What follows belongs to an exercise in optimizing a design on an open flow for small area; a production flow would make more cautious choices. RTL that was checked went through simulation tests only; none was proved equivalent to the original. The series may have gaps, and a smaller design here may also do less where the tests do not look. For runs 2 to 5, only the layout was checked, not whether the RTL still works. Power is estimated from default activity; no workload was simulated.

`design/flow/run.sh`:
```
#!/bin/bash
# synth_recipe.tcl (not shown) runs the flow's synth.tcl, then flattens the netlist and writes it again
# the make line also repeats each setting of config.mk as NAME=value (left out here)
make -C /OpenROAD-flow-scripts/flow DESIGN_CONFIG=/design/flow/config.mk WORK_HOME=/design/flow/orfs CLKGATE_MAP_FILE= SYNTH_SCRIPT=/design/flow/synth_recipe.tcl finish
```
`design/flow/config.mk`:
```
export PLATFORM = sky130hd
export DESIGN_NAME = WaveGenerator
export DESIGN_NICKNAME = WaveGenerator
export VERILOG_FILES = /design/flow/design.v
export SDC_FILE = /design/flow/constraint.sdc
export NUM_CORES = 4
export LEC_CHECK = 0
export CAP_MARGIN = 20
export CORE_MARGIN = 2
export CORE_UTILIZATION = 40
export SLEW_MARGIN = 20
```
`design/flow/constraint.sdc`:
```
create_clock -name core_clock -period 6.0 [get_ports {clk}]
set_input_delay 1.2000 -clock core_clock [delete_from_list [all_inputs] [get_ports {clk}]]
set_output_delay 1.2000 -clock core_clock [all_outputs]
set_load 0.01 [all_outputs]
```
`design/flow/design.v`:
```
module NCO #(N = 32)(
  input clk,                  
  input rst,                  
  input [N-1:0] ctrl,         
  output reg [15:0] sin_out   
);
reg [N-1:0] phase;
always @(posedge clk) begin
  if (rst)
    phase <= {N{1'b0}};
  else
    phase <= phase + ctrl;
end
reg [5:0] sin_lut_sel;
reg [15:0] sin_lut_val;
always @(*) begin
  sin_lut_sel <= phase[N-2] ? ~(phase[N-3:N-8]-1'b1) : phase[N-3:N-8];
  if (phase[N-2] & ~|phase[N-3:N-8]) begin
    sin_out <= phase[N-1] ? 16'b10000000_00000001 : 16'b01111111_11111111;
  end else begin
    sin_out <= phase[N-1] ? (~sin_lut_val+1'b1) : sin_lut_val;    
  end
  case(sin_lut_sel)
    6'h00 : sin_lut_val <= 16'h0000;
    6'h01 : sin_lut_val <= 16'h0324;
    6'h02 : sin_lut_val <= 16'h0648;
    6'h03 : sin_lut_val <= 16'h096A;
    6'h04 : sin_lut_val <= 16'h0C8C;
    6'h05 : sin_lut_val <= 16'h0FAB;
    6'h06 : sin_lut_val <= 16'h12C8;
    6'h07 : sin_lut_val <= 16'h15E2;
    6'h08 : sin_lut_val <= 16'h18F9;
    6'h09 : sin_lut_val <= 16'h1C0B;
    6'h0A : sin_lut_val <= 16'h1F1A;
    6'h0B : sin_lut_val <= 16'h2223;
    6'h0C : sin_lut_val <= 16'h2528;
    6'h0D : sin_lut_val <= 16'h2826;
    6'h0E : sin_lut_val <= 16'h2B1F;
    6'h0F : sin_lut_val <= 16'h2E11;
    6'h10 : sin_lut_val <= 16'h30FB;
    6'h11 : sin_lut_val <= 16'h33DF;
    6'h12 : sin_lut_val <= 16'h36BA;
    6'h13 : sin_lut_val <= 16'h398C;
    6'h14 : sin_lut_val <= 16'h3C56;
    6'h15 : sin_lut_val <= 16'h3F17;
    6'h16 : sin_lut_val <= 16'h41CE;
    6'h17 : sin_lut_val <= 16'h447A;
    6'h18 : sin_lut_val <= 16'h471C;
    6'h19 : sin_lut_val <= 16'h49B4;
    6'h1A : sin_lut_val <= 16'h4C3F;
    6'h1B : sin_lut_val <= 16'h4EBF;
    6'h1C : sin_lut_val <= 16'h5133;
    6'h1D : sin_lut_val <= 16'h539B;
    6'h1E : sin_lut_val <= 16'h55F5;
    6'h1F : sin_lut_val <= 16'h5842;
    6'h20 : sin_lut_val <= 16'h5A82;
    6'h21 : sin_lut_val <= 16'h5CB3;
    6'h22 : sin_lut_val <= 16'h5ED7;
    6'h23 : sin_lut_val <= 16'h60EB;
    6'h24 : sin_lut_val <= 16'h62F1;
    6'h25 : sin_lut_val <= 16'h64E8;
    6'h26 : sin_lut_val <= 16'h66CF;
    6'h27 : sin_lut_val <= 16'h68A6;
    6'h28 : sin_lut_val <= 16'h6A6D;
    6'h29 : sin_lut_val <= 16'h6C23;
    6'h2A : sin_lut_val <= 16'h6DC9;
    6'h2B : sin_lut_val <= 16'h6F5E;
    6'h2C : sin_lut_val <= 16'h70E2;
    6'h2D : sin_lut_val <= 16'h7254;
    6'h2E : sin_lut_val <= 16'h73B5;
    6'h2F : sin_lut_val <= 16'h7504;
    6'h30 : sin_lut_val <= 16'h7641;
    6'h31 : sin_lut_val <= 16'h776B;
    6'h32 : sin_lut_val <= 16'h7884;
    6'h33 : sin_lut_val <= 16'h7989;
    6'h34 : sin_lut_val <= 16'h7A7C;
    6'h35 : sin_lut_val <= 16'h7B5C;
    6'h36 : sin_lut_val <= 16'h7C29;
    6'h37 : sin_lut_val <= 16'h7CE3;
    6'h38 : sin_lut_val <= 16'h7D89;
    6'h39 : sin_lut_val <= 16'h7E1D;
    6'h3A : sin_lut_val <= 16'h7E9C;
    6'h3B : sin_lut_val <= 16'h7F09;
    6'h3C : sin_lut_val <= 16'h7F61;
    6'h3D : sin_lut_val <= 16'h7FA6;
    6'h3E : sin_lut_val <= 16'h7FD8;
    6'h3F : sin_lut_val <= 16'h7FF5;
  endcase
end
endmodule
module Chirp #(N = 32)(
  input clk,
  input rst,
  input [7:0] delay,           
  input reverse,               
  input [N-1:0] min_ctrl,      
  input [N-1:0] max_ctrl,      
  input [N-1:0] inc_rate,      
  input [N-1:0] div_rate,      
  output reg nco_reset,        
  output reg [N-1:0] nco_ctrl  
);
wire [N-1:0] stt_ctrl;
wire [N-1:0] end_ctrl;
wire end_flag;
assign stt_ctrl = reverse ? max_ctrl : min_ctrl;
assign end_ctrl = reverse ? min_ctrl : max_ctrl;
assign end_flag = reverse ? (nco_ctrl <= end_ctrl) : (nco_ctrl >= end_ctrl);
reg [N-1:0] rate_count;
reg [7:0] delay_count;
always @(posedge clk) begin
  if (rst) begin
    rate_count <= {N{1'b0}};
    delay_count <= 4'b0;
    nco_reset <= 1'b1;
    nco_ctrl <= {N{1'b0}};
  end else begin
    if (end_flag) begin
      nco_ctrl <= stt_ctrl;
      rate_count <= rate_count + 1'b1;
    end else if (rate_count >= div_rate) begin
      nco_ctrl <= reverse ? nco_ctrl - inc_rate : nco_ctrl + inc_rate;
      rate_count <= {N{1'b0}};
    end else
      rate_count <= rate_count + 1'b1;
    if (end_flag) begin
      if (delay_count >= delay)
        delay_count <= 8'b0;
      else
        delay_count <= delay_count + 1'b1;
    end
    nco_reset <= |delay_count;
  end
end
endmodule
module WaveGenerator #(N = 32, M = 16)(
  input clk,
  input rst,
  input chirp_reverse,             
  input [7:0] chirp_delay,         
  input [N-1:0] chirp_min_ctrl,    
  input [N-1:0] chirp_max_ctrl,    
  input [N-1:0] chirp_inc_rate,    
  input [N-1:0] chirp_div_rate,    
  output reg [M-1:0] waveform     
);
reg nco_reset;
reg [N-1:0] nco_ctrl;
wire chirp_nco_reset;
wire [N-1:0] chirp_nco_ctrl;
wire [15:0] sin_out;
always @(posedge clk) begin
  nco_ctrl <= chirp_nco_ctrl;
  nco_reset <= chirp_nco_reset;
  waveform <= sin_out;
end
NCO #(.N(N)) NCO0 (
  .clk     ( clk       ),  
  .rst     ( nco_reset ),  
  .ctrl    ( nco_ctrl  ),  
  .sin_out ( sin_out   )  
);
Chirp #(.N(N)) Chirp0 (
  .clk       ( clk             ),  
  .rst       ( rst             ),  
  .delay     ( chirp_delay     ),  
  .reverse   ( chirp_reverse   ),  
  .min_ctrl  ( chirp_min_ctrl  ),  
  .max_ctrl  ( chirp_max_ctrl  ),  
  .inc_rate  ( chirp_inc_rate  ),  
  .div_rate  ( chirp_div_rate  ),  
  .nco_reset ( chirp_nco_reset ),  
  .nco_ctrl  ( chirp_nco_ctrl  )   
);
endmodule
```
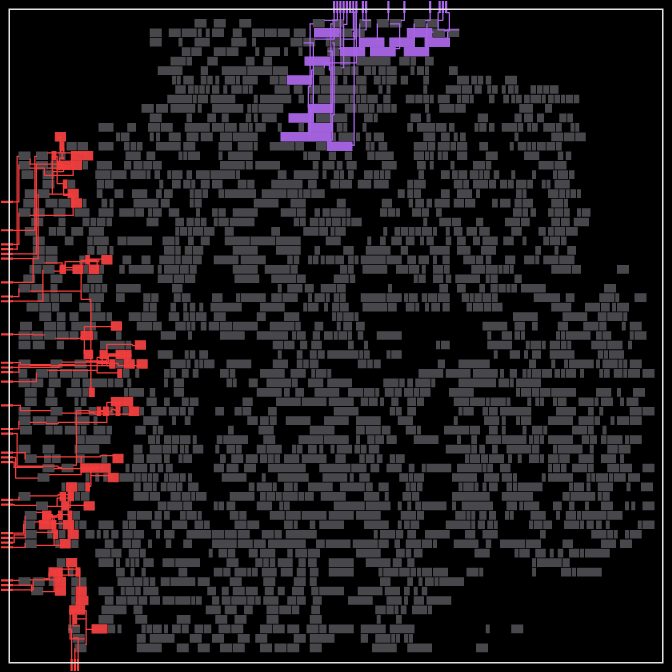
Fig. 1. Nets reached from selected ports (run 1).
color	port	bits	direction	edge	end cells	buffers	wire
purple	waveform	16	output	top	16	16	360 um
red	chirp_inc_rate	32	input	29 left, 3 bottom	68	32	1150 um
input/output buffers: 154
boundary pin count: 155

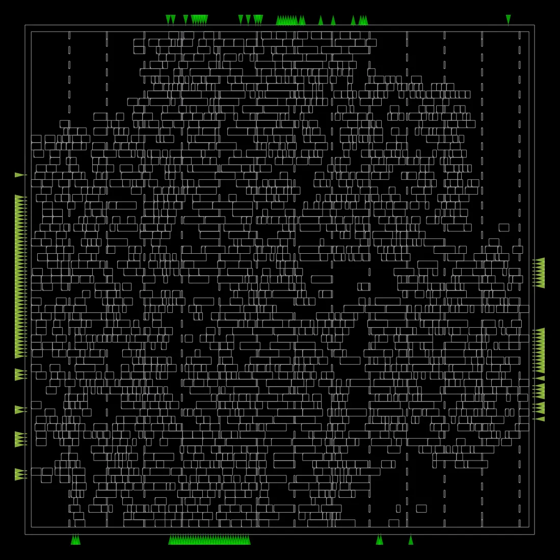
Fig. 2. Placement view (run 1).
Layout Cells excl Fill: 2269
Seq area share: 19.2%
Tap Cells: 448
core footprint: 33400 um^2
final design utilization: 48.2%

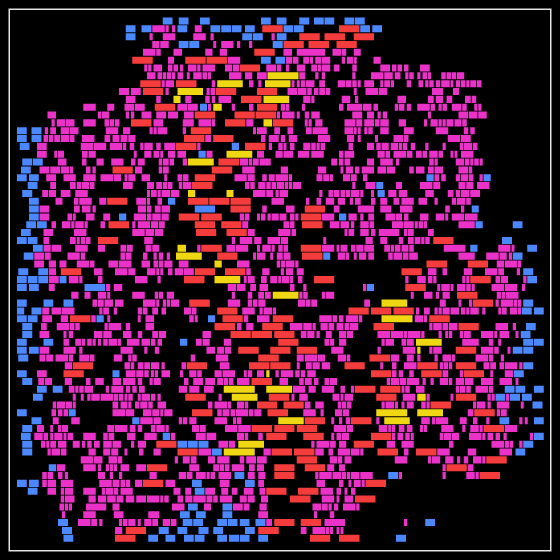
Fig. 3. Placed cells, one color a class (run 1).
color	class	cells	share of their area
red	flops	154	20%
blue	other buffers and delay cells	180	11%
magenta	combinational and other logic	1455	65%
yellow	clock drivers and dummy loads	32	4.2%
fin area: 16100 um^2
Site Rows: 67

==> impl_metrics.toml, run 1 <==
[status]
outcome = "no timing/DRC/antenna violations"

[flow_run]
maxCapViolations = 0

[drt]
antenna_left = 0
routed_wl_mm = 36.9
drc_errors = 0
drtIter0Drc = 1044

[worst_setup_path]
crit_path_start_kind = "input port"
reg2reg_from = "NCO0.phase[25]$_SDFF_PP0_"
critPathLaunch = "chirp_inc_rate[9]"
cp-end-kind = "flop"
rr_worst_depth = 17

[power]
power_switching_uw = 1810
swShare_pct = 38.7
total_power_uw = 4690
clockPowerShare_pct = 25.2
p_seq_uw = 1300

[cts]
htreeDepth = 4
cts_buffers = 17
clk_pin_slew_ns = 0.06

[logic_synthesis]
synth_most_common_cell = "nor2_1"
netlist.area_leader.share_pct = 22.9
synthXorXnorAreaFrac_pct = 7.79
synth-edff-count = 0
synthFlopType = "dfxtp_1"
yosys_warnings = 3
synth.area.mux_share_pct = 5.40
syn-num-nets = 1982
syn-cell-area_um2 = 13500

[layout]
multi_input_area_share_pct = 60.1
drive_gt1_share_pct = 5.11
buffer_area_share_pct = 10.9

[placed_design]
gp_congestion = 0.907

[hold_path]
hp-class = "flop to flop"

[timing]
whs_ns = 0.333
rsz0062_at_grt = "false"
relSlewSlack_pct = 36.6
fin_skew_ns = 0.0111
setup_slack_ns = 0.755

[grt]
antenna_found_initial = 0
-- run 1: routing by layer --
metal | up-vias | track usage [%] | part of all wire (%)
met5 | - | 0 | 0
met4 | 0 | 5.69 | 1.8
met3 | 45 | 2.53 | 4.5
met2 | 374 | 34.0 | 45
met1 | 5859 | 29.0 | 49
li1 | 6423 | - | -
-- run 1: cells in the final DEF (no fill, tap or decap), types with 24 or more instances in the layout --
| cell type | count |
|---|---|
| a211oi_1 | 77 |
| a21o_1 | 44 |
| a21oi_1 | 109 |
| a31oi_1 | 24 |
| buf_4 | 25 |
| clkdlybuf4s50_1 | 153 |
| dfxtp_1 | 154 |
| ha_1 | 155 |
| inv_1 | 90 |
| mux2i_1 | 67 |
| nand2_1 | 115 |
| nand3_1 | 51 |
| nor2_1 | 163 |
| nor2b_1 | 40 |
| nor3_1 | 49 |
| o21ai_0 | 68 |
| xnor2_1 | 75 |
| xor2_1 | 40 |
-- run 1: logic make-up (layout without fill, tap and decap cells) --
logic type      count (synthesis)  after routing
simple gates                  537            537
compound gates                477            477
buf+inv                       171            306
fa+ha+maj                     157            157
flops                         154            154
xor+xnor                      118            118
mux                            72             72
## Run 2: files that changed since run 1, shown whole
removed: design/flow/run.sh
==> design/flow/design.v <==
module NCO #(N = 32)(
  input clk,
  input rst,                  
  input [N-1:0] ctrl,         
  output reg [15:0] sin_out   
);
reg [N-1:0] phase;
reg [7:0] ph1, ph2;
always @(posedge clk) begin
  if (rst)
    phase <= {N{1'b0}};
  else
    phase <= phase + ctrl;
  ph1 <= phase[N-1:N-8];
  ph2 <= ph1;
end
reg [5:0] sin_lut_sel;
reg [15:0] sin_lut_val;
always @(*) begin
  sin_lut_sel = ph2[6] ? ~(ph2[5:0]-1'b1) : ph2[5:0];
  if (ph2[6] & ~|ph2[5:0]) begin
    sin_out = ph2[7] ? 16'b10000000_00000001 : 16'b01111111_11111111;
  end else begin
    sin_out = ph2[7] ? (~sin_lut_val+1'b1) : sin_lut_val;
  end
  case(sin_lut_sel)
    6'h00 : sin_lut_val = 16'h0000;
    6'h01 : sin_lut_val = 16'h0324;
    6'h02 : sin_lut_val = 16'h0648;
    6'h03 : sin_lut_val = 16'h096A;
    6'h04 : sin_lut_val = 16'h0C8C;
    6'h05 : sin_lut_val = 16'h0FAB;
    6'h06 : sin_lut_val = 16'h12C8;
    6'h07 : sin_lut_val = 16'h15E2;
    6'h08 : sin_lut_val = 16'h18F9;
    6'h09 : sin_lut_val = 16'h1C0B;
    6'h0A : sin_lut_val = 16'h1F1A;
    6'h0B : sin_lut_val = 16'h2223;
    6'h0C : sin_lut_val = 16'h2528;
    6'h0D : sin_lut_val = 16'h2826;
    6'h0E : sin_lut_val = 16'h2B1F;
    6'h0F : sin_lut_val = 16'h2E11;
    6'h10 : sin_lut_val = 16'h30FB;
    6'h11 : sin_lut_val = 16'h33DF;
    6'h12 : sin_lut_val = 16'h36BA;
    6'h13 : sin_lut_val = 16'h398C;
    6'h14 : sin_lut_val = 16'h3C56;
    6'h15 : sin_lut_val = 16'h3F17;
    6'h16 : sin_lut_val = 16'h41CE;
    6'h17 : sin_lut_val = 16'h447A;
    6'h18 : sin_lut_val = 16'h471C;
    6'h19 : sin_lut_val = 16'h49B4;
    6'h1A : sin_lut_val = 16'h4C3F;
    6'h1B : sin_lut_val = 16'h4EBF;
    6'h1C : sin_lut_val = 16'h5133;
    6'h1D : sin_lut_val = 16'h539B;
    6'h1E : sin_lut_val = 16'h55F5;
    6'h1F : sin_lut_val = 16'h5842;
    6'h20 : sin_lut_val = 16'h5A82;
    6'h21 : sin_lut_val = 16'h5CB3;
    6'h22 : sin_lut_val = 16'h5ED7;
    6'h23 : sin_lut_val = 16'h60EB;
    6'h24 : sin_lut_val = 16'h62F1;
    6'h25 : sin_lut_val = 16'h64E8;
    6'h26 : sin_lut_val = 16'h66CF;
    6'h27 : sin_lut_val = 16'h68A6;
    6'h28 : sin_lut_val = 16'h6A6D;
    6'h29 : sin_lut_val = 16'h6C23;
    6'h2A : sin_lut_val = 16'h6DC9;
    6'h2B : sin_lut_val = 16'h6F5E;
    6'h2C : sin_lut_val = 16'h70E2;
    6'h2D : sin_lut_val = 16'h7254;
    6'h2E : sin_lut_val = 16'h73B5;
    6'h2F : sin_lut_val = 16'h7504;
    6'h30 : sin_lut_val = 16'h7641;
    6'h31 : sin_lut_val = 16'h776B;
    6'h32 : sin_lut_val = 16'h7884;
    6'h33 : sin_lut_val = 16'h7989;
    6'h34 : sin_lut_val = 16'h7A7C;
    6'h35 : sin_lut_val = 16'h7B5C;
    6'h36 : sin_lut_val = 16'h7C29;
    6'h37 : sin_lut_val = 16'h7CE3;
    6'h38 : sin_lut_val = 16'h7D89;
    6'h39 : sin_lut_val = 16'h7E1D;
    6'h3A : sin_lut_val = 16'h7E9C;
    6'h3B : sin_lut_val = 16'h7F09;
    6'h3C : sin_lut_val = 16'h7F61;
    6'h3D : sin_lut_val = 16'h7FA6;
    6'h3E : sin_lut_val = 16'h7FD8;
    6'h3F : sin_lut_val = 16'h7FF5;
  endcase
end
endmodule
module Chirp #(N = 32)(
  input clk,
  input rst,
  input [7:0] delay,           
  input reverse,               
  input [N-1:0] min_ctrl,      
  input [N-1:0] max_ctrl,      
  input [N-1:0] inc_rate,      
  input [N-1:0] div_rate,      
  output reg nco_reset,        
  output reg [N-1:0] nco_ctrl  
);
wire [N-1:0] stt_ctrl;
wire [N-1:0] end_ctrl;
wire end_flag;
assign stt_ctrl = reverse ? max_ctrl : min_ctrl;
assign end_ctrl = reverse ? min_ctrl : max_ctrl;
assign end_flag = reverse ? (nco_ctrl <= end_ctrl) : (nco_ctrl >= end_ctrl);
reg [N-1:0] rate_count;
reg [7:0] delay_count;
always @(posedge clk) begin
  if (rst) begin
    rate_count <= {N{1'b0}};
    delay_count <= 4'b0;
    nco_reset <= 1'b1;
    nco_ctrl <= {N{1'b0}};
  end else begin
    if (end_flag) begin
      nco_ctrl <= stt_ctrl;
      rate_count <= rate_count + 1'b1;
    end else if (rate_count >= div_rate) begin
      nco_ctrl <= reverse ? nco_ctrl - inc_rate : nco_ctrl + inc_rate;
      rate_count <= {N{1'b0}};
    end else
      rate_count <= rate_count + 1'b1;
    if (end_flag) begin
      if (delay_count >= delay)
        delay_count <= 8'b0;
      else
        delay_count <= delay_count + 1'b1;
    end
    nco_reset <= |delay_count;
  end
end
endmodule
module WaveGenerator #(N = 32, M = 16)(
  input clk,
  input rst,
  input chirp_reverse,             
  input [7:0] chirp_delay,         
  input [N-1:0] chirp_min_ctrl,    
  input [N-1:0] chirp_max_ctrl,    
  input [N-1:0] chirp_inc_rate,    
  input [N-1:0] chirp_div_rate,    
  output [M-1:0] waveform          
);
wire chirp_nco_reset;
wire [N-1:0] chirp_nco_ctrl;
NCO #(.N(N)) NCO0 (
  .clk     ( clk             ),
  .rst     ( chirp_nco_reset ),
  .ctrl    ( chirp_nco_ctrl  ),
  .sin_out ( waveform        )
);
Chirp #(.N(N)) Chirp0 (
  .clk       ( clk             ),
  .rst       ( rst             ),
  .delay     ( chirp_delay     ),
  .reverse   ( chirp_reverse   ),
  .min_ctrl  ( chirp_min_ctrl  ),
  .max_ctrl  ( chirp_max_ctrl  ),
  .inc_rate  ( chirp_inc_rate  ),
  .div_rate  ( chirp_div_rate  ),
  .nco_reset ( chirp_nco_reset ),
  .nco_ctrl  ( chirp_nco_ctrl  )
);
endmodule
==> design/flow/flow/run.sh <==
#!/bin/bash
# Standard layout flow, unchanged.
bash standard.sh > standard.log 2>&1
==> design/flow/standard.sh <==
#!/bin/bash
# synth_recipe.tcl (not shown) runs the flow's synth.tcl, then flattens the netlist and writes it again
# the make line also repeats each setting of config.mk as NAME=value (left out here)
make -C /OpenROAD-flow-scripts/flow DESIGN_CONFIG=/design/flow/config.mk WORK_HOME=/design/flow/orfs CLKGATE_MAP_FILE= SYNTH_SCRIPT=/design/flow/synth_recipe.tcl "${@:-finish}"
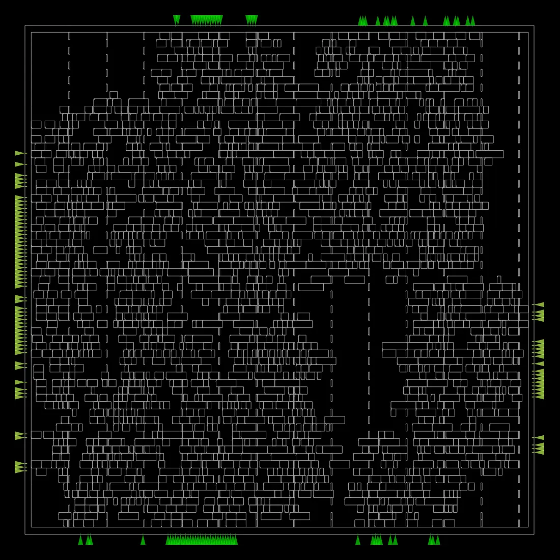
Fig. 4. Placement view (run 2).
Filler cells: 3368
Layout Cells excl Fill: 2347
Seq area share: 14.9%
final design utilization: 48.8%
sequential cell count: 121

==> run 2 against run 1 <==
  * Clock power is 13% lower
  * Final cell count is 3.4% higher
  * Synthesized area hardly changed
  * Highest routed layer unchanged
  * Hold slack worse by 0.0082 ns
  * Clock-buffer cell count is 4 higher
  * Sequential power is 23% lower
  * Die area hardly changed
  * Still clean
  * Via count is 5.7% higher
==> impl_metrics.toml, run 2 <==
[drt]
wl_met1_mm = 18.8
routed_wl_mm = 40.0
top_layer_used = "met4"
wl_met3_mm = 2.07
routed-wl-met2_mm = 18.5
drtIter0Drc = 969

[logic_synthesis]
syn-num-nets = 2033
synthXorXnorAreaFrac_pct = 7.17
netlist.area_leader.share_pct = 18.0
synth-edff-count = 0
yosys_warnings = 2

[die]
taps = 448
row_count = 67
core_region_area_um2 = 33400

[cts]
htreeDepth = 4
clk_pin_slew_ns = 0.05

[grt]
antenna_found_initial = 0

[worst_setup_path]
crit_path_start_kind = "flop"
critPathLaunch = "NCO0.ph2[0]$_DFF_P_"
cp-end-kind = "output pin"
reg2reg_from = "Chirp0.nco_ctrl[1]$_SDFFE_PP0P_"

[status]
outcome = "no timing/DRC/antenna violations"

[placed_design]
gp_congestion = 0.924

[timing]
rsz0062_at_grt = "true"

[layout]
multi_input_area_share_pct = 63.3

[power]
clockPowerShare_pct = 19.1
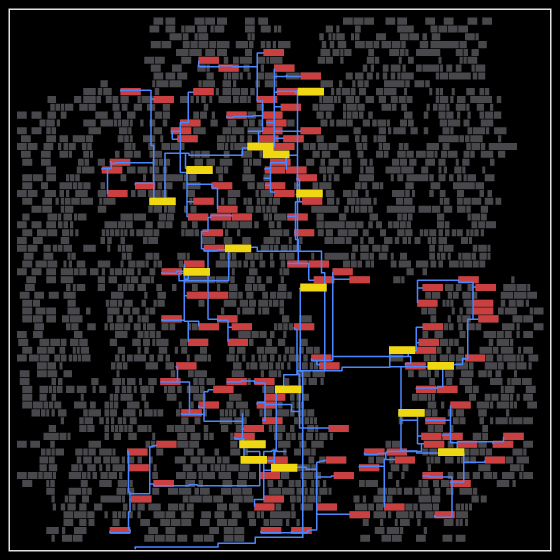
Fig. 5. Clock wires, drivers and flops (run 2).
[blue] clock wires | length: 1890 um
[yellow] clock drivers | count: 17
[red] flip-flops | count: 121
routed clock nets	18
P_clk: 1030 uW
Worst Skew: 0.0178 ns
Skew-Pair Late Insertion Delay: 0.43 ns

[run 2: cell types whose count changed after synthesis, sizes merged, moves of 12 or more]
| cell | before | now |
|---|---|---|
| dfxtp | 154 | 121 |
| and2 | 13 | 47 |
| nor2 | 163 | 145 |
| nand2 | 116 | 130 |
| nand4 | 19 | 31 |
| a31oi | 24 | 36 |
| a21oi | 109 | 130 |
| xor2 | 40 | 27 |
| nor2b | 40 | 22 |
| a211oi | 79 | 47 |
[run 2: what timing repair did]
action	in CTS	in global routing
resized for setup	0	7
setup endpoints to repair	0	10
setup buffers	0	10
[run 2: power by group through the flow]
stage	Clock, uW	Combinational [uW]	Sequential, uW
2_1_floorplan	0	2280	970
3_3_place_gp	0	3190	1020
3_5_place_dp	0	3220	1020
4_1_cts	1050	3240	1000
5_1_grt	1090	3670	1020
6_report	1030	3360	1000
[run 2: routing by layer]
layer	global-route usage (%)	up-vias
li1	-	6745
met1	30.1	6253
met2	37.5	379
met3	2.78	49
met4	6.39	0
met5	0	-
==> run 2 -> run 3 <==
--- a/design/flow/design.v
+++ b/design/flow/design.v
@@ -6,2 +6,14 @@
 );
+function automatic [N-1:0] add;
+  input [N-1:0] a, b;
+  integer i;
+  reg c;
+  begin
+    c = 1'b0;
+    for (i = 0; i < N; i = i + 1) begin
+      add[i] = a[i] ^ b[i] ^ c;
+      c = (a[i] & b[i]) | (c & (a[i] ^ b[i]));
+    end
+  end
+endfunction
 reg [N-1:0] phase;
@@ -12,3 +24,3 @@
   else
-    phase <= phase + ctrl;
+    phase <= add(phase, ctrl);
   ph1 <= phase[N-1:N-8];
@@ -105,10 +117,44 @@
 );
-wire [N-1:0] stt_ctrl;
-wire [N-1:0] end_ctrl;
-wire end_flag;
-assign stt_ctrl = reverse ? max_ctrl : min_ctrl;
-assign end_ctrl = reverse ? min_ctrl : max_ctrl;
-assign end_flag = reverse ? (nco_ctrl <= end_ctrl) : (nco_ctrl >= end_ctrl);
+function automatic ge;
+  input [N-1:0] a, b;
+  integer i;
+  reg c;
+  begin
+    c = 1'b1;
+    for (i = 0; i < N; i = i + 1)
+      c = (a[i] & ~b[i]) | (c & ~(a[i] ^ b[i]));
+    ge = c;
+  end
+endfunction
+function automatic [N-1:0] add;
+  input [N-1:0] a, b;
+  input ci;
+  integer i;
+  reg c;
+  begin
+    c = ci;
+    for (i = 0; i < N; i = i + 1) begin
+      add[i] = a[i] ^ b[i] ^ c;
+      c = (a[i] & b[i]) | (c & (a[i] ^ b[i]));
+    end
+  end
+endfunction
+function automatic [N-1:0] inc;
+  input [N-1:0] a;
+  integer i;
+  reg c;
+  begin
+    c = 1'b1;
+    for (i = 0; i < N; i = i + 1) begin
+      inc[i] = a[i] ^ c;
+      c = c & a[i];
+    end
+  end
+endfunction
+wire [N-1:0] stt_ctrl = reverse ? max_ctrl : min_ctrl;
+wire end_flag = reverse ? ge(min_ctrl, nco_ctrl) : ge(nco_ctrl, max_ctrl);
 reg [N-1:0] rate_count;
 reg [7:0] delay_count;
+wire step = ge(rate_count, div_rate);
+wire [N-1:0] nco_step = add(nco_ctrl, inc_rate ^ {N{reverse}}, reverse);
 always @(posedge clk) begin
@@ -116,3 +162,3 @@
     rate_count <= {N{1'b0}};
-    delay_count <= 4'b0;
+    delay_count <= 8'b0;
     nco_reset <= 1'b1;
@@ -122,8 +168,8 @@
       nco_ctrl <= stt_ctrl;
-      rate_count <= rate_count + 1'b1;
-    end else if (rate_count >= div_rate) begin
-      nco_ctrl <= reverse ? nco_ctrl - inc_rate : nco_ctrl + inc_rate;
+      rate_count <= inc(rate_count);
+    end else if (step) begin
+      nco_ctrl <= nco_step;
       rate_count <= {N{1'b0}};
     end else
-      rate_count <= rate_count + 1'b1;
+      rate_count <= inc(rate_count);
     if (end_flag) begin
==> design/flow/run.sh (new file) <==
#!/bin/bash
# synth_recipe.tcl (not shown) runs the flow's synth.tcl, then flattens the netlist and writes it again
# the make line also repeats each setting of config.mk as NAME=value (left out here)
make -C /OpenROAD-flow-scripts/flow DESIGN_CONFIG=/design/flow/config.mk WORK_HOME=/design/flow/orfs CLKGATE_MAP_FILE= SYNTH_SCRIPT=/design/flow/synth_recipe.tcl finish
removed: design/flow/flow/run.sh
removed: design/flow/standard.sh
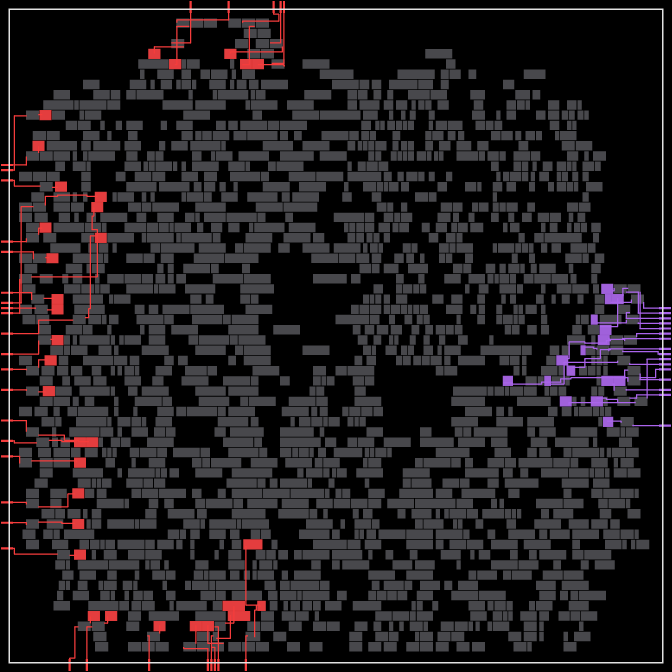
Fig. 6. Nets reached from selected ports (run 3).
color	port	bits	direction	edge	end cells	buffers	wire
red	chirp_inc_rate	32	input	19 left, 8 bottom, 5 top	33	32	605 um
purple	waveform	16	output	right	16	16	325 um

==> run 3 against run 2 <==
  * Via count decreased by 24%
  * Clock-buffer cell count is 6 lower
  * Global-route usage is 1.2 points lower
  * Sequential share of layout area is 1.3 points higher
  * Clock power rose by 11%
  * Utilization rose by 3.8 points
  * Critical path type is now flop to flop
  * The layout now fails its checks (negative setup slack)
  * Sequential power grew 7%
==> impl_metrics.toml, run 3 <==
[drt]
antenna_left = 0
drc_errors = 0
drtIter0Drc = 859

[logic_synthesis]
netlist.area_leader.share_pct = 21.1
yosys_warnings = 2
synth_most_common_cell = "ha_1"
syn-cell-area_um2 = 11500
synthFlopType = "dfxtp_1"

[timing]
setup_slack_ns = -6.23
relSlewSlack_pct = 35.0
setup_viol = 37
whs_ns = 0.323
rsz0062_at_grt = "true"
fin_skew_ns = 0.0107

[worst_setup_path]
cp-end-kind = "flop"
rr_worst_depth = 34
reg2reg_from = "Chirp0.nco_ctrl[0]$_SDFFE_PP0P_"
crit_path_start_kind = "flop"

[power]
swShare_pct = 41.6
total_power_uw = 5270
pg_comb_uw = 3060
power_switching_uw = 2190
p_seq_uw = 1070
clock_power_uw = 1140
power-top-group = "combinational logic"

[layout]
utilization_pct = 52.6
fillerInstances = 2679
final_cell_mix = "clkdlybuf4s50_1 (149), inv_1 (121), dfxtp_1 (118)"
drive_gt1_share_pct = 17.9

[die]
core_region_area_um2 = 28500
row_count = 62

[cts]
clock_latency_ns = 0.41
htreeDepth = 4
clk_pin_slew_ns = 0.06

[flow_run]
maxCapViolations = 0

[status]
outcome = "finished with violations"
failed_checks = "negative setup slack"

[placed_design]
port_buffers = 154

[grt]
antenna_found_initial = 0
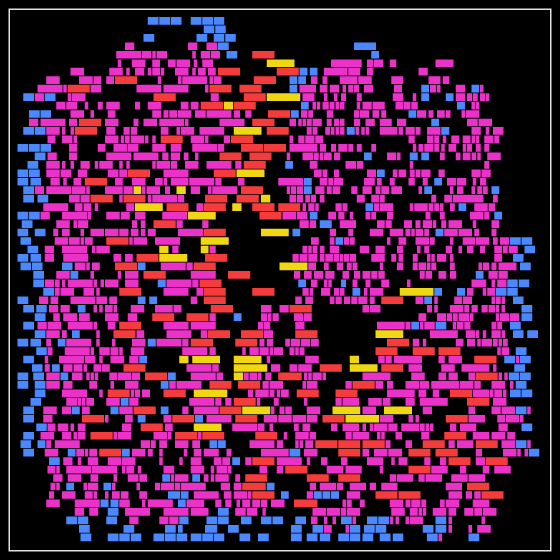
Fig. 7. Placed cells, one color a class (run 3).
color	class	cells	share of their area
yellow	clock drivers and dummy loads	32	4.6%
red	flops	121	17%
blue	other buffers and delay cells	237	15%
magenta	combinational and other logic	1110	64%

[run 3: kinds of logic (layout without fill, tap and decap cells)]
family                   count (synthesis)  after routing  synth area share [%]
XOR/XNOR                                53             53                  4.10
multiplexers                            44             44                  3.97
adder cells (fa/ha/maj)                210            210                  26.8
flip-flops                             121            121                  21.1
AND/OR/NAND/NOR                        317            317                  14.9
buffers and inverters                  213            395                  7.27
AO/OA/AOI/OAI                          360            360                  21.9
[run 3: area by class of cell]
type                       instances  area [um^2]  area share [%]
multi-input combinational        984         8750            58.5
timing repair buffer             237         2170            14.5
clock buffer                      17          425            2.84
inverter                         126          475            3.18
sequential                       121         2430            16.2
tap                              384          480            3.21
clock inverter                    15          235            1.57
[run 3: per-layer routing]
layer  GRT usage, %  wire length [um]  vias to the layer above
met5              0                 0                        -
met4           5.90               546                        0
met3           3.33              1490                       36
met2           34.9             14700                      316
met1           28.7             14600                     4805
li1               -                 -                     5068
[run 3: timing repair]
action / in CTS / in global routing
gates resized for setup: 28 / 36
pin swaps: 5 / 2
gates cloned: 0 / 0
endpoints found under the setup margin: 44 / 45
setup buffers: 0 / 1
==> run 3 -> run 4 <==
==> design/flow/flow/run.sh (new file) <==
#!/bin/bash
# Standard ORFS layout, with two changes:
#  - synthesis maps logic with an area-oriented ABC script (flow/abc.script)
#    and leaves adders as plain logic (no full/half-adder cells); registers
#    are the standard synthesis's (same passes up to mapping, same names)
#  - ports are buffered with the smallest buffer
set -u
W=$(pwd)
export MY_ABC_SCRIPT=$W/flow/abc.script
export MY_ABC_D=${MY_ABC_D:-4000}
export MY_NO_FA=1
bash standard.sh SYNTH_SCRIPT=$W/flow/my_synth.tcl \
  BUFFER_PORTS_ARGS="-buffer_cell sky130_fd_sc_hd__buf_1" finish > standard.log 2>&1
==> design/flow/flow/abc.script (new file) <==
strash
dch
map {D}
topo
stime -c
==> design/flow/flow/my_synth.tcl (new file) <==
proc synth {args} { yosys synth -nofsm -noshare {*}$args }
if { [info exists ::env(MY_ABC_SCRIPT)] && $::env(MY_ABC_SCRIPT) ne "" } {
  proc abc {args} {
    set i [lsearch -exact $args -script]
    if { $i >= 0 } { set args [lreplace $args $i [expr {$i + 1}] -script $::env(MY_ABC_SCRIPT)] }
    set i [lsearch -exact $args -D]
    if { $i >= 0 && [info exists ::env(MY_ABC_D)] } { set args [lreplace $args $i [expr {$i + 1}] -D $::env(MY_ABC_D)] }
    puts "my abc: $args"
    yosys abc {*}$args
  }
}
if { [info exists ::env(MY_NO_FA)] && $::env(MY_NO_FA) eq "1" } {
  proc extract_fa {args} { puts "extract_fa skipped" }
}
source $::env(SCRIPTS_DIR)/synth.tcl
# left out here: clear keep_hierarchy, flatten, clean up, hide names made inside functions, write 1_2_yosys.v
==> design/flow/standard.sh (new file) <==
#!/bin/bash
# synth_recipe.tcl (not shown) runs the flow's synth.tcl, then flattens the netlist and writes it again
# the make line also repeats each setting of config.mk as NAME=value (left out here)
make -C /OpenROAD-flow-scripts/flow DESIGN_CONFIG=/design/flow/config.mk WORK_HOME=/design/flow/orfs CLKGATE_MAP_FILE= SYNTH_SCRIPT=/design/flow/synth_recipe.tcl "${@:-finish}"
removed: design/flow/run.sh
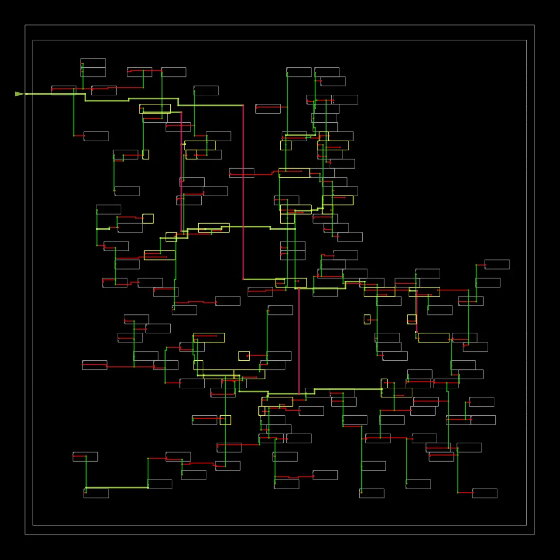
Fig. 8. Clock routing (run 4).
clock buf count: 17
Worst Skew: 0.0122 ns
P_clk: 940 uW
Skew-Pair Late Insertion Delay: 0.42 ns
TritonCTS buffer count: 17

==> run 4 against run 3 <==
  * The run now finishes clean
  * Maximum frequency up 110%
  * Combinational power fell by 57%
  * Sequential cell count unchanged
  * Largest cell class unchanged
==> impl_metrics.toml, run 4 <==
[worst_setup_path]
critPathLaunch = "chirp_reverse"
crit_path_start_kind = "input port"
critPathMaxFanout = 7
reg2reg_from = "Chirp0.nco_ctrl[1]$_SDFFE_PP0P_"
cp_common_cell = "buf_4"
cp_num_buf_inv = 32

[layout]
layout_commonest_cell = "nor2_1"
drive_gt1_share_pct = 17.5
inverters = 199
multi_input_area_share_pct = 49.5
seq_cells = 121
multi_input_cells = 1024
largest_class = "multi-input gates"
multi_input_area_um2 = 5880
fin_area_um2 = 11900
buffer_area_share_pct = 16.1
final_cell_mix = "nor2_1 (215), clkinv_1 (194), buf_4 (168)"
num-nonclk-buffers = 325
clk_share_pct = 4.56
regArea_um2 = 2420
instances_no_fill = 1977
fillerInstances = 2095

[power]
swShare_pct = 38.2
p_seq_uw = 941
clockPowerShare_pct = 29.2
power_switching_uw = 1230
internal_power_uw = 1990
pg_comb_uw = 1330

[timing]
relSlewSlack_pct = 40.6
setup_viol = 0

[grt]
antenna_found_initial = 3
grt_use_met1_pct = 29.2
grt_busiest_layer = "met2"
use_met3_pct = 4.67
gr-usage-met2_pct = 41.5

[status]
outcome = "no timing/DRC/antenna violations"

[drt]
routed_wl_mm = 28.2
drc_errors = 0
wl_met3_mm = 1.84
routed-wl-met2_mm = 13.5
drtIter0Drc = 585
wl_met1_mm = 12.0
top_layer_used = "met5"
antenna_left = 0

[logic_synthesis]
netlist.area_leader.share_pct = 27.9
synth-edff-count = 0
synthFlopType = "dfxtp_1"
syn-num-nets = 1483
synth_most_common_cell = "nor2_1"
syn-cell-area_um2 = 8690

[cts]
post-cts-setup-buffers = 71
clk_pin_slew_ns = 0.06
htreeDepth = 4
post_cts_resize_count = 24

[die]
ios = 155
taps = 275

[hold_path]
hp-class = "flop to flop"

[placed_design]
port_buffers = 154
gp_congestion = 0.939
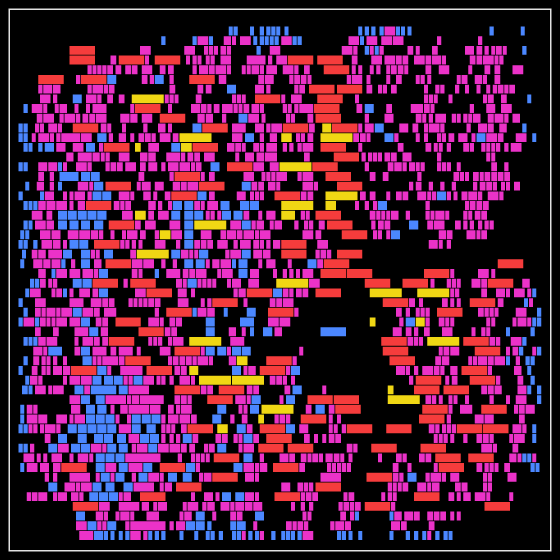
Fig. 9. Placed cells, one color a class (run 4).
color	class	cells	share of their area
yellow	clock drivers and dummy loads	32	4.7%
red	flops	121	21%
magenta	combinational and other logic	1223	58%
blue	other buffers and delay cells	325	17%
core footprint: 21200 um^2
Site Rows: 53
Seq area share: 20.4%

[run 4: per-stage QoR]
step	TNS, ns	utilization, %	hold WS, ns	total power (uW)	worst slack (ns)
floorplan	-6.08	-	0.310	1650	-0.180
global placement	-16.98	49.1	0.312	2050	-0.461
detailed placement	-17.32	49.1	0.312	2060	-0.682
CTS	-0.00405	54.5	0.326	3140	-0.00328
global route	-0.463	56.1	0.327	3410	-0.0877
finish	0	56.1	0.324	3220	0.154
[run 4: path summary, 6_finish.rpt]
kind | end | depth (start not counted)
worst max-delay path | Chirp0.nco_ctrl[6]$_SDFFE_PP0P_ | 41
worst max register to register | Chirp0.nco_ctrl[6]$_SDFFE_PP0P_ | 40
worst min-delay path | NCO0.ph2[6]$_DFF_P_ | 0
worst min register to register | NCO0.ph2[6]$_DFF_P_ | 0
[run 4: cells by family (layout without fill, tap and decap cells)]
logic type                 Yosys count  after routing  share of synthesized area [%]
buffers and inverters              199            556                           8.60
DFF                                121            121                           27.9
other                                0              1                              0
xor gates and xnor gates           107            107                           10.8
AOI/OAI and AO/OA                  457            457                           31.4
and+or+nand+nor                    459            459                           21.2
adders and majority gates            1              1                          0.115
==> run 4 -> run 5 <==
--- a/design/flow/flow/run.sh
+++ b/design/flow/flow/run.sh
@@ -1,3 +1,3 @@
 #!/bin/bash
-# Standard ORFS layout, with two changes:
+# Standard ORFS layout, with these changes:
 #  - synthesis maps logic with an area-oriented ABC script (flow/abc.script)
@@ -9,3 +9,2 @@
 export MY_ABC_SCRIPT=$W/flow/abc.script
-export MY_ABC_D=${MY_ABC_D:-4000}
 export MY_NO_FA=1
==> design/flow/flow/abc.script (replaced) <==
strash
dch
amap
topo
stime -c
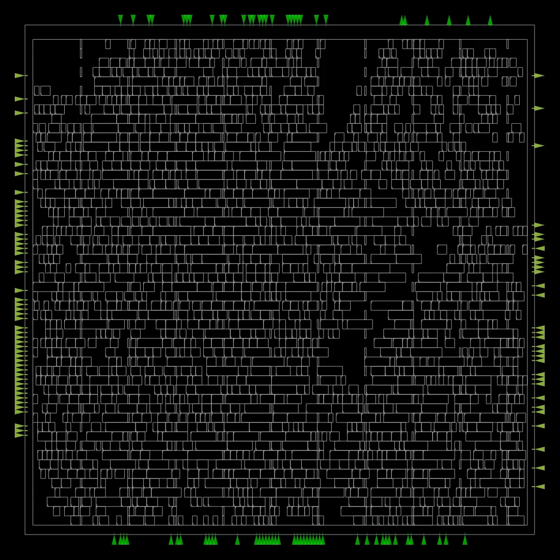
Fig. 10. Placement view (run 5).
final design utilization: 66.8%
Site Rows: 52

==> run 5 against run 4 <==
  * Now fails the layout checks on negative setup slack
  * Via count is 7.5% higher
  * Synthesized cell count down 3.6%
  * Maximum frequency decreased by 27%
  * Sequential share of layout area shrank 2.5 points
  * Power increased by 2.2%
  * Combinational power about the same
  * Utilization grew 11 points
  * Clock power increased by 9%
  * Setup slack got worse by 2.1 ns
  * Sequential power about the same
  * Synthesized area decreased by 4.1%
  * Largest cell class unchanged
==> impl_metrics.toml, run 5 <==
[logic_synthesis]
syn-cell-area_um2 = 8340
synth_most_common_cell = "nor2_1"
syn-num-nets = 1434
synth-seq-cells = 121
synthFlopType = "dfxtp_1"
netlist.area_leader.share_pct = 29.1
synth-edff-count = 0
yosys_warnings = 2

[power]
power_switching_uw = 1210
total_power_uw = 3290
clockPowerShare_pct = 31.1

[flow_run]
maxCapViolations = 0

[worst_setup_path]
critPathMaxFanout = 3
critPathLaunch = "chirp_min_ctrl[0]"
reg2reg_from = "Chirp0.nco_ctrl[1]$_SDFFE_PP0P_"
cp-end-kind = "flop"
crit_path_start_kind = "input port"
rr_worst_depth = 64

[die]
core_region_area_um2 = 20400
ios = 155

[placed_design]
port_buffers = 154
gp_congestion = 0.918

[timing]
setup_slack_ns = -1.96
rsz0062_at_grt = "true"
setup_viol = 81
whs_ns = 0.320
relSlewSlack_pct = 32.9
fin_skew_ns = 0.0152

[layout]
layout_commonest_cell = "buf_4"
final_cell_mix = "buf_4 (302), nor2_1 (251), buf_1 (151)"
fin_area_um2 = 13600
regArea_um2 = 2430

[grt]
grt_use_met1_pct = 32.0
gr-usage-met2_pct = 46.8
antenna_found_initial = 0
use_met3_pct = 4.29

[drt]
routed-wl-met2_mm = 15.1
drtIter0Drc = 540
routed_wl_mm = 30.1
wl_met3_mm = 1.50
wl_met1_mm = 13.0
antenna_left = 0

[status]
outcome = "finished with violations"
failed_checks = "negative setup slack"

[hold_path]
hold_depth = 0
hp-class = "flop to flop"

[cts]
htreeDepth = 4
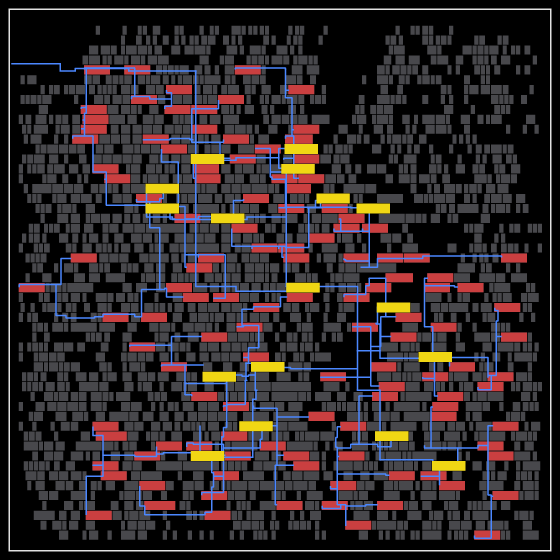
Fig. 11. Clock wires, drivers and flops (run 5).
[blue] clock wires | length: 1870 um
[red] flip-flops | count: 121
[yellow] clock drivers | count: 17
routed clock nets	18
flops lie	widely spread

-- run 5: final cells by class --
class / instances / area share [%]
clock buffers: 20 / 3.36
clock inverters: 11 / 0.901
inverters: 136 / 4.30
multi-input cells: 1041 / 47.5
flip-flops and latches: 121 / 17.9
well taps: 270 / 2.48
repair buffers: 475 / 23.3
repair inverters: 2 / 0.340
-- run 5: worst max-delay path: cells and delay by family --
family	cells	cell delay, ns
AO/OA/AOI/OAI	41	5.07
buffers and inverters	1	0.07
AND/OR/NAND/NOR	19	1.96
-- run 5: logic make-up (layout without fill, tap and decap cells) --
| kind of cell | count (synthesis) | in the layout | share of synthesized area, % |
|---|---|---|---|
| buf+inv | 136 | 644 | 6.12 |
| compound gates | 562 | 562 | 42.4 |
| simple gates | 476 | 479 | 22.4 |
| flops | 121 | 121 | 29.1 |
-- run 5: power groups by stage --
stage	Sequential [uW]	Clock [uW]	Combinational (uW)
after global placement	945	0	1110
after global routing	955	1070	1460
after detailed placement	947	0	1120
after CTS	936	1030	1240
final	944	1020	1320
after floorplan	948	0	664
-- run 5: timing repair --
item | in CTS | in global routing
cloned | 5 | 1
pin swaps | 16 | 23
setup buffers | 78 | 27
resized for setup | 109 | 130
setup endpoints to repair | 91 | 100
==> run 5 -> run 6 <==
--- a/design/flow/design.v
+++ b/design/flow/design.v
@@ -1,2 +1,2 @@
-module NCO #(N = 32)(
+module NCO #(N = 32, B = 8)(
   input clk,
@@ -8,9 +8,20 @@
   input [N-1:0] a, b;
-  integer i;
-  reg c;
-  begin
+  integer i, k;
+  reg c, G, P;
+  reg [N-1:0] g, p;
+  begin
+    g = a & b;
+    p = a ^ b;
     c = 1'b0;
-    for (i = 0; i < N; i = i + 1) begin
-      add[i] = a[i] ^ b[i] ^ c;
-      c = (a[i] & b[i]) | (c & (a[i] ^ b[i]));
+    for (k = 0; k < N; k = k + B) begin
+      G = 1'b0; P = 1'b1;
+      for (i = k; i < k + B; i = i + 1) begin
+        G = g[i] | (p[i] & G);
+        P = P & p[i];
+      end
+      for (i = k; i < k + B; i = i + 1) begin
+        add[i] = p[i] ^ c;
+        c = g[i] | (p[i] & c);
+      end
+      c = G | (P & c);
     end
@@ -105,3 +116,3 @@
 endmodule
-module Chirp #(N = 32)(
+module Chirp #(N = 32, B = 8)(
   input clk,
@@ -119,8 +130,14 @@
   input [N-1:0] a, b;
-  integer i;
-  reg c;
+  integer i, k;
+  reg c, G, T;
   begin
     c = 1'b1;
-    for (i = 0; i < N; i = i + 1)
-      c = (a[i] & ~b[i]) | (c & ~(a[i] ^ b[i]));
+    for (k = 0; k < N; k = k + B) begin
+      G = 1'b0; T = 1'b1;
+      for (i = k; i < k + B; i = i + 1) begin
+        G = (a[i] & ~b[i]) | ((a[i] | ~b[i]) & G);
+        T = T & (a[i] | ~b[i]);
+      end
+      c = G | (T & c);
+    end
     ge = c;
@@ -131,9 +148,20 @@
   input ci;
-  integer i;
-  reg c;
-  begin
+  integer i, k;
+  reg c, G, P;
+  reg [N-1:0] g, p;
+  begin
+    g = a & b;
+    p = a ^ b;
     c = ci;
-    for (i = 0; i < N; i = i + 1) begin
-      add[i] = a[i] ^ b[i] ^ c;
-      c = (a[i] & b[i]) | (c & (a[i] ^ b[i]));
+    for (k = 0; k < N; k = k + B) begin
+      G = 1'b0; P = 1'b1;
+      for (i = k; i < k + B; i = i + 1) begin
+        G = g[i] | (p[i] & G);
+        P = P & p[i];
+      end
+      for (i = k; i < k + B; i = i + 1) begin
+        add[i] = p[i] ^ c;
+        c = g[i] | (p[i] & c);
+      end
+      c = G | (P & c);
     end
@@ -143,9 +171,13 @@
   input [N-1:0] a;
-  integer i;
-  reg c;
+  integer i, k;
+  reg c, P;
   begin
     c = 1'b1;
-    for (i = 0; i < N; i = i + 1) begin
-      inc[i] = a[i] ^ c;
-      c = c & a[i];
+    for (k = 0; k < N; k = k + B) begin
+      P = &a[k +: B];
+      for (i = k; i < k + B; i = i + 1) begin
+        inc[i] = a[i] ^ c;
+        c = c & a[i];
+      end
+      c = P & c;
     end
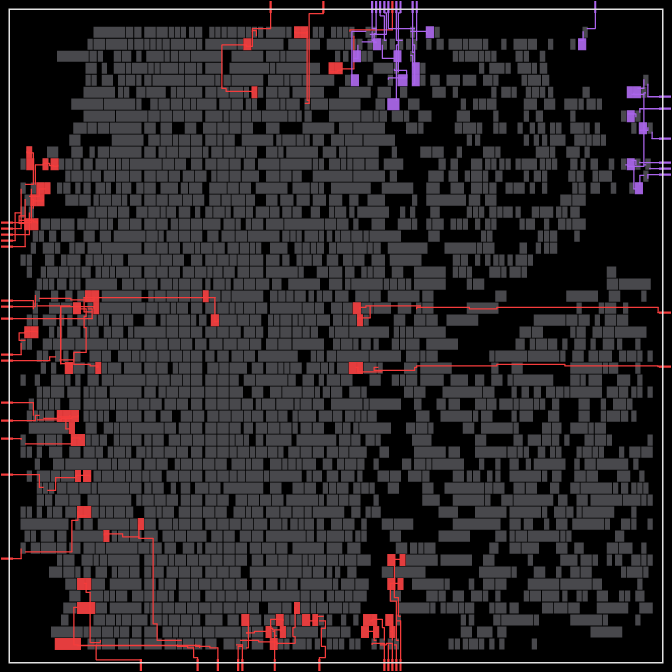
Fig. 12. Nets reached from selected ports (run 6).
color	port	bits	direction	edge	end cells	buffers	wire
purple	waveform	16	output	10 top, 6 right	16	16	229 um
red	chirp_inc_rate	32	input	15 left, 12 bottom, 3 top, 2 right	64	32	931 um

==> run 6 against run 5 <==
  * The layout still fails its checks (negative setup slack)
  * Die area shrank 0.70%
  * Hold slack improved by 0.0053 ns
  * Via count up 20%
  * Clock power is 5% higher
  * Register-to-register slack got worse by 0.05 ns
  * Synthesized cell count fell by 2.5%
  * Power rose by 0.26%
  * Design area grew 3.6%
  * Clock-buffer cell count decreased by 2
  * Critical path type is now flop to flop
  * Largest cell class unchanged
  * Highest routed layer unchanged
==> impl_metrics.toml, run 6 <==
[worst_setup_path]
path_delay_family = "buffers and inverters"
critPathMaxFanout = 3
cp_num_buf_inv = 53
cp_common_cell = "buf_4"

[drt]
drc_errors = 0
routed-wl-met2_mm = 18.6
wl_met1_mm = 15.5
top_layer_used = "met4"
routed_wl_mm = 42.5

[power]
p_seq_uw = 947
internal_power_uw = 1970
clockPowerShare_pct = 32.5
power_switching_uw = 1320
total_power_uw = 3300
pg_comb_uw = 1280
clock_power_uw = 1070
power-top-group = "combinational logic"

[layout]
inverters = 131
sh_seq_area_pct = 17.2
instances_no_fill = 2199
multi_input_area_um2 = 5910
fin_area_um2 = 14100
regArea_um2 = 2430
buffer_area_share_pct = 30.5
clock_buffers = 18
layout_commonest_cell = "buf_4"
drive_gt1_share_pct = 34.8
final_cell_mix = "buf_4 (457), nor2_1 (227), buf_1 (152)"
largest_class = "multi-input gates"
clk_share_pct = 4.18
utilization_pct = 69.4
num-nonclk-buffers = 634

[cts]
htreeDepth = 4
clock_latency_ns = 0.45
cts_buffers = 17
post_cts_resize_count = 69
clk_pin_slew_ns = 0.07
post-cts-setup-buffers = 430

[logic_synthesis]
syn-num-nets = 1401
netlist.area_leader.share_pct = 29.3
yosys_warnings = 2
syn-cell-area_um2 = 8280
synth-seq-cells = 121
synth-edff-count = 0
synthFlopType = "dfxtp_1"

[status]
failed_checks = "negative setup slack"
outcome = "finished with violations"

[die]
row_count = 52
ios = 155

[timing]
setup_slack_ns = -1.93
setup_tns_ns = -25.40
rsz0062_at_grt = "true"
setup_viol = 26
fin_skew_ns = 0.0208

[grt]
use_met3_pct = 11.2
antenna_found_initial = 1
gr-usage-met2_pct = 61.5
grt_use_met1_pct = 43.2

[placed_design]
gp_congestion = 0.912
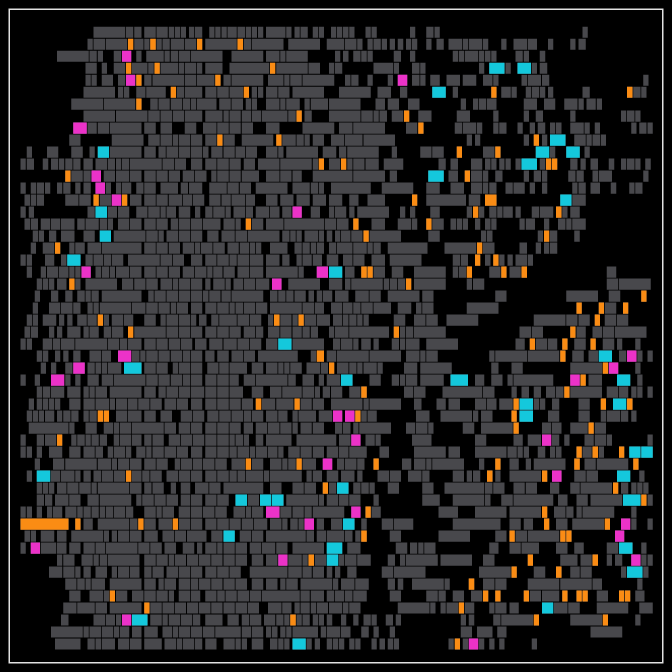
Fig. 13. Selected gate families (run 6).
color	family	cells	most used	where
magenta	AND and OR gates	33	or2_0	widely spread
orange	inverters	131	clkinv_1	widely spread
cyan	AND-OR and OR-AND gates	41	o21a_1	widely spread

==> run 6: cell count changes in the layout (fill, tap and decap cells not counted), moves of 14 or more <==
cell / delta
a211oi_2: -37
buf_4: +155
o22ai_1: +21
a21oi_1: -18
nor2_1: -24
a211oi_1: +15
o211ai_1: -14
==> run 6: logic make-up after synthesis <==
logic type / Yosys count / synth area share [%]
simple gates: 483 / 24.2
compound gates: 527 / 40.6
buf+inv: 131 / 5.94
flops: 121 / 29.3
==> run 6: worst paths after layout <==
| kind | start | endpoint | slack, ns | cells past startpoint |
|---|---|---|---|---|
| worst max-delay path | Chirp0.nco_ctrl[1]$_SDFFE_PP0P_ | NCO0.phase[2]$_SDFF_PP0_ | -1.93 | 58 |
| worst min-delay path | NCO0.ph1[2]$_DFF_P_ | NCO0.ph2[2]$_DFF_P_ | 0.32 | 0 |
| worst max register to register | Chirp0.nco_ctrl[1]$_SDFFE_PP0P_ | NCO0.phase[2]$_SDFF_PP0_ | -1.93 | 58 |
| worst min register to register | NCO0.ph1[2]$_DFF_P_ | NCO0.ph2[2]$_DFF_P_ | 0.32 | 0 |
==> run 6 -> run 7 <==
==> design/flow/flow/abc.script (replaced) <==
strash
dch
map -D 5000
topo
stime -c
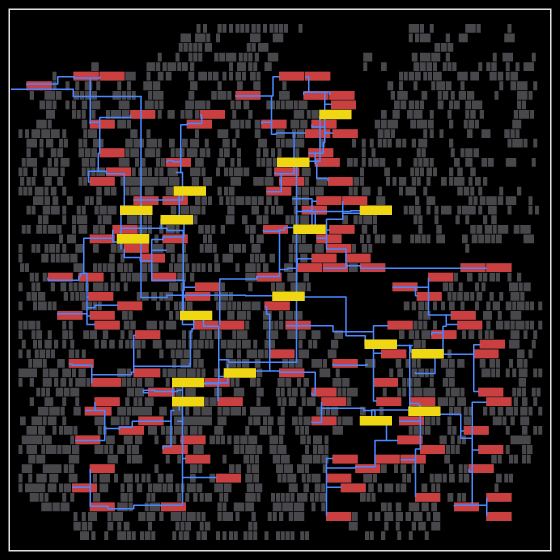
Fig. 14. Clock wires, drivers and flops (run 7).
[blue] clock wires | length: 1760 um
[yellow] clock drivers | count: 17
[red] flip-flops | count: 121
routed clock nets	18
flops lie	widely spread
P_clk: 998 uW
clock power share: 31.8%
Worst Skew: 0.00749 ns

==> run 7 against run 6 <==
  * Now clean on timing, DRC and antenna
  * Hold slack got worse by 0.00057 ns
  * First-iteration DRC count decreased by 70%
  * Maximum frequency grew 42%
  * Clock power fell by 7%
  * Setup slack gained 2.4 ns
  * Non-clock buffer count decreased by 419
==> impl_metrics.toml, run 7 <==
[logic_synthesis]
synthFlopType = "dfxtp_1"
synthSimpleGateAreaFrac_pct = 33.1
synth-edff-count = 0
syn-num-nets = 1583
syn-cell-area_um2 = 8930

[timing]
relSlewSlack_pct = 42.2

[layout]
buffer_area_share_pct = 9.45
clk_share_pct = 5.16
drive_gt1_share_pct = 11.4
multi_input_cells = 1113
multi_input_area_share_pct = 53.4
seq_cells = 121
fillerInstances = 2359

[worst_setup_path]
rrSetupSlack_ns = 0.68
r2r_end = "NCO0.phase[31]$_SDFF_PP0_"
reg2reg_from = "NCO0.phase[1]$_SDFF_PP0_"

[flow_run]
maxCapViolations = 0

[drt]
routed_wl_mm = 26.8
wl_met3_mm = 1.72
top_layer_used = "met5"
drtIter0Drc = 429
wl_met1_mm = 11.9

[power]
internal_power_uw = 1940
swShare_pct = 38.2
p_seq_uw = 958
power_switching_uw = 1200

[hold_path]
min_to = "NCO0.ph2[0]$_DFF_P_"
hold_depth = 0
hold_start = "NCO0.ph1[0]$_DFF_P_"
hp-class = "flop to flop"

[grt]
grt_use_met1_pct = 28.1
grt_busiest_layer = "met2"
use_met3_pct = 4.99
gr-usage-met2_pct = 38.2

[cts]
cts_buffers = 17
htreeDepth = 4

[status]
outcome = "no timing/DRC/antenna violations"

[die]
taps = 280
core_region_area_um2 = 21900

[placed_design]
gp_congestion = 0.927
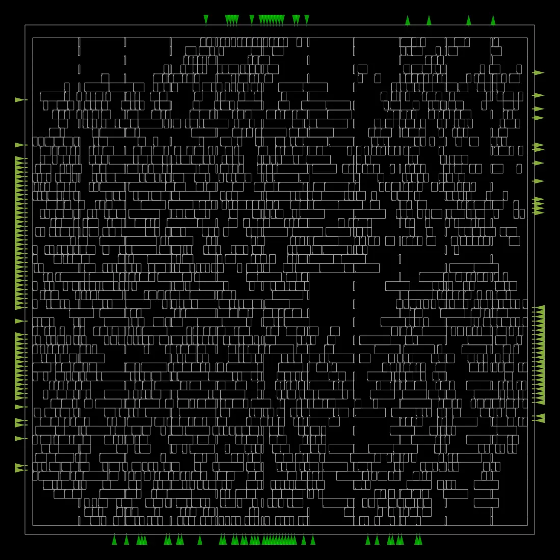
Fig. 15. Placement view (run 7).
final design utilization: 51.0%
Layout Cells excl Fill: 1973
Seq area share: 21.7%

-- run 7: changes by cell type after synthesis, moves of 23 or more --
cell      before  now
nand2_1      124  293
clkinv_1     131  210
nand3_1        3   63
xor2_1         0   53
nor2_1       276  231
o21ai_0      121   76
a211oi_1      55   16
xnor2_1        0   35
a21oi_1      133  100
nor3b_1        1   33
nor3_1        23   47
o221ai_1      28    5
-- run 7: what timing repair did --
item	4_1_cts	5_1_grt
endpoints found under the setup margin	1	15
pin swaps	0	40
hold endpoints to repair	0	0
buffers inserted	0	7
resized for setup	2	97
-- run 7: per-stage QoR --
| step | hold slack (ns) | instances | setup WS (ns) | power [uW] | cell area (um^2) |
|---|---|---|---|---|---|
| 2_1_floorplan | 0.310 | 1444 | 0.267 | 1720 | 8930 |
| 3_3_place_gp | 0.310 | 1932 | -0.0861 | 2100 | 10300 |
| 3_5_place_dp | 0.312 | 1932 | -0.175 | 2100 | 10300 |
| 4_1_cts | 0.325 | 1964 | 0.00800 | 3110 | 10900 |
| 5_1_grt | 0.329 | 1972 | -0.0803 | 3360 | 11200 |
| 6_report | 0.324 | 1973 | 0.420 | 3140 | 11200 |
==> run 7 -> run 8 <==
--- a/design/flow/design.v
+++ b/design/flow/design.v
@@ -169,3 +169,3 @@
 endfunction
-function automatic [N-1:0] inc;
+function automatic [N-1:0] dec;
   input [N-1:0] a;
@@ -176,6 +176,6 @@
     for (k = 0; k < N; k = k + B) begin
-      P = &a[k +: B];
-      for (i = k; i < k + B; i = i + 1) begin
-        inc[i] = a[i] ^ c;
-        c = c & a[i];
+      P = ~|a[k +: B];
+      for (i = k; i < k + B; i = i + 1) begin
+        dec[i] = a[i] ^ c;
+        c = c & ~a[i];
       end
@@ -187,5 +187,5 @@
 wire end_flag = reverse ? ge(min_ctrl, nco_ctrl) : ge(nco_ctrl, max_ctrl);
-reg [N-1:0] rate_count;
+reg [N-1:0] rate_count_n;     
 reg [7:0] delay_count;
-wire step = ge(rate_count, div_rate);
+wire step = ge(~div_rate, rate_count_n);
 wire [N-1:0] nco_step = add(nco_ctrl, inc_rate ^ {N{reverse}}, reverse);
@@ -193,3 +193,3 @@
   if (rst) begin
-    rate_count <= {N{1'b0}};
+    rate_count_n <= {N{1'b1}};
     delay_count <= 8'b0;
@@ -200,8 +200,8 @@
       nco_ctrl <= stt_ctrl;
-      rate_count <= inc(rate_count);
+      rate_count_n <= dec(rate_count_n);
     end else if (step) begin
       nco_ctrl <= nco_step;
-      rate_count <= {N{1'b0}};
+      rate_count_n <= {N{1'b1}};
     end else
-      rate_count <= inc(rate_count);
+      rate_count_n <= dec(rate_count_n);
     if (end_flag) begin
==> design/flow/flow/abc.script (replaced) <==
strash
ifraig
dch
map -D 5000
topo
stime -c
--- a/design/flow/config.mk
+++ b/design/flow/config.mk
@@ -7,5 +7,6 @@
 export LEC_CHECK = 0
-export CAP_MARGIN = 20
+export CAP_MARGIN = 0
 export CORE_MARGIN = 2
 export CORE_UTILIZATION = 40
-export SLEW_MARGIN = 20
+export CTS_BUF_LIST = sky130_fd_sc_hd__clkbuf_4 sky130_fd_sc_hd__clkbuf_8
+export SLEW_MARGIN = 0
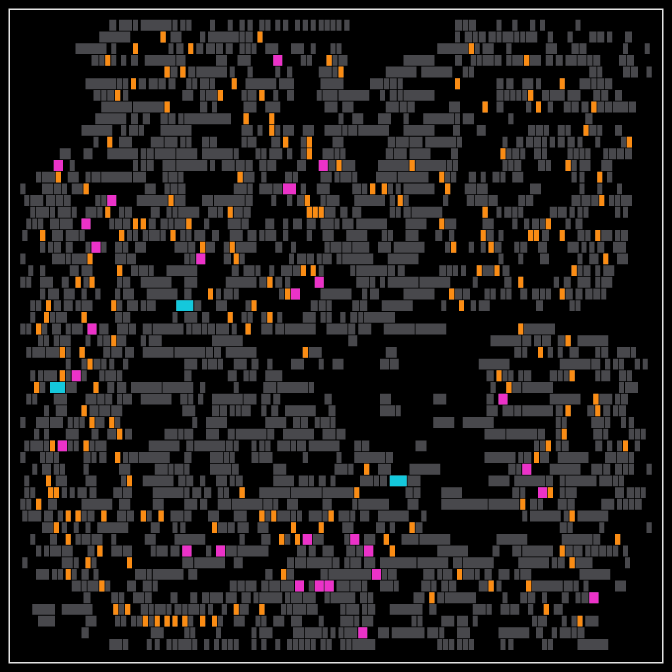
Fig. 16. Selected gate families (run 8).
color	family	cells	most used
orange	inverters	181	clkinv_1
cyan	adder and majority cells	3	maj3_2
magenta	AND and OR gates	27	or2_2

==> run 8 against run 7 <==
  * Hold slack better by 0.0035 ns
  * Design area decreased by 3.4%
  * First-iteration DRC count down 3.3%
  * Non-clock buffer count stayed put
  * Largest cell class unchanged
  * Largest power group unchanged
==> impl_metrics.toml, run 8 <==
[timing]
whs_ns = 0.328
rsz0062_at_grt = "true"
setup_slack_ns = 0.372
setup_viol = 0

[logic_synthesis]
synth_fa_ha_area_share_pct = 0.344
yosys_warnings = 2
synth-edff-count = 0
synth_top_family_by_area = "simple AND/OR/NAND/NOR gates"
syn-cell-area_um2 = 8740
synthSimpleGateAreaFrac_pct = 30.5
synthXorXnorAreaFrac_pct = 6.92
synth-compound-area-share_pct = 26.7
synth-seq-cells = 121
netlist.area_leader.share_pct = 27.7
synth_most_common_cell = "nand2_1"

[cts]
clk_pin_slew_ns = 0.09
htreeDepth = 4

[drt]
drtIter0Drc = 415
routed_wl_mm = 26.2
antenna_left = 0
drc_errors = 0

[placed_design]
placed_cell_area_um2 = 10100
port_buffers = 154

[layout]
drive_gt1_share_pct = 12.0
final_cell_mix = "nand2_1 (325), clkinv_1 (173), buf_1 (151)"
instances_no_fill = 1930
fillerInstances = 2279
layout_commonest_cell = "nand2_1"

[power]
pg_comb_uw = 961
power-top-group = "combinational logic"
clock_power_uw = 764
power_switching_uw = 1040
internal_power_uw = 1620

[die]
ios = 155

[worst_setup_path]
cp-end-kind = "flop"
cp_common_cell = "nand2_1"
crit_path_start_kind = "input port"
critPathLaunch = "chirp_reverse"
rr_worst_depth = 44

[hold_path]
hold_depth = 0
min_to = "NCO0.ph2[2]$_DFF_P_"

[status]
outcome = "no timing/DRC/antenna violations"
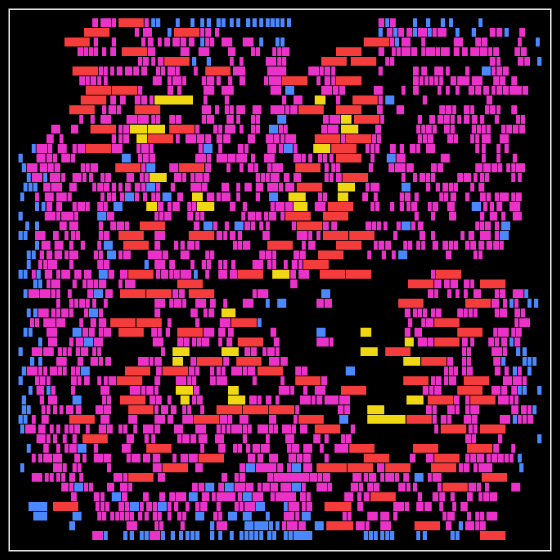
Fig. 17. Placed cells, one color a class (run 8).
core footprint: 21600 um^2
final design utilization: 49.9%
fin area: 10800 um^2
Site Rows: 54
Seq area share: 22.5%

-- run 8: repair_timing --
action | 4_1_cts | 5_1_grt
pin swaps | 1 | 23
endpoints found under the setup margin | 1 | 14
setup buffers | 1 | 9
resized for setup | 1 | 92
-- run 8: area by class of cell --
type                       instances  share of cell area [%]
multi-input combinational       1099                    54.2
sequential                       121                    22.5
timing repair buffer             215                    9.89
inverter                         181                    6.29
tap                              280                    3.25
clock buffer                      17                    2.17
clock inverter                    15                    1.63
antenna                            2                  0.0464
-- run 8: logic make-up (layout without fill, tap and decap cells) --
logic type,after synthesis,in the layout
xor gates and xnor gates,69,69
adders and majority gates,3,3
and+or+nand+nor,646,646
AOI/OAI and AO/OA,381,381
buffers and inverters,181,428
DFF,121,121
other,0,2
-- run 8: worst max-delay path, delay by kind of cell --
family	cells	cell delay (ns)
AO/OA/AOI/OAI	6	0.96
XOR/XNOR	2	0.37
buffers and inverters	3	0.41
AND/OR/NAND/NOR	49	3.05
-- run 8: metal layers --
layer	GRT usage, %	routed length [um]	up-vias
met5	0	0	-
met4	8.61	578	0
met3	3.77	1400	44
met2	38.7	12500	263
met1	28.3	11800	4554
li1	-	-	5304
==> run 8 -> run 9 <==
==> design/flow/flow/abc.script (replaced) <==
strash
ifraig
dch
map -D 4500
topo
stime -c
--- a/design/flow/config.mk
+++ b/design/flow/config.mk
@@ -7,3 +7,3 @@
 export LEC_CHECK = 0
-export CAP_MARGIN = 0
+export CAP_MARGIN = 20
 export CORE_MARGIN = 2
@@ -11,2 +11,2 @@
 export CTS_BUF_LIST = sky130_fd_sc_hd__clkbuf_4 sky130_fd_sc_hd__clkbuf_8
-export SLEW_MARGIN = 0
+export SLEW_MARGIN = 20
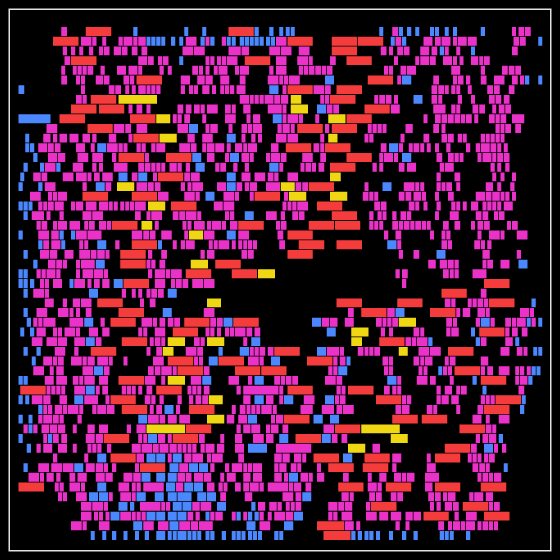
Fig. 18. Placed cells, one color a class (run 9).
color	class	cells	share of their area
blue	other buffers and delay cells	260	13%
red	flops	121	22%
magenta	combinational and other logic	1228	61%
yellow	clock drivers and dummy loads	32	4.0%

==> run 9 against run 8 <==
  * Critical endpoint is now Chirp0.nco_ctrl[7]$_SDFFE_PP0P_
  * Still clean
  * Via count increased by 0.81%
  * Setup slack got worse by 0.20 ns
  * Largest cell class unchanged
  * Synthesized area shrank 0.32%
  * Register-to-register slack got worse by 0.08 ns
  * Final cell count is 0.67% lower
==> impl_metrics.toml, run 9 <==
[layout]
clock_buffers = 17
seq_cells = 121
instances_no_fill = 1917
diodes = 1
largest_class = "multi-input gates"
regArea_um2 = 2420
utilization_pct = 52.7
fin_area_um2 = 11200
multi_input_area_um2 = 5910
final_cell_mix = "nand2_1 (232), clkinv_1 (170), nor2_1 (157)"
clk_share_pct = 3.92
multi_input_area_share_pct = 52.8
buffer_area_share_pct = 12.6

[status]
outcome = "no timing/DRC/antenna violations"

[worst_setup_path]
cp-end-kind = "flop"
cp_common_cell = "buf_4"
critPathMaxFanout = 3
critPathLaunch = "chirp_reverse"
reg2reg_from = "Chirp0.nco_ctrl[1]$_SDFFE_PP0P_"
crit_path_start_kind = "input port"

[logic_synthesis]
synth_most_common_cell = "nand2_1"
synthXorXnorAreaFrac_pct = 8.65
synth_fa_ha_area_share_pct = 0.345
syn-num-nets = 1488
synth-seq-cells = 121
synth_top_family_by_area = "compound AO/OA/AOI/OAI gates"
synthFlopType = "dfxtp_1"
synth.area.mux_share_pct = 0
synthSimpleGateAreaFrac_pct = 24.1

[drt]
routed-wl-met2_mm = 12.5
drtIter0Drc = 569
top_layer_used = "met4"
wl_met3_mm = 1.57
wl_met1_mm = 11.9
drc_errors = 0

[cts]
cts_buffers = 17
post-cts-setup-buffers = 43
post_cts_resize_count = 26

[timing]
setup_viol = 0
relSlewSlack_pct = 31.1
setup_tns_ns = 0
fin_skew_ns = 0.0203
setup_slack_ns = 0.174

[grt]
antenna_found_initial = 1
grt_use_met1_pct = 29.8

[die]
taps = 275
ios = 155

[power]
total_power_uw = 2800
clockPowerShare_pct = 29.4

[hold_path]
hold_start = "NCO0.ph1[1]$_DFF_P_"

[placed_design]
placed_cell_area_um2 = 10100
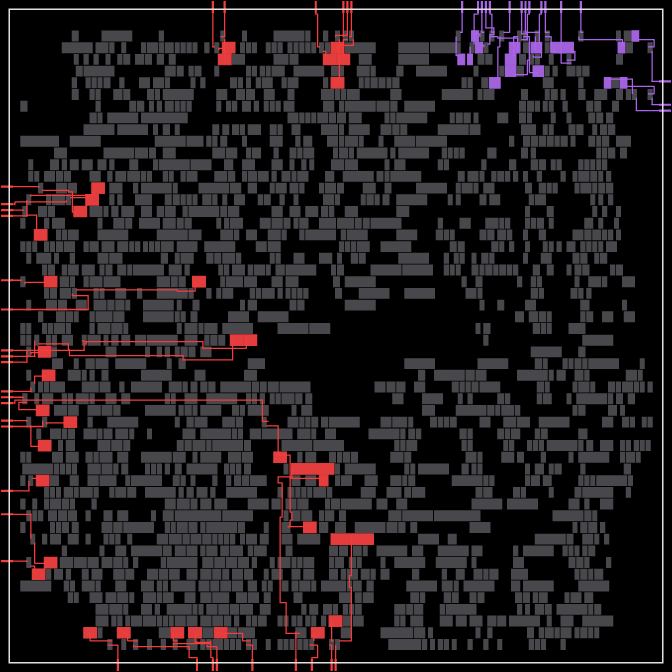
Fig. 19. Nets reached from selected ports (run 9).
color	port	bits	direction	edge	end cells	buffers	wire
red	chirp_inc_rate	32	input	17 left, 9 bottom, 6 top	34	32	708 um
purple	waveform	16	output	13 top, 3 right	16	16	232 um

[run 9: changes by cell type in the layout (fill, tap and decap cells not counted), sizes merged, moves of 17 or more]
| cell | before | now |
|---|---|---|
| a21oi | 81 | 103 |
| o21ai | 110 | 134 |
| xor2 | 37 | 54 |
| nand3 | 92 | 49 |
| nand2 | 355 | 242 |
| nor2 | 144 | 172 |
| buf | 214 | 258 |
[run 9: path summary, 6_finish.rpt]
kind	endpoint	depth (start not counted)	slack, ns
hold / removal	NCO0.ph2[1]$_DFF_P_	0	0.33
setup reg to reg	Chirp0.nco_ctrl[7]$_SDFFE_PP0P_	45	0.59
hold reg to reg	NCO0.ph2[1]$_DFF_P_	0	0.33
setup / recovery	Chirp0.nco_ctrl[7]$_SDFFE_PP0P_	45	0.17
[run 9: power by group through the flow]
stage | clock network, uW | logic [uW] | registers (uW)
after global placement | 0 | 916 | 942
after CTS | 846 | 1010 | 924
final | 822 | 1050 | 925
after global routing | 882 | 1170 | 935
after floorplan | 0 | 608 | 929
after detailed placement | 0 | 920 | 942
[run 9: worst max-delay path, delay by kind of cell]
family	cells	cell delay, ns
simple gates	13	0.98
compound gates	1	0.16
xor+xnor	3	0.45
buf+inv	28	3.41
==> run 9 -> run 10 <==
==> design/flow/flow/abc.script (replaced) <==
strash
ifraig
dch
map -D 5000
topo
stime -c
--- a/design/flow/config.mk
+++ b/design/flow/config.mk
@@ -11,2 +11,3 @@
 export CTS_BUF_LIST = sky130_fd_sc_hd__clkbuf_4 sky130_fd_sc_hd__clkbuf_8
+export GPL_TIMING_DRIVEN = 0
 export SLEW_MARGIN = 20
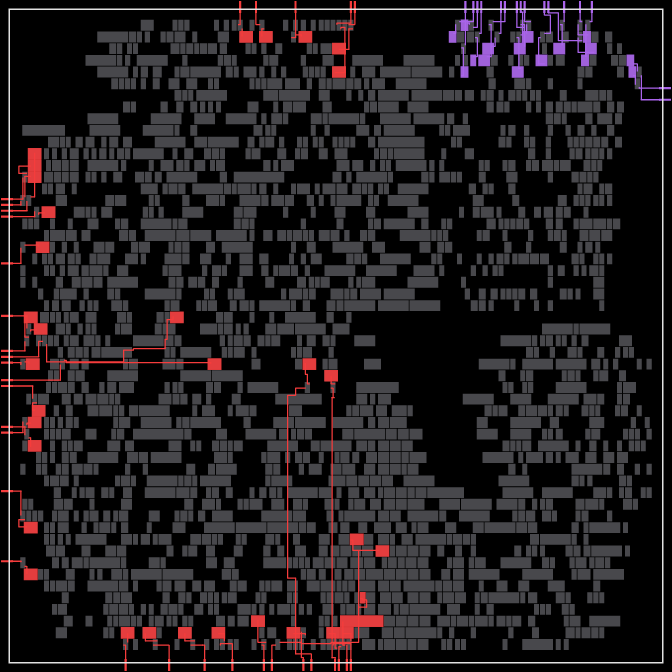
Fig. 20. Nets reached from selected ports (run 10).

==> run 10 against run 9 <==
  * Setup slack got worse by 0.029 ns
  * Global-route usage is 1.1 points higher
  * Clock-buffer cell count up 3
  * Combinational power about the same
  * Wire length grew 4.5%
  * Via count increased by 2.5%
  * Non-clock buffer count down 8
  * Register-to-register slack worse by 0.07 ns
  * First-iteration DRC count shrank 20%
  * Utilization down 0.53 points
  * Final cell count grew 2.6%
  * Critical endpoint is now Chirp0.nco_ctrl[2]$_SDFFE_PP0P_
  * Highest routed layer unchanged
==> impl_metrics.toml, run 10 <==
[status]
outcome = "no timing/DRC/antenna violations"

[placed_design]
placed_cell_area_um2 = 9800
dp.cells = 1842
port_buffers = 154
place_ws_ns = -1.55
gp_congestion = 0.915

[cts]
cts_buffers = 17
clock_latency_ns = 0.43
post_cts_resize_count = 35
htreeDepth = 4
clk_pin_slew_ns = 0.07

[grt]
antenna_found_initial = 2
use_met3_pct = 4.31
gr-usage-met2_pct = 41.8
grt_busiest_layer = "met2"

[die]
ios = 155
core_region_area_um2 = 21600

[logic_synthesis]
syn-cell-area_um2 = 8740
synth_most_common_cell = "nand2_1"
syn-num-nets = 1540
yosys_warnings = 2

[worst_setup_path]
crit_path_start_kind = "input port"
cp_common_cell = "buf_4"
rr_worst_depth = 41
cp-end-kind = "flop"

[layout]
multi_input_area_um2 = 5980
fillerInstances = 2256
fin_area_um2 = 11300
final_cell_mix = "nand2_1 (288), clkinv_1 (169), buf_1 (151)"
drive_gt1_share_pct = 16.4
regArea_um2 = 2430

[timing]
setup_viol = 0
setup_slack_ns = 0.145
fin_skew_ns = 0.0142
whs_ns = 0.329
rsz0062_at_grt = "true"
setup_tns_ns = 0

[flow_run]
maxCapViolations = 0

[drt]
wl_met1_mm = 12.3
drc_errors = 0

[hold_path]
hp-class = "flop to flop"
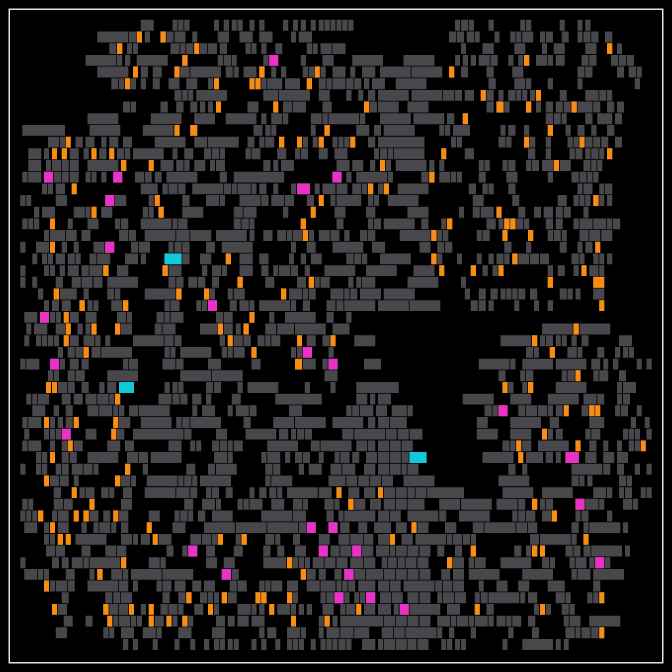
Fig. 21. Selected gate families (run 10).
multi-input gate share of the layout cell area: 53.0%
Layout Cells excl Fill: 1967
commonest non-fill, non-tap cell in the layout: nand2_1

run 10: final timing paths:
path                                          end  slack, ns                       startpoint
setup reg to reg  Chirp0.nco_ctrl[2]$_SDFFE_PP0P_       0.52  Chirp0.nco_ctrl[1]$_SDFFE_PP0P_
setup / recovery  Chirp0.nco_ctrl[2]$_SDFFE_PP0P_       0.15                    chirp_reverse
hold / removal                NCO0.ph2[7]$_DFF_P_       0.33              NCO0.ph1[7]$_DFF_P_
hold reg to reg               NCO0.ph2[7]$_DFF_P_       0.33              NCO0.ph1[7]$_DFF_P_
run 10: cell type report:
type	count	area share (%)
Clock inverter	12	1.11
Multi-Input combinational cell	1099	53.0
Sequential cell	121	21.5
Antenna cell	2	0.0443
Timing Repair Buffer	252	12.8
Tap cell	280	3.10
Inverter	181	6.08
Clock buffer	20	2.38
run 10: cell families after synthesis:
family | Yosys count | share of synthesized area, %
and+or+nand+nor | 646 | 30.5
DFF | 121 | 27.7
adders and majority gates | 3 | 0.344
AOI/OAI and AO/OA | 381 | 26.7
buffers and inverters | 181 | 7.78
xor gates and xnor gates | 69 | 6.92
run 10: where the power goes:
part	internal (uW)	switching, uW
Clock	393	334
Sequential	865	65.8
Combinational	430	638
==> run 10 -> run 11 <==
--- a/design/flow/config.mk
+++ b/design/flow/config.mk
@@ -11,3 +11,2 @@
 export CTS_BUF_LIST = sky130_fd_sc_hd__clkbuf_4 sky130_fd_sc_hd__clkbuf_8
-export GPL_TIMING_DRIVEN = 0
 export SLEW_MARGIN = 20
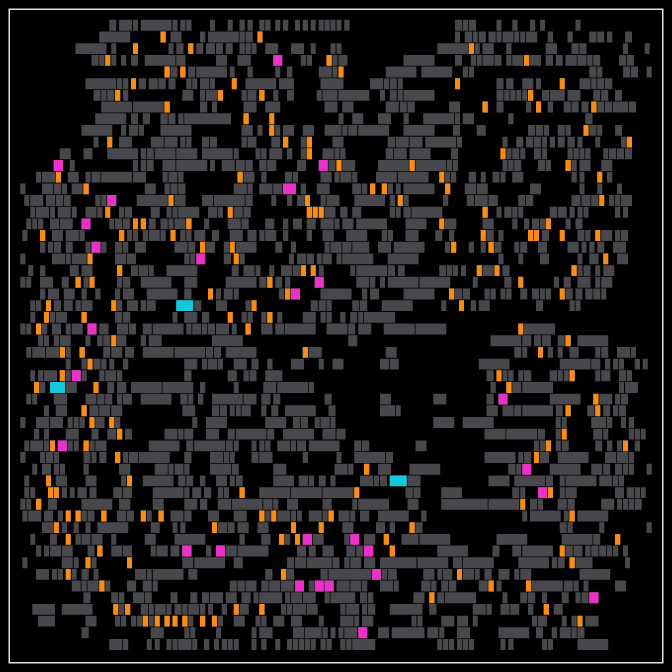
Fig. 22. Selected gate families (run 11).
color	family	cells	most used
magenta	AND and OR gates	27	or2_2
cyan	adder and majority cells	3	maj3_2
orange	inverters	181	clkinv_1

==> run 11 against run 10 <==
  * Clock power grew 5.0%
  * Setup slack improved by 0.23 ns
  * Clock-buffer cell count decreased by 3
  * Critical path depth up 18
  * Clock skew grew 0.0067 ns
  * Still clean
  * Largest cell class unchanged
  * Register-to-register slack improved by 0.16 ns
  * Via count fell by 3.3%
  * Die area is the same
  * Sequential power about the same
  * Non-clock buffer count is 37 lower
  * Critical endpoint is now Chirp0.nco_ctrl[31]$_SDFFE_PP0P_
  * Global-route usage fell by 1.7 points
==> impl_metrics.toml, run 11 <==
[cts]
cts_buffers = 17
clock_latency_ns = 0.44
htreeDepth = 4

[grt]
antenna_found_initial = 2

[layout]
layout_commonest_cell = "nand2_1"
drive_gt1_share_pct = 12.0
instances_no_fill = 1930
final_cell_mix = "nand2_1 (325), clkinv_1 (173), buf_1 (151)"

[logic_synthesis]
syn-cell-area_um2 = 8740
syn-num-nets = 1540
synth_most_common_cell = "nand2_1"

[timing]
setup_tns_ns = 0
setup_viol = 0
rsz0062_at_grt = "true"
whs_ns = 0.328

[worst_setup_path]
crit_end = "Chirp0.nco_ctrl[31]$_SDFFE_PP0P_"
cp-end-kind = "flop"
critPathLaunch = "chirp_reverse"
rr_worst_depth = 44

[placed_design]
dp.cells = 1886
placed_cell_area_um2 = 10100

[power]
sequentialPowerShare_pct = 35.0
power_switching_uw = 1040
internal_power_uw = 1620
swShare_pct = 39.1
comb_power_share_pct = 36.2
power-top-group = "combinational logic"

[hold_path]
hold_start = "NCO0.ph1[2]$_DFF_P_"

[die]
row_count = 54

[drt]
antenna_left = 0
routed_wl_mm = 26.2

[status]
outcome = "no timing/DRC/antenna violations"

[flow_run]
maxCapViolations = 0
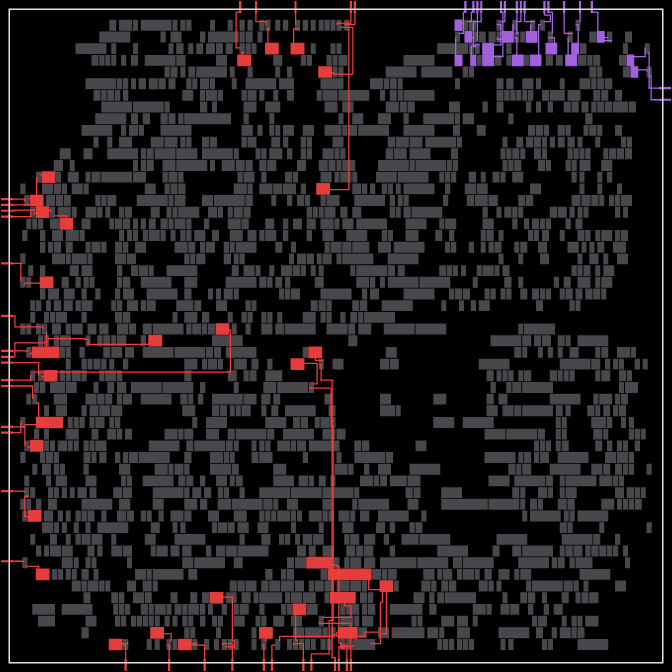
Fig. 23. Nets reached from selected ports (run 11).
color	port	bits	direction	edge	end cells	buffers	wire
red	chirp_inc_rate	32	input	15 left, 12 bottom, 5 top	34	33	713 um
purple	waveform	16	output	14 top, 2 right	16	16	172 um

## run 11: critical path: cells and delay by family
family / cells / cell delay (ns)
buffers and inverters: 3 / 0.41
xor gates and xnor gates: 2 / 0.37
and+or+nand+nor: 49 / 3.04
AOI/OAI and AO/OA: 6 / 0.96
## run 11: logic make-up after synthesis
kind of cell    synth area share [%]
compound gates                  26.7
xor+xnor                        6.92
fa+ha+maj                      0.344
buf+inv                         7.78
flops                           27.7
simple gates                    30.5
## run 11: layer usage
layer / share of wire [%] / global-route usage, % / wire, um / up-vias
li1: - / - / - / 5305
met1: 45 / 28.3 / 11800 / 4549
met2: 47 / 38.7 / 12400 / 258
met3: 5.3 / 3.77 / 1390 / 47
met4: 2.3 / 8.61 / 603 / 0
met5: 0 / 0 / 0 / -
## run 11: repair_timing
action                                  in CTS  in global routing
pin swaps                                    1                 23
resized for setup                            1                 92
gates cloned                                 0                  0
setup buffers                                1                  9
endpoints found under the setup margin       1                 14
## run 11: layout make-up
cell class,instances,area (um^2)
diodes,2,5.00
clock buffers,17,234
clock inverters,15,176
fillers,2278,10800
inverters,181,679
multi-input cells,1099,5860
flip-flops and latches,121,2430
well taps,280,350
repair buffers,215,1070
==> run 11 -> run 12 <==
--- a/design/flow/flow/run.sh
+++ b/design/flow/flow/run.sh
@@ -11,2 +11,4 @@
 bash standard.sh SYNTH_SCRIPT=$W/flow/my_synth.tcl \
-  BUFFER_PORTS_ARGS="-buffer_cell sky130_fd_sc_hd__buf_1" finish > standard.log 2>&1
+  BUFFER_PORTS_ARGS="-buffer_cell sky130_fd_sc_hd__buf_1" \
+  SETUP_MOVE_SEQUENCE=unbuffer,sizeup,swap,clone \
+  RECOVER_POWER=100 finish > standard.log 2>&1
--- a/design/flow/flow/my_synth.tcl
+++ b/design/flow/flow/my_synth.tcl
@@ -8,3 +8,13 @@
     puts "my abc: $args"
-    yosys abc {*}$args
+    if { [info exists ::env(MY_ABC_KEEP_SCRIPT)] && [info exists ::env(SYNTH_KEEP_MODULES)] } {
+      set kargs $args
+      set i [lsearch -exact $kargs -script]
+      set kargs [lreplace $kargs $i [expr {$i + 1}] -script $::env(MY_ABC_KEEP_SCRIPT)]
+      foreach m $::env(SYNTH_KEEP_MODULES) {
+        yosys abc {*}$kargs $m
+      }
+      yosys abc {*}$args $::env(DESIGN_NAME)
+    } else {
+      yosys abc {*}$args
+    }
   }
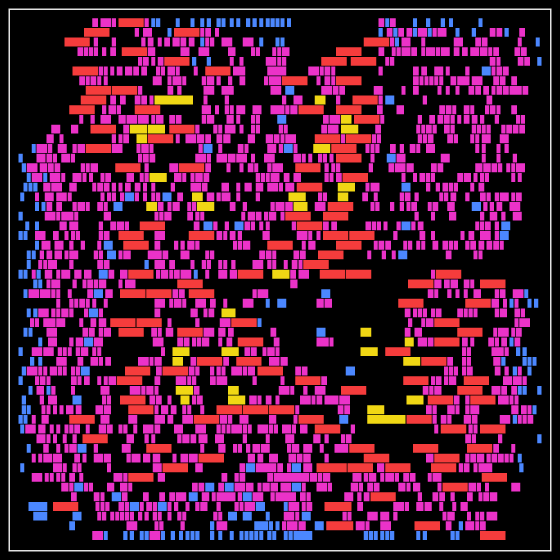
Fig. 24. Placed cells, one color a class (run 12).
final design utilization: 49.6%
Seq area share: 22.6%
fin area: 10700 um^2

==> run 12 against run 11 <==
  * Final cell count is 0.52% lower
  * Global-route usage barely moved
  * Critical path type unchanged
  * First-iteration DRC count is 1.2% higher
  * Wire length down 0.49%
  * Still clean
  * Largest cell class unchanged
  * Maximum frequency is 0.56% higher
==> impl_metrics.toml, run 12 <==
[status]
outcome = "no timing/DRC/antenna violations"

[placed_design]
gp_congestion = 0.951
place_ws_ns = -0.126
dp.cells = 1886
port_buffers = 154

[flow_run]
maxCapViolations = 0

[timing]
fin_skew_ns = 0.0208
relSlewSlack_pct = 41.4
setup_viol = 0
setup_slack_ns = 0.406

[logic_synthesis]
synthSimpleGateAreaFrac_pct = 30.5
synth_top_family_by_area = "simple AND/OR/NAND/NOR gates"
synth-compound-area-share_pct = 26.7
synth-edff-count = 0

[drt]
routed_wl_mm = 26.1
wl_met1_mm = 11.7
drc_errors = 0
top_layer_used = "met4"
wl_met3_mm = 1.40
routed-wl-met2_mm = 12.3

[power]
pg_comb_uw = 950
total_power_uw = 2640
p_seq_uw = 930
clockPowerShare_pct = 28.9
clock_power_uw = 764

[grt]
grt_use_met1_pct = 28.3
antenna_found_initial = 2
grt_busiest_layer = "met2"

[die]
core_region_area_um2 = 21600
ios = 155

[hold_path]
hp-class = "flop to flop"

[worst_setup_path]
cp_common_cell = "nand2_1"
crit_path_start_kind = "input port"
cp_num_buf_inv = 3
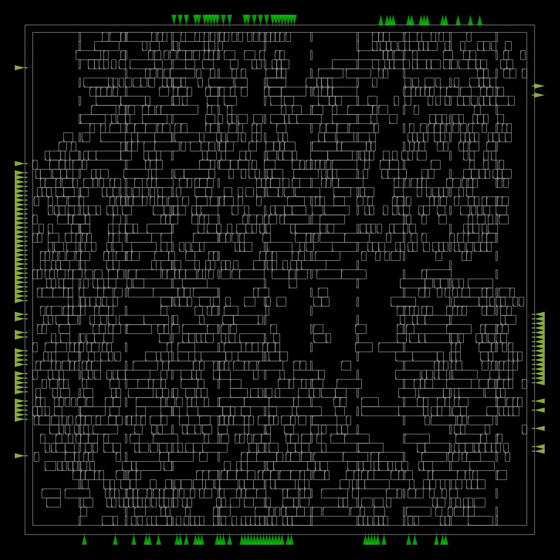
Fig. 25. Placement view (run 12).
Filler cells: 2280
Tap Cells: 280
Layout Cells excl Fill: 1920

[run 12: cell counts after synthesis]
Identical to the previous run, type by type.
[run 12: final cells by class]
| cell class | instances | area (um^2) |
|---|---|---|
| Clock inverter | 15 | 176 |
| Sequential cell | 121 | 2430 |
| Inverter | 181 | 679 |
| Antenna cell | 2 | 5.00 |
| Fill cell | 2280 | 10900 |
| Multi-Input combinational cell | 1099 | 5870 |
| Tap cell | 280 | 350 |
| Timing Repair Buffer | 205 | 992 |
| Clock buffer | 17 | 234 |
[run 12: final timing paths]
path	startpoint	end	slack [ns]	depth (start not counted)
worst max-delay path	chirp_reverse	Chirp0.nco_ctrl[31]$_SDFFE_PP0P_	0.41	60
worst min-delay path	NCO0.ph1[2]$_DFF_P_	NCO0.ph2[2]$_DFF_P_	0.33	0
worst max register to register	Chirp0.rate_count_n[1]$_SDFF_PP1_	Chirp0.rate_count_n[31]$_SDFF_PP1_	0.68	44
worst min register to register	NCO0.ph1[2]$_DFF_P_	NCO0.ph2[2]$_DFF_P_	0.33	0
[run 12: repair_timing]
item                                    in CTS  in global routing
endpoints found under the setup margin       1                 14
pin swaps                                    1                 24
hold endpoints to repair                     0                  0
gates resized for setup                      2                 95
buffers inserted                             0                  0
==> run 12 -> run 13 <==
==> design/flow/flow/abc.script (replaced) <==
strash
ifraig
dch
map -D 5000
topo
upsize -c
dnsize -c
topo
stime -c
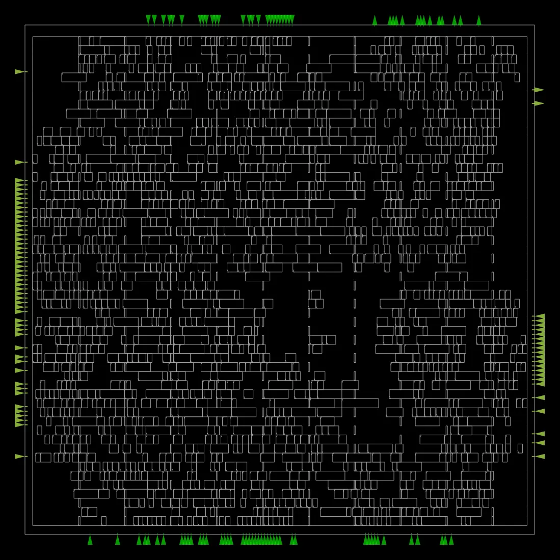
Fig. 26. Placement view (run 13).
core footprint: 21800 um^2
Filler cells: 2295

==> run 13 against run 12 <==
  * Still clean on timing, DRC and antenna
  * Register-to-register slack lost 0.05 ns
  * Sequential cell count is the same
  * Global-route usage shrank 0.48 points
  * Clock-buffer cell count is the same
  * Synthesized cell count is the same
  * Clock power shrank 5.2%
  * Design area shrank 1.2%
  * Synthesized area grew 1.8%
  * Critical path depth shrank 1
  * Die area grew 1.7%
  * Hold slack is essentially flat
  * Critical endpoint unchanged
==> impl_metrics.toml, run 13 <==
[status]
outcome = "no timing/DRC/antenna violations"

[worst_setup_path]
rr_worst_depth = 62
rrSetupSlack_ns = 0.63
reg2reg_from = "Chirp0.nco_ctrl[0]$_SDFFE_PP0P_"
r2r_end = "NCO0.phase[31]$_SDFF_PP0_"
crit_path_start_kind = "input port"
cp-end-kind = "flop"

[layout]
drive_gt1_share_pct = 13.6
instances_no_fill = 1889
inverters = 181
largest_class = "multi-input gates"
diodes = 1
buffer_area_share_pct = 7.01
utilization_pct = 48.6

[drt]
drc_errors = 0
routed_wl_mm = 26.2
drtIter0Drc = 473

[placed_design]
dp.cells = 1856

[die]
row_count = 54

[cts]
post-cts-setup-buffers = 0
cts_buffers = 17

[logic_synthesis]
synthXorXnorAreaFrac_pct = 6.80
synth.area.mux_share_pct = 0
syn-num-nets = 1540
yosys_warnings = 2

[timing]
whs_ns = 0.328
relSlewSlack_pct = 39.5

[hold_path]
hp-class = "flop to flop"
hold_depth = 0
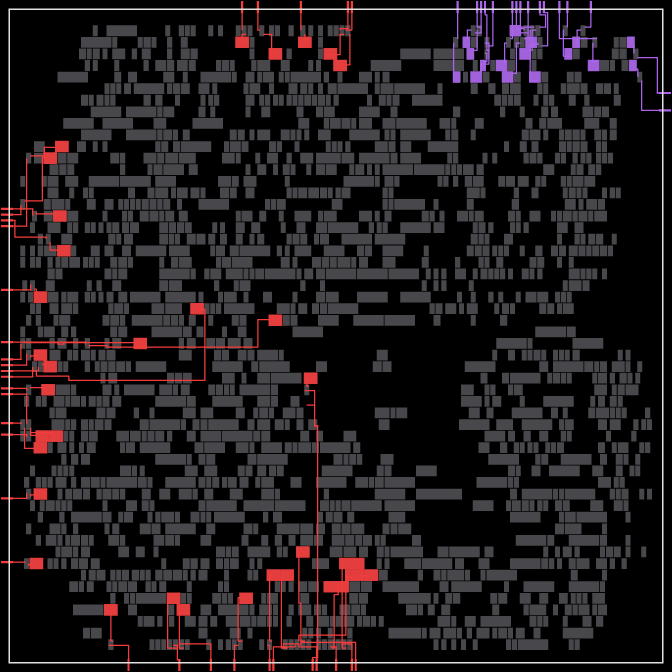
Fig. 27. Nets reached from selected ports (run 13).

==> run 13: per-layer routing <==
layer | track usage, % | part of all wire (%)
met1 | 28.1 | 45
met2 | 37.6 | 47
met3 | 4.08 | 5.4
met4 | 7.41 | 2.3
met5 | 0 | 0
==> run 13: worst max-delay path by stage <==
stage                                         end  cells past startpoint
6_report         Chirp0.nco_ctrl[31]$_SDFFE_PP0P_                     59
5_1_grt                 NCO0.phase[31]$_SDFF_PP0_                     62
4_1_cts        Chirp0.rate_count_n[31]$_SDFF_PP1_                     44
3_5_place_dp     Chirp0.nco_ctrl[31]$_SDFFE_PP0P_                     59
3_3_place_gp     Chirp0.nco_ctrl[31]$_SDFFE_PP0P_                     59
2_1_floorplan    Chirp0.nco_ctrl[31]$_SDFFE_PP0P_                     59
==> run 13: timing repair <==
action	CTS	global route
hold buffers	0	0
gates resized for setup	8	89
setup endpoints to repair	2	12
pin swaps	7	38
==> run 13: power by group <==
group          internal (uW)  switching [uW]  leakage, uW
sequential               865            65.5     0.000990
combinational            333             604      0.00293
clock                    341             383     0.000187
==> run 13 -> run 14 <==
--- a/design/flow/flow/run.sh
+++ b/design/flow/flow/run.sh
@@ -12,3 +12,3 @@
   BUFFER_PORTS_ARGS="-buffer_cell sky130_fd_sc_hd__buf_1" \
-  SETUP_MOVE_SEQUENCE=unbuffer,sizeup,swap,clone \
+  CTS_ARGS="-sink_clustering_enable -repair_clock_nets -dont_use_dummy_load -buf_list sky130_fd_sc_hd__clkbuf_8" \
   RECOVER_POWER=100 finish > standard.log 2>&1
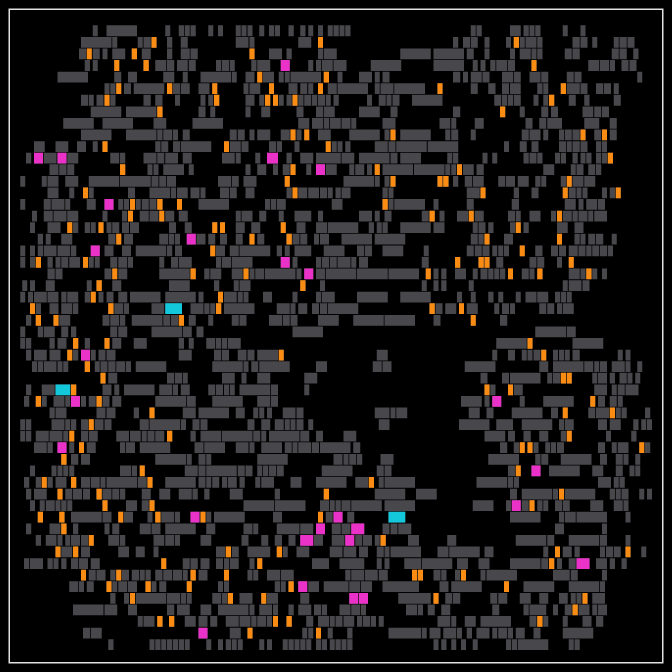
Fig. 28. Selected gate families (run 14).
color	family	cells	most used
cyan	adder and majority cells	3	maj3_2
magenta	AND and OR gates	27	or2_2
orange	inverters	181	clkinv_1
Layout Cells excl Fill: 1879
multi-input gate share of the layout cell area: 57.1%

==> run 14 against run 13 <==
  * Sequential cell count did not move
  * Synthesized area did not move
  * Non-clock buffer count rose by 5
  * Via count fell by 0.41%
  * Power fell by 7.7%
  * Clock-buffer cell count did not move
  * Critical endpoint unchanged
  * Largest power group unchanged
  * Highest routed layer unchanged
==> impl_metrics.toml, run 14 <==
[layout]
num-nonclk-buffers = 180
seq_cells = 121
layout_commonest_cell = "nand2_1"
buffer_area_share_pct = 7.48
fillerInstances = 2303
drive_gt1_share_pct = 11.4
multi_input_area_um2 = 5950
regArea_um2 = 2430
inverters = 181
diodes = 1
clk_share_pct = 2.24
largest_class = "multi-input gates"

[drt]
antenna_left = 0
drc_errors = 0
drtIter0Drc = 458
routed-wl-met2_mm = 12.2
top_layer_used = "met4"

[worst_setup_path]
cp_num_buf_inv = 2
cp_common_cell = "nand2_2"
cp.depth = 59
rr_worst_depth = 44
critPathMaxFanout = 9
reg2reg_from = "Chirp0.rate_count_n[0]$_SDFF_PP1_"
critPathLaunch = "chirp_reverse"
crit_end = "Chirp0.nco_ctrl[31]$_SDFFE_PP0P_"
crit_path_start_kind = "input port"

[logic_synthesis]
netlist.area_leader.share_pct = 27.2
synth-seq-cells = 121
synth-edff-count = 0
syn-cell-area_um2 = 8890
synth_most_common_cell = "nand2_1"
syn-num-nets = 1540

[grt]
use_met3_pct = 3.88
gr-usage-met2_pct = 37.2
antenna_found_initial = 1
grt_busiest_layer = "met2"
grt_use_met1_pct = 28.1

[cts]
cts_buffers = 17
htreeDepth = 4

[timing]
setup_tns_ns = 0
fin_skew_ns = 0.0388
setup_slack_ns = 0.416
whs_ns = 0.323
relSlewSlack_pct = 41.2
setup_viol = 0

[placed_design]
gp_congestion = 0.957
port_buffers = 154
place_ws_ns = -0.0493
placed_cell_area_um2 = 9990
dp.cells = 1856

[hold_path]
min_to = "NCO0.ph2[5]$_DFF_P_"
hold_start = "NCO0.ph1[5]$_DFF_P_"
hp-class = "flop to flop"

[status]
outcome = "no timing/DRC/antenna violations"

[die]
ios = 155

[flow_run]
maxCapViolations = 0
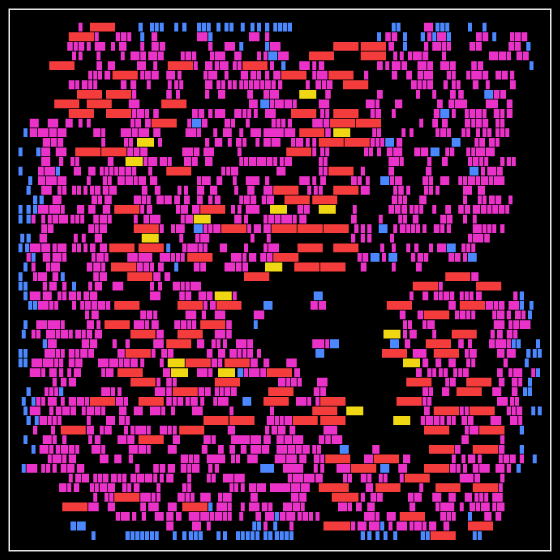
Fig. 29. Placed cells, one color a class (run 14).
Seq area share: 23.3%
final design utilization: 47.8%
fin area: 10400 um^2

run 14: cell count changes in the layout (fill, tap and decap cells not counted), moves of 2 or more:
| cell | before | now |
|---|---|---|
| nand2_1 | 263 | 284 |
| nand2_2 | 89 | 69 |
| inv_6 | 8 | 0 |
| buf_4 | 20 | 25 |
| clkinvlp_4 | 3 | 0 |
| clkinv_1 | 171 | 173 |
| clkinv_4 | 2 | 0 |
run 14: cells by family (layout without fill, tap and decap cells):
| family | Yosys count | in the layout | share of synthesized area [%] |
|---|---|---|---|
| AOI/OAI and AO/OA | 381 | 381 | 26.5 |
| xor gates and xnor gates | 69 | 69 | 6.80 |
| adders and majority gates | 3 | 3 | 0.338 |
| buffers and inverters | 181 | 378 | 7.64 |
| DFF | 121 | 121 | 27.2 |
| other | 0 | 1 | 0 |
| and+or+nand+nor | 646 | 646 | 31.5 |
run 14: power by group:
part,switching [uW],total (uW),internal [uW]
Sequential,65.1,931,866
Clock,278,526,248
Combinational,599,934,335
Total,941,2390,1450
run 14: what timing repair did:
action                     CTS  global route
pin swaps                    2            12
setup endpoints to repair    1            12
resized for setup            3            64
buffers inserted             1             4
==> run 14 -> run 15 <==
--- a/design/flow/flow/run.sh
+++ b/design/flow/flow/run.sh
@@ -13,2 +13,2 @@
   CTS_ARGS="-sink_clustering_enable -repair_clock_nets -dont_use_dummy_load -buf_list sky130_fd_sc_hd__clkbuf_8" \
-  RECOVER_POWER=100 finish > standard.log 2>&1
+  GPL_KEEP_OVERFLOW=0 finish > standard.log 2>&1
--- a/design/flow/config.mk
+++ b/design/flow/config.mk
@@ -10,3 +10,2 @@
 export CORE_UTILIZATION = 40
-export CTS_BUF_LIST = sky130_fd_sc_hd__clkbuf_4 sky130_fd_sc_hd__clkbuf_8
 export SLEW_MARGIN = 20
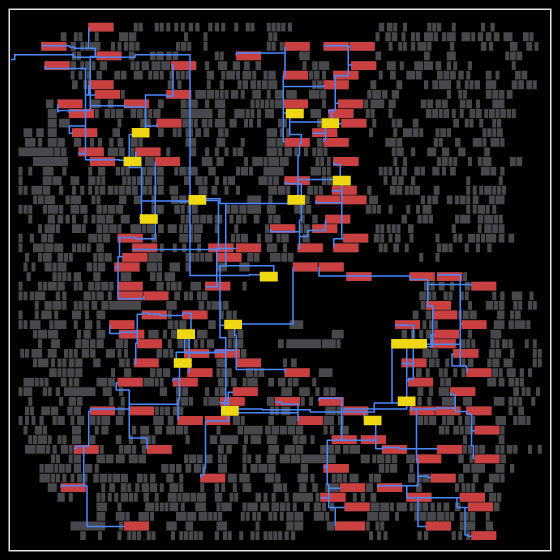
Fig. 30. Clock wires, drivers and flops (run 15).
[red] flip-flops | count: 121
[blue] clock wires | length: 1700 um
[yellow] clock drivers | count: 17
flops lie	widely spread
routed clock nets	18

==> run 15 against run 14 <==
  * Clock-buffer cell count is the same
  * Critical path depth grew 2
  * Register-to-register slack lost 0.04 ns
  * Combinational power is 2.8% higher
  * Sequential cell count stayed put
  * Via count is 0.50% higher
  * First-iteration DRC count increased by 3.7%
  * Critical path type unchanged
  * Largest cell class unchanged
==> impl_metrics.toml, run 15 <==
[drt]
antenna_left = 0
top_layer_used = "met4"
routed-wl-met2_mm = 12.6
drtIter0Drc = 475
wl_met1_mm = 12.1
routed_wl_mm = 26.5

[logic_synthesis]
syn-num-nets = 1540
syn-cell-area_um2 = 8890
synth-seq-cells = 121
synthFlopType = "dfxtp_1"
netlist.area_leader.share_pct = 27.2
synth-edff-count = 0

[worst_setup_path]
r2r_end = "Chirp0.rate_count_n[31]$_SDFF_PP1_"
critPathLaunch = "chirp_reverse"
rrSetupSlack_ns = 0.64
cp-end-kind = "flop"
crit_end = "Chirp0.nco_ctrl[30]$_SDFFE_PP0P_"
crit_path_start_kind = "input port"
rr_worst_depth = 44

[grt]
gr-usage-met2_pct = 36.7
grt_use_met1_pct = 27.9
use_met3_pct = 3.54

[power]
internal_power_uw = 1470
comb_power_share_pct = 39.7
power_switching_uw = 953
swShare_pct = 39.4
total_power_uw = 2420
sequentialPowerShare_pct = 38.5

[die]
row_count = 54
core_region_area_um2 = 21800
ios = 155

[cts]
htreeDepth = 4
post-cts-setup-buffers = 0
post_cts_resize_count = 7

[placed_design]
placed_cell_area_um2 = 9950
place_ws_ns = -0.692

[layout]
drive_gt1_share_pct = 12.0
instances_no_fill = 1890
layout_commonest_cell = "nand2_1"

[hold_path]
hp-class = "flop to flop"
min_to = "NCO0.ph2[0]$_DFF_P_"
hold_start = "NCO0.ph1[0]$_DFF_P_"
hold_depth = 0

[status]
outcome = "no timing/DRC/antenna violations"

[timing]
rsz0062_at_grt = "true"

[flow_run]
maxCapViolations = 0
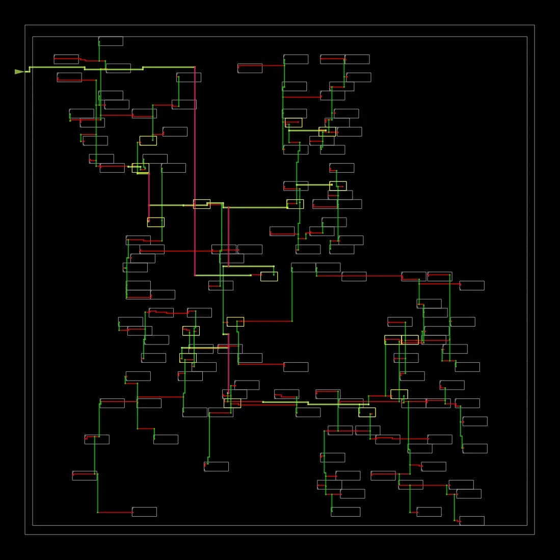
Fig. 31. Clock routing (run 15).
Worst Skew: 0.0399 ns
Skew-Pair Late Insertion Delay: 0.44 ns
P_clk: 528 uW

run 15: changes by cell type in the layout (fill, tap and decap cells not counted), sizes merged:
cell      delta
buf         +11
clkbuf       +1
clkinv       -3
clkinvlp     +2
diode        -1
inv          +1
run 15: layout make-up:
type	count	area, um^2
inverters	181	691
repair buffers	192	1000
fillers	2349	11200
multi-input cells	1099	5960
clock buffers	17	234
well taps	280	350
flip-flops and latches	121	2430
run 15: kinds of logic (layout without fill, tap and decap cells):
group	after synthesis	after routing	synth area share, %
AND/OR/NAND/NOR	646	646	31.5
AO/OA/AOI/OAI	381	381	26.5
adder cells (fa/ha/maj)	3	3	0.338
buffers and inverters	181	390	7.64
flip-flops	121	121	27.2
XOR/XNOR	69	69	6.80
run 15: power groups by stage:
stage	Combinational [uW]	Sequential (uW)	Clock, uW
finish	960	931	528
global route	1080	942	581
CTS	908	930	551
detailed placement	902	947	0
global placement	893	947	0
floorplan	645	930	0
run 15: critical path: cells and delay by family:
| kind | cells | cell delay, ns |
|---|---|---|
| buf+inv | 3 | 0.38 |
| compound gates | 7 | 1.02 |
| xor+xnor | 2 | 0.37 |
| simple gates | 49 | 3.16 |
==> run 15 -> run 16 <==
==> design/flow/flow/abc.script (replaced) <==
strash
ifraig
dch
map -D 4900
topo
upsize -c
dnsize -c
topo
stime -c
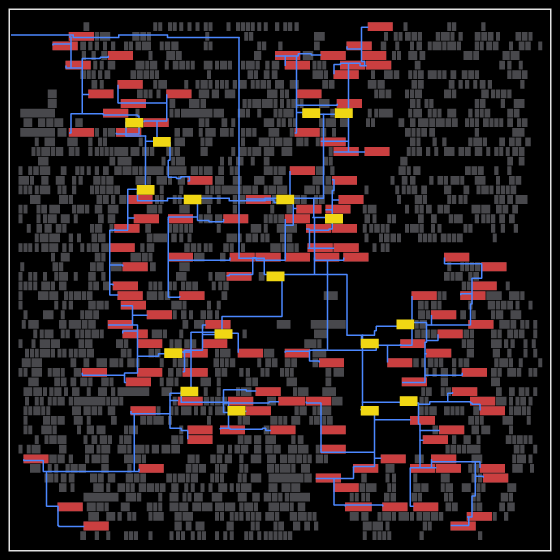
Fig. 32. Clock wires, drivers and flops (run 16).
[yellow] clock drivers | count: 17
[red] flip-flops | count: 121
[blue] clock wires | length: 1670 um
flops lie	widely spread
routed clock nets	18
P_clk: 527 uW
clock power share: 21.9%
Worst Skew: 0.0286 ns

==> run 16 against run 15 <==
  * Sequential cell count unchanged
  * Critical path depth decreased by 3
  * Combinational power decreased by 2%
  * Setup slack improved by 0.28 ns
  * Hold slack got worse by 0.00085 ns
  * Register-to-register slack about the same
  * Power decreased by 0.76%
  * Via count decreased by 1.7%
  * Clock skew decreased by 0.011 ns
  * Critical path type unchanged
  * Critical endpoint is now Chirp0.nco_ctrl[31]$_SDFFE_PP0P_
==> impl_metrics.toml, run 16 <==
[status]
outcome = "no timing/DRC/antenna violations"

[drt]
drtIter0Drc = 469
routed-wl-met2_mm = 11.9
top_layer_used = "met5"
wl_met1_mm = 12.3
routed_wl_mm = 25.8
antenna_left = 0

[layout]
fin_area_um2 = 10600
utilization_pct = 48.5
layout_commonest_cell = "nand2_1"
diodes = 0
final_cell_mix = "nand2_1 (289), clkinv_1 (161), buf_1 (152)"
drive_gt1_share_pct = 10.9

[worst_setup_path]
crit_path_start_kind = "input port"
cp_common_cell = "nand2_2"
r2r_end = "Chirp0.rate_count_n[31]$_SDFF_PP1_"
critPathMaxFanout = 7
path_delay_family = "simple AND/OR/NAND/NOR gates"
rr_worst_depth = 44
rrSetupSlack_ns = 0.64

[die]
ios = 155
row_count = 54

[hold_path]
hold_depth = 0
hold_start = "NCO0.ph1[0]$_DFF_P_"
min_to = "NCO0.ph2[0]$_DFF_P_"
hp-class = "flop to flop"

[placed_design]
port_buffers = 154
dp.cells = 1827
gp_congestion = 0.910
place_ws_ns = -0.587

[logic_synthesis]
synthXorXnorAreaFrac_pct = 7.30
synth_fa_ha_area_share_pct = 0.451
synthFlopType = "dfxtp_1"
synth-seq-cells = 121
synth-compound-area-share_pct = 27.4
synthSimpleGateAreaFrac_pct = 30.2
synth-edff-count = 0
synth.area.mux_share_pct = 0
yosys_warnings = 2
synth_top_family_by_area = "simple AND/OR/NAND/NOR gates"
netlist.area_leader.share_pct = 27.3
syn-num-nets = 1526
synth_most_common_cell = "nand2_1"

[timing]
relSlewSlack_pct = 43.1
setup_slack_ns = 0.451
whs_ns = 0.324
rsz0062_at_grt = "true"
setup_viol = 0

[grt]
grt_busiest_layer = "met2"
gr-usage-met2_pct = 35.9
antenna_found_initial = 1

[power]
total_power_uw = 2400

[cts]
cts_hold_buf = 0
htreeDepth = 4
clock_latency_ns = 0.44

[flow_run]
maxCapViolations = 0
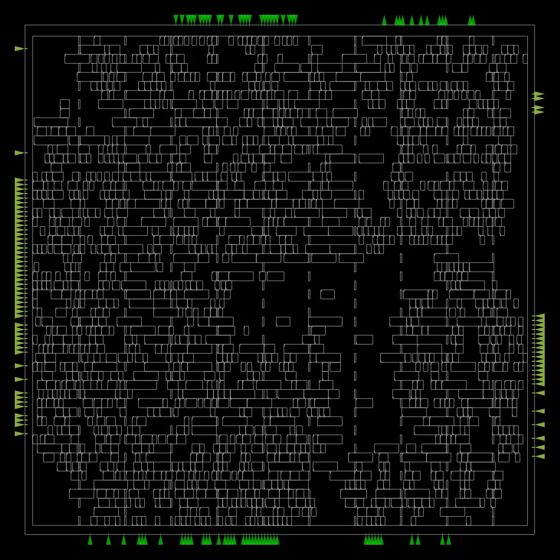
Fig. 33. Placement view (run 16).
Filler cells: 2281
Layout Cells excl Fill: 1869
Seq area share: 22.9%

[run 16: cell types whose count changed in the layout (fill, tap and decap cells not counted), moves of 4 or more]
cell      before  now
clkinv_1     167  161
nand3_1       92   80
o21ai_0      104  108
buf_4         31   23
a21oi_2        0    4
xor2_1        36   41
nand2_2       67   46
[run 16: cell type report]
| cell class | count | area [um^2] |
|---|---|---|
| clock buffer | 17 | 234 |
| fill | 2281 | 11200 |
| inverter | 176 | 669 |
| multi-input combinational | 1090 | 5940 |
| sequential | 121 | 2420 |
| tap | 280 | 350 |
| timing repair buffer | 185 | 957 |
[run 16: cell families (layout without fill, tap and decap cells)]
kind of cell / Yosys count / after routing
AND/OR/NAND/NOR: 620 / 620
XOR/XNOR: 74 / 74
adder cells (fa/ha/maj): 4 / 4
flip-flops: 121 / 121
buffers and inverters: 176 / 378
AO/OA/AOI/OAI: 392 / 392
[run 16: what timing repair did]
| item | in CTS | in global routing |
|---|---|---|
| gates resized for setup | 5 | 54 |
| buffers inserted | 0 | 21 |
| setup endpoints to repair | 13 | 20 |
| gates cloned | 0 | 3 |
| pin swaps | 2 | 18 |
[run 16: power breakdown]
group | internal (uW) | switching, uW
registers | 866 | 66.4
clock network | 248 | 279
logic | 341 | 601
==> run 16 -> run 17 <==
--- a/design/flow/flow/run.sh
+++ b/design/flow/flow/run.sh
@@ -12,3 +12,2 @@
   BUFFER_PORTS_ARGS="-buffer_cell sky130_fd_sc_hd__buf_1" \
-  CTS_ARGS="-sink_clustering_enable -repair_clock_nets -dont_use_dummy_load -buf_list sky130_fd_sc_hd__clkbuf_8" \
-  GPL_KEEP_OVERFLOW=0 finish > standard.log 2>&1
+  CTS_ARGS="-sink_clustering_enable -repair_clock_nets -dont_use_dummy_load -buf_list sky130_fd_sc_hd__clkbuf_8" finish > standard.log 2>&1
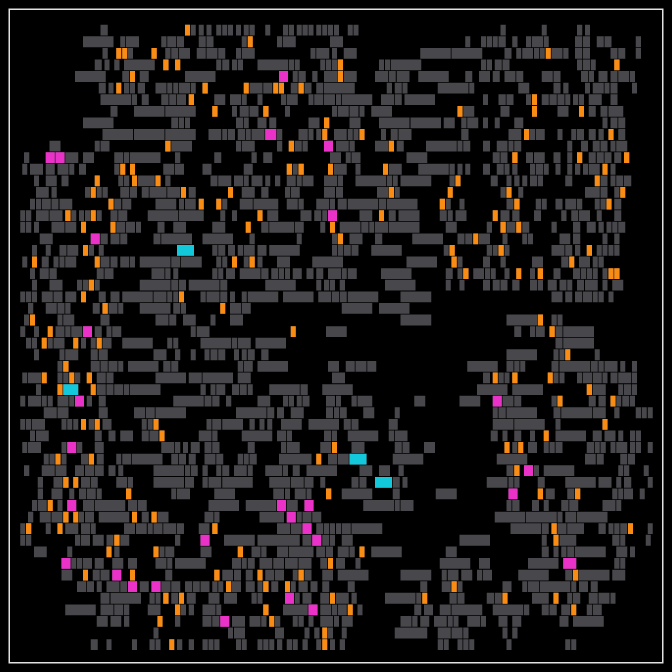
Fig. 34. Selected gate families (run 17).
color	family	cells	most used
cyan	adder and majority cells	4	maj3_2
orange	inverters	176	clkinv_1
magenta	AND and OR gates	28	or2_2

==> run 17 against run 16 <==
  * Still clean on timing, DRC and antenna
  * Clock power hardly changed
  * Setup slack better by 0.0025 ns
  * Clock skew is 0.0060 ns higher
  * First-iteration DRC count is 8.5% lower
  * Combinational power is 0.4% lower
  * Global-route usage is 0.22 points higher
  * Sequential power hardly changed
  * Synthesized area stayed put
  * Synthesized cell count stayed put
  * Register-to-register slack worse by 0.05 ns
  * Wire length is 1.1% lower
  * Largest power group unchanged
==> impl_metrics.toml, run 17 <==
[drt]
drc_errors = 0
drtIter0Drc = 429
antenna_left = 0
routed_wl_mm = 25.5

[timing]
setup_slack_ns = 0.454
relSlewSlack_pct = 44.0
fin_skew_ns = 0.0347
setup_tns_ns = 0
setup_viol = 0
whs_ns = 0.321

[status]
outcome = "no timing/DRC/antenna violations"

[power]
swShare_pct = 39.3
power-top-group = "combinational logic"
clockPowerShare_pct = 21.9
total_power_uw = 2400
internal_power_uw = 1450
p_seq_uw = 932
power_switching_uw = 942
sequentialPowerShare_pct = 38.9
clock_power_uw = 525

[logic_synthesis]
synth-edff-count = 0
syn-cell-area_um2 = 8880
yosys_warnings = 2
synth_most_common_cell = "nand2_1"
synthFlopType = "dfxtp_1"
syn-num-nets = 1526
netlist.area_leader.share_pct = 27.3

[worst_setup_path]
r2r_end = "Chirp0.rate_count_n[31]$_SDFF_PP1_"
critPathLaunch = "chirp_reverse"
crit_end = "Chirp0.nco_ctrl[31]$_SDFFE_PP0P_"
critPathMaxFanout = 5
reg2reg_from = "Chirp0.rate_count_n[1]$_SDFF_PP1_"
rr_worst_depth = 44
rrSetupSlack_ns = 0.59
cp_common_cell = "nand2_2"

[cts]
post_cts_resize_count = 2
cts_hold_buf = 0
htreeDepth = 4
post-cts-setup-buffers = 2
cts_buffers = 17

[hold_path]
hp-class = "flop to flop"
hold_start = "NCO0.ph1[5]$_DFF_P_"
min_to = "NCO0.ph2[5]$_DFF_P_"

[layout]
drive_gt1_share_pct = 11.0
instances_no_fill = 1867
utilization_pct = 47.8
final_cell_mix = "nand2_1 (279), clkinv_1 (168), buf_1 (152)"
diodes = 0

[placed_design]
port_buffers = 154
placed_cell_area_um2 = 9980
dp.cells = 1843
gp_congestion = 0.923
place_ws_ns = 0.0176

[die]
core_region_area_um2 = 21800
row_count = 54
ios = 155

[grt]
antenna_found_initial = 1
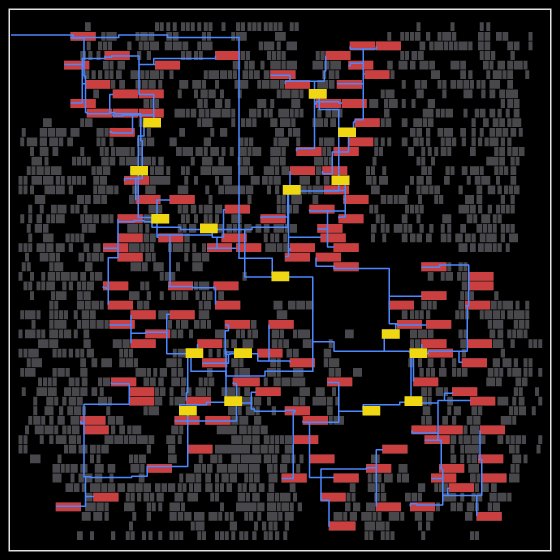
Fig. 35. Clock wires, drivers and flops (run 17).
[yellow] clock drivers | count: 17
[red] flip-flops | count: 121
[blue] clock wires | length: 1700 um
flops lie	widely spread

==> run 17: cell counts after synthesis <==
No cell type changed its count.
==> run 17: area by class of cell <==
class / instances / area [um^2] / share of cell area [%]
Multi-Input combinational cell: 1090 / 5960 / 57.1
Sequential cell: 121 / 2420 / 23.2
Timing Repair Buffer: 183 / 805 / 7.71
Inverter: 176 / 661 / 6.33
Tap cell: 280 / 350 / 3.36
Clock buffer: 17 / 234 / 2.24
==> run 17: logic make-up (layout without fill, tap and decap cells) <==
group,count (synthesis),count (layout),share of synthesized area [%]
xor+xnor,74,74,7.30
buf+inv,176,376,7.44
compound gates,392,392,27.4
flops,121,121,27.3
simple gates,620,620,30.2
fa+ha+maj,4,4,0.451
==> run 17: metal layers <==
metal	vias up	track usage, %	wire length (um)
met3	48	3.91	1320
li1	5187	-	-
met5	-	0	13
met1	4444	27.4	11600
met4	2	7.63	587
met2	269	36.7	12000
==> run 17: critical path, delay by kind of cell <==
family | cells | cell delay [ns]
compound gates | 9 | 1.37
buf+inv | 1 | 0.15
xor+xnor | 2 | 0.36
simple gates | 45 | 2.86

==> screenshots <==
Clock routing.
panel A
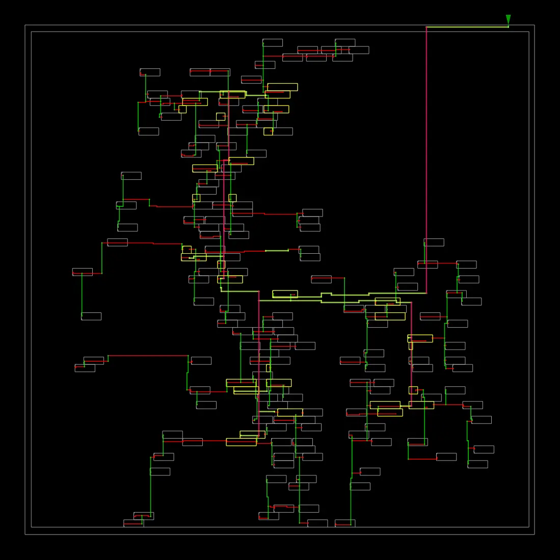
panel B
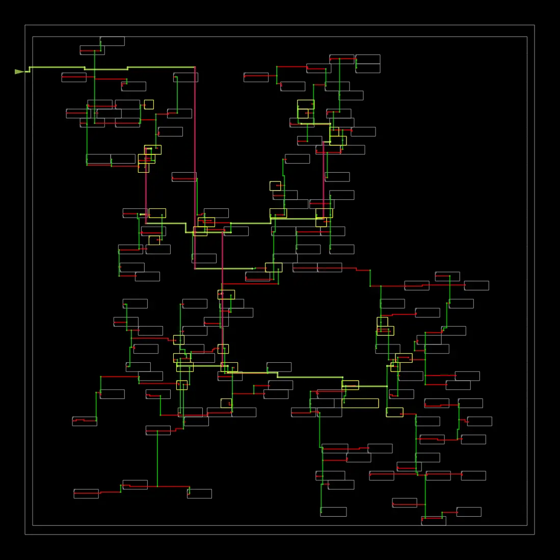
panel C
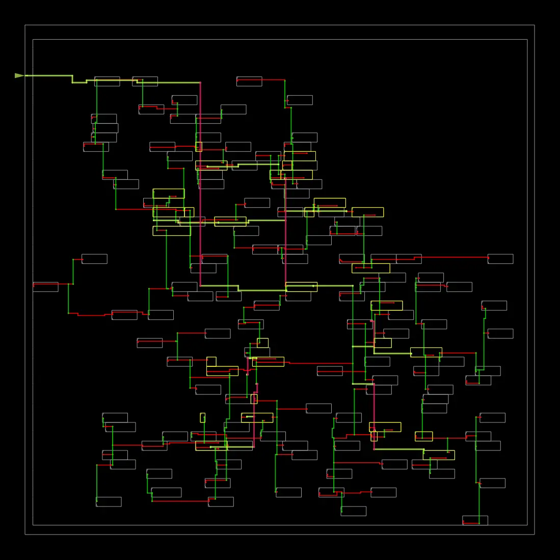
panel D
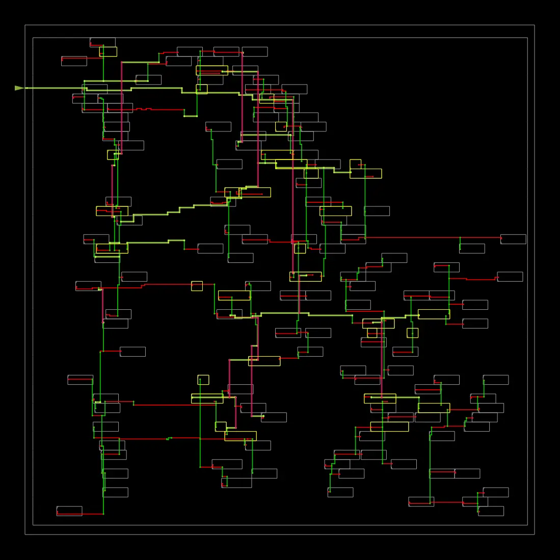
panel E
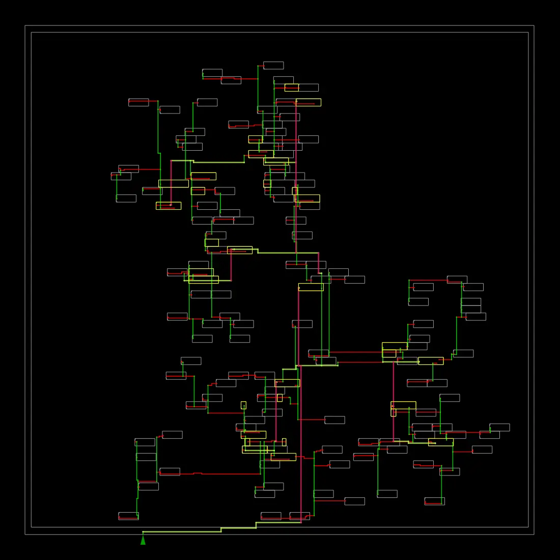
panel F
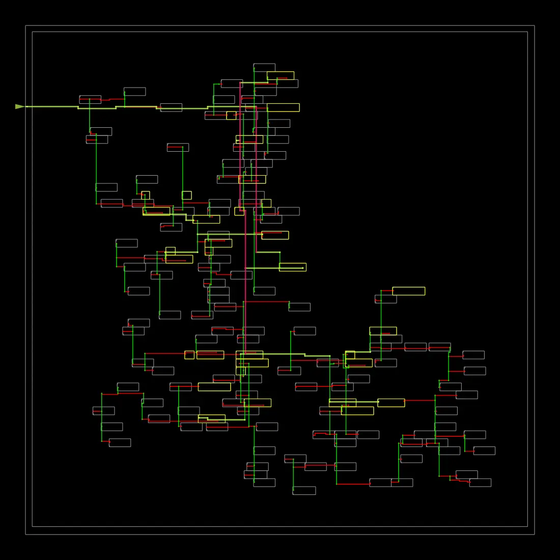
- run 13 = panel B
- run 1 = panel A
- run 2 = panel E
- run 5 = panel C
- run 3 = panel F
- run 6 = panel D


==> screenshots <==
Placed cells, one color a class.
image #1
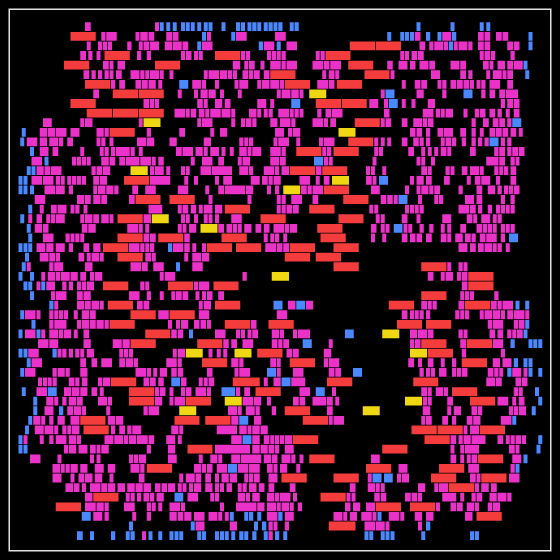
image #2
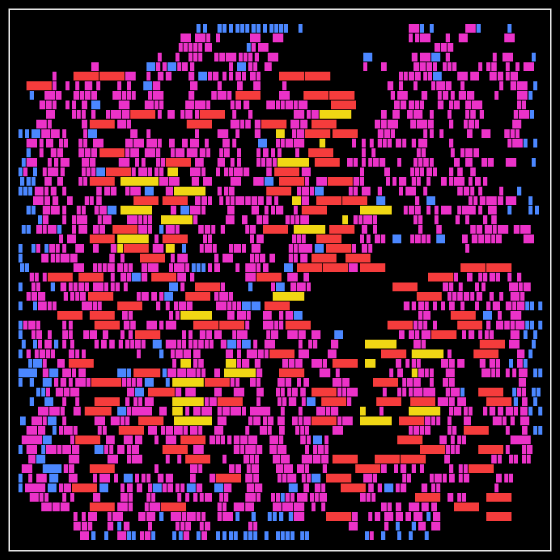
image #3
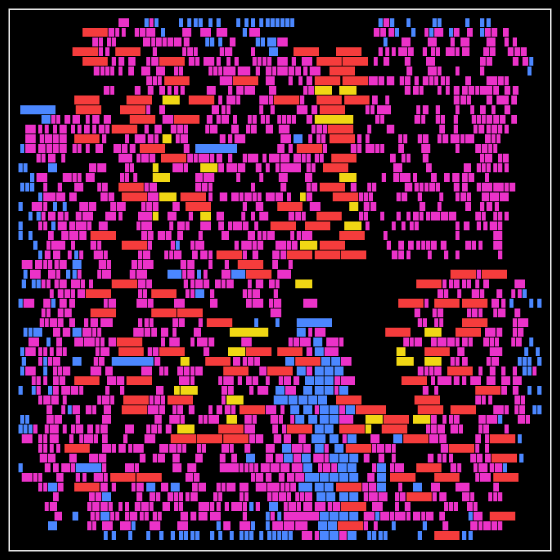
image #4
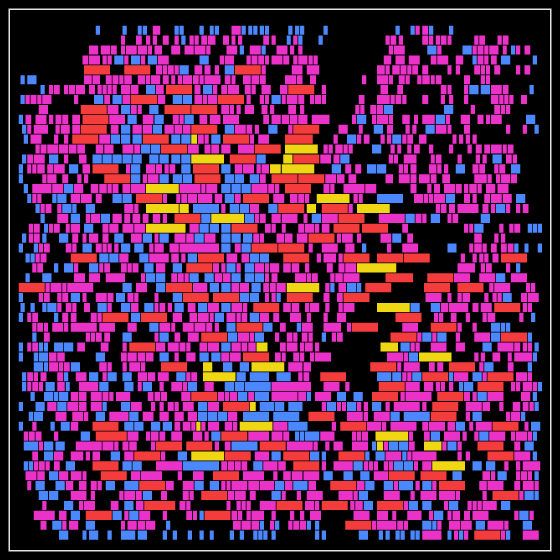
image #5
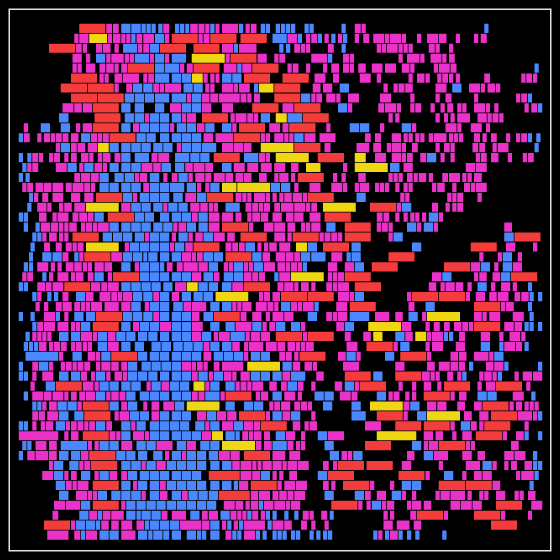
Run 10 is image #3.
Run 7 is image #2.
Run 5 is image #4.
Run 6 is image #5.
Run 17 is image #1.

-- port drivers added, routing unchanged --
The results above use ideal ports. As a check the final layouts listed here were re-extracted and re-timed, cells and wires unchanged.
Step 1 assumes that a clkbuf_16 drives the clock port and a buf_2 every other input.
Step 2, shift: input delay + t, output delay - t, t = (earliest + latest rising clock arrival at the registers) / 2. This alone moves slack from input paths to output paths.
Three values: ideal ports, drivers, drivers and shift; two values: the first two.
run	t, ns	slack for setup (ns)	worst setup path after step 2	clock arrival spread, ns
run 1	0.475	0.755 / 0.785 / 0.310	input to register	0.011 / 0.011
run 2	0.467	0.274 / 0.226 / 0.198	input to register	0.019 / 0.018
run 3	0.455	-6.225 / -6.225 / -6.642	input to register	0.012 / 0.011
run 4	0.462	0.154 / 0.138 / -0.324	input to register	0.012 / 0.013
run 5	0.466	-1.956 / -1.944 / -2.409	input to register	0.015 / 0.015
run 6	0.486	-1.933 / -1.933 / -2.221	input to register	0.020 / 0.021
run 7	0.459	0.420 / 0.411 / -0.048	input to register	0.008 / 0.008
run 8	0.475	0.372 / 0.343 / -0.132	input to register	0.022 / 0.023
run 9	0.486	0.174 / 0.175 / -0.312	input to register	0.020 / 0.021
run 10	0.474	0.145 / 0.099 / -0.375	input to register	0.014 / 0.014
run 11	0.475	0.375 / 0.346 / -0.129	input to register	0.024 / 0.023
run 12	0.476	0.406 / 0.376 / -0.100	input to register	0.023 / 0.022
run 13	0.487	0.467 / 0.424 / -0.063	input to register	0.022 / 0.022
run 14	0.469	0.416 / 0.366 / -0.103	input to register	0.039 / 0.039
run 15	0.467	0.167 / 0.100 / -0.367	input to register	0.039 / 0.040
run 16	0.463	0.451 / 0.388 / -0.075	input to register	0.037 / 0.037
run 17	0.472	0.454 / 0.444 / -0.028	input to register	0.035 / 0.034
With both steps, setup timing fails in 12 of these runs, where it was met with ideal ports. The setup slack of run 15, which loses most, moves by -0.067 ns with the drivers and by -0.534 ns with both steps.
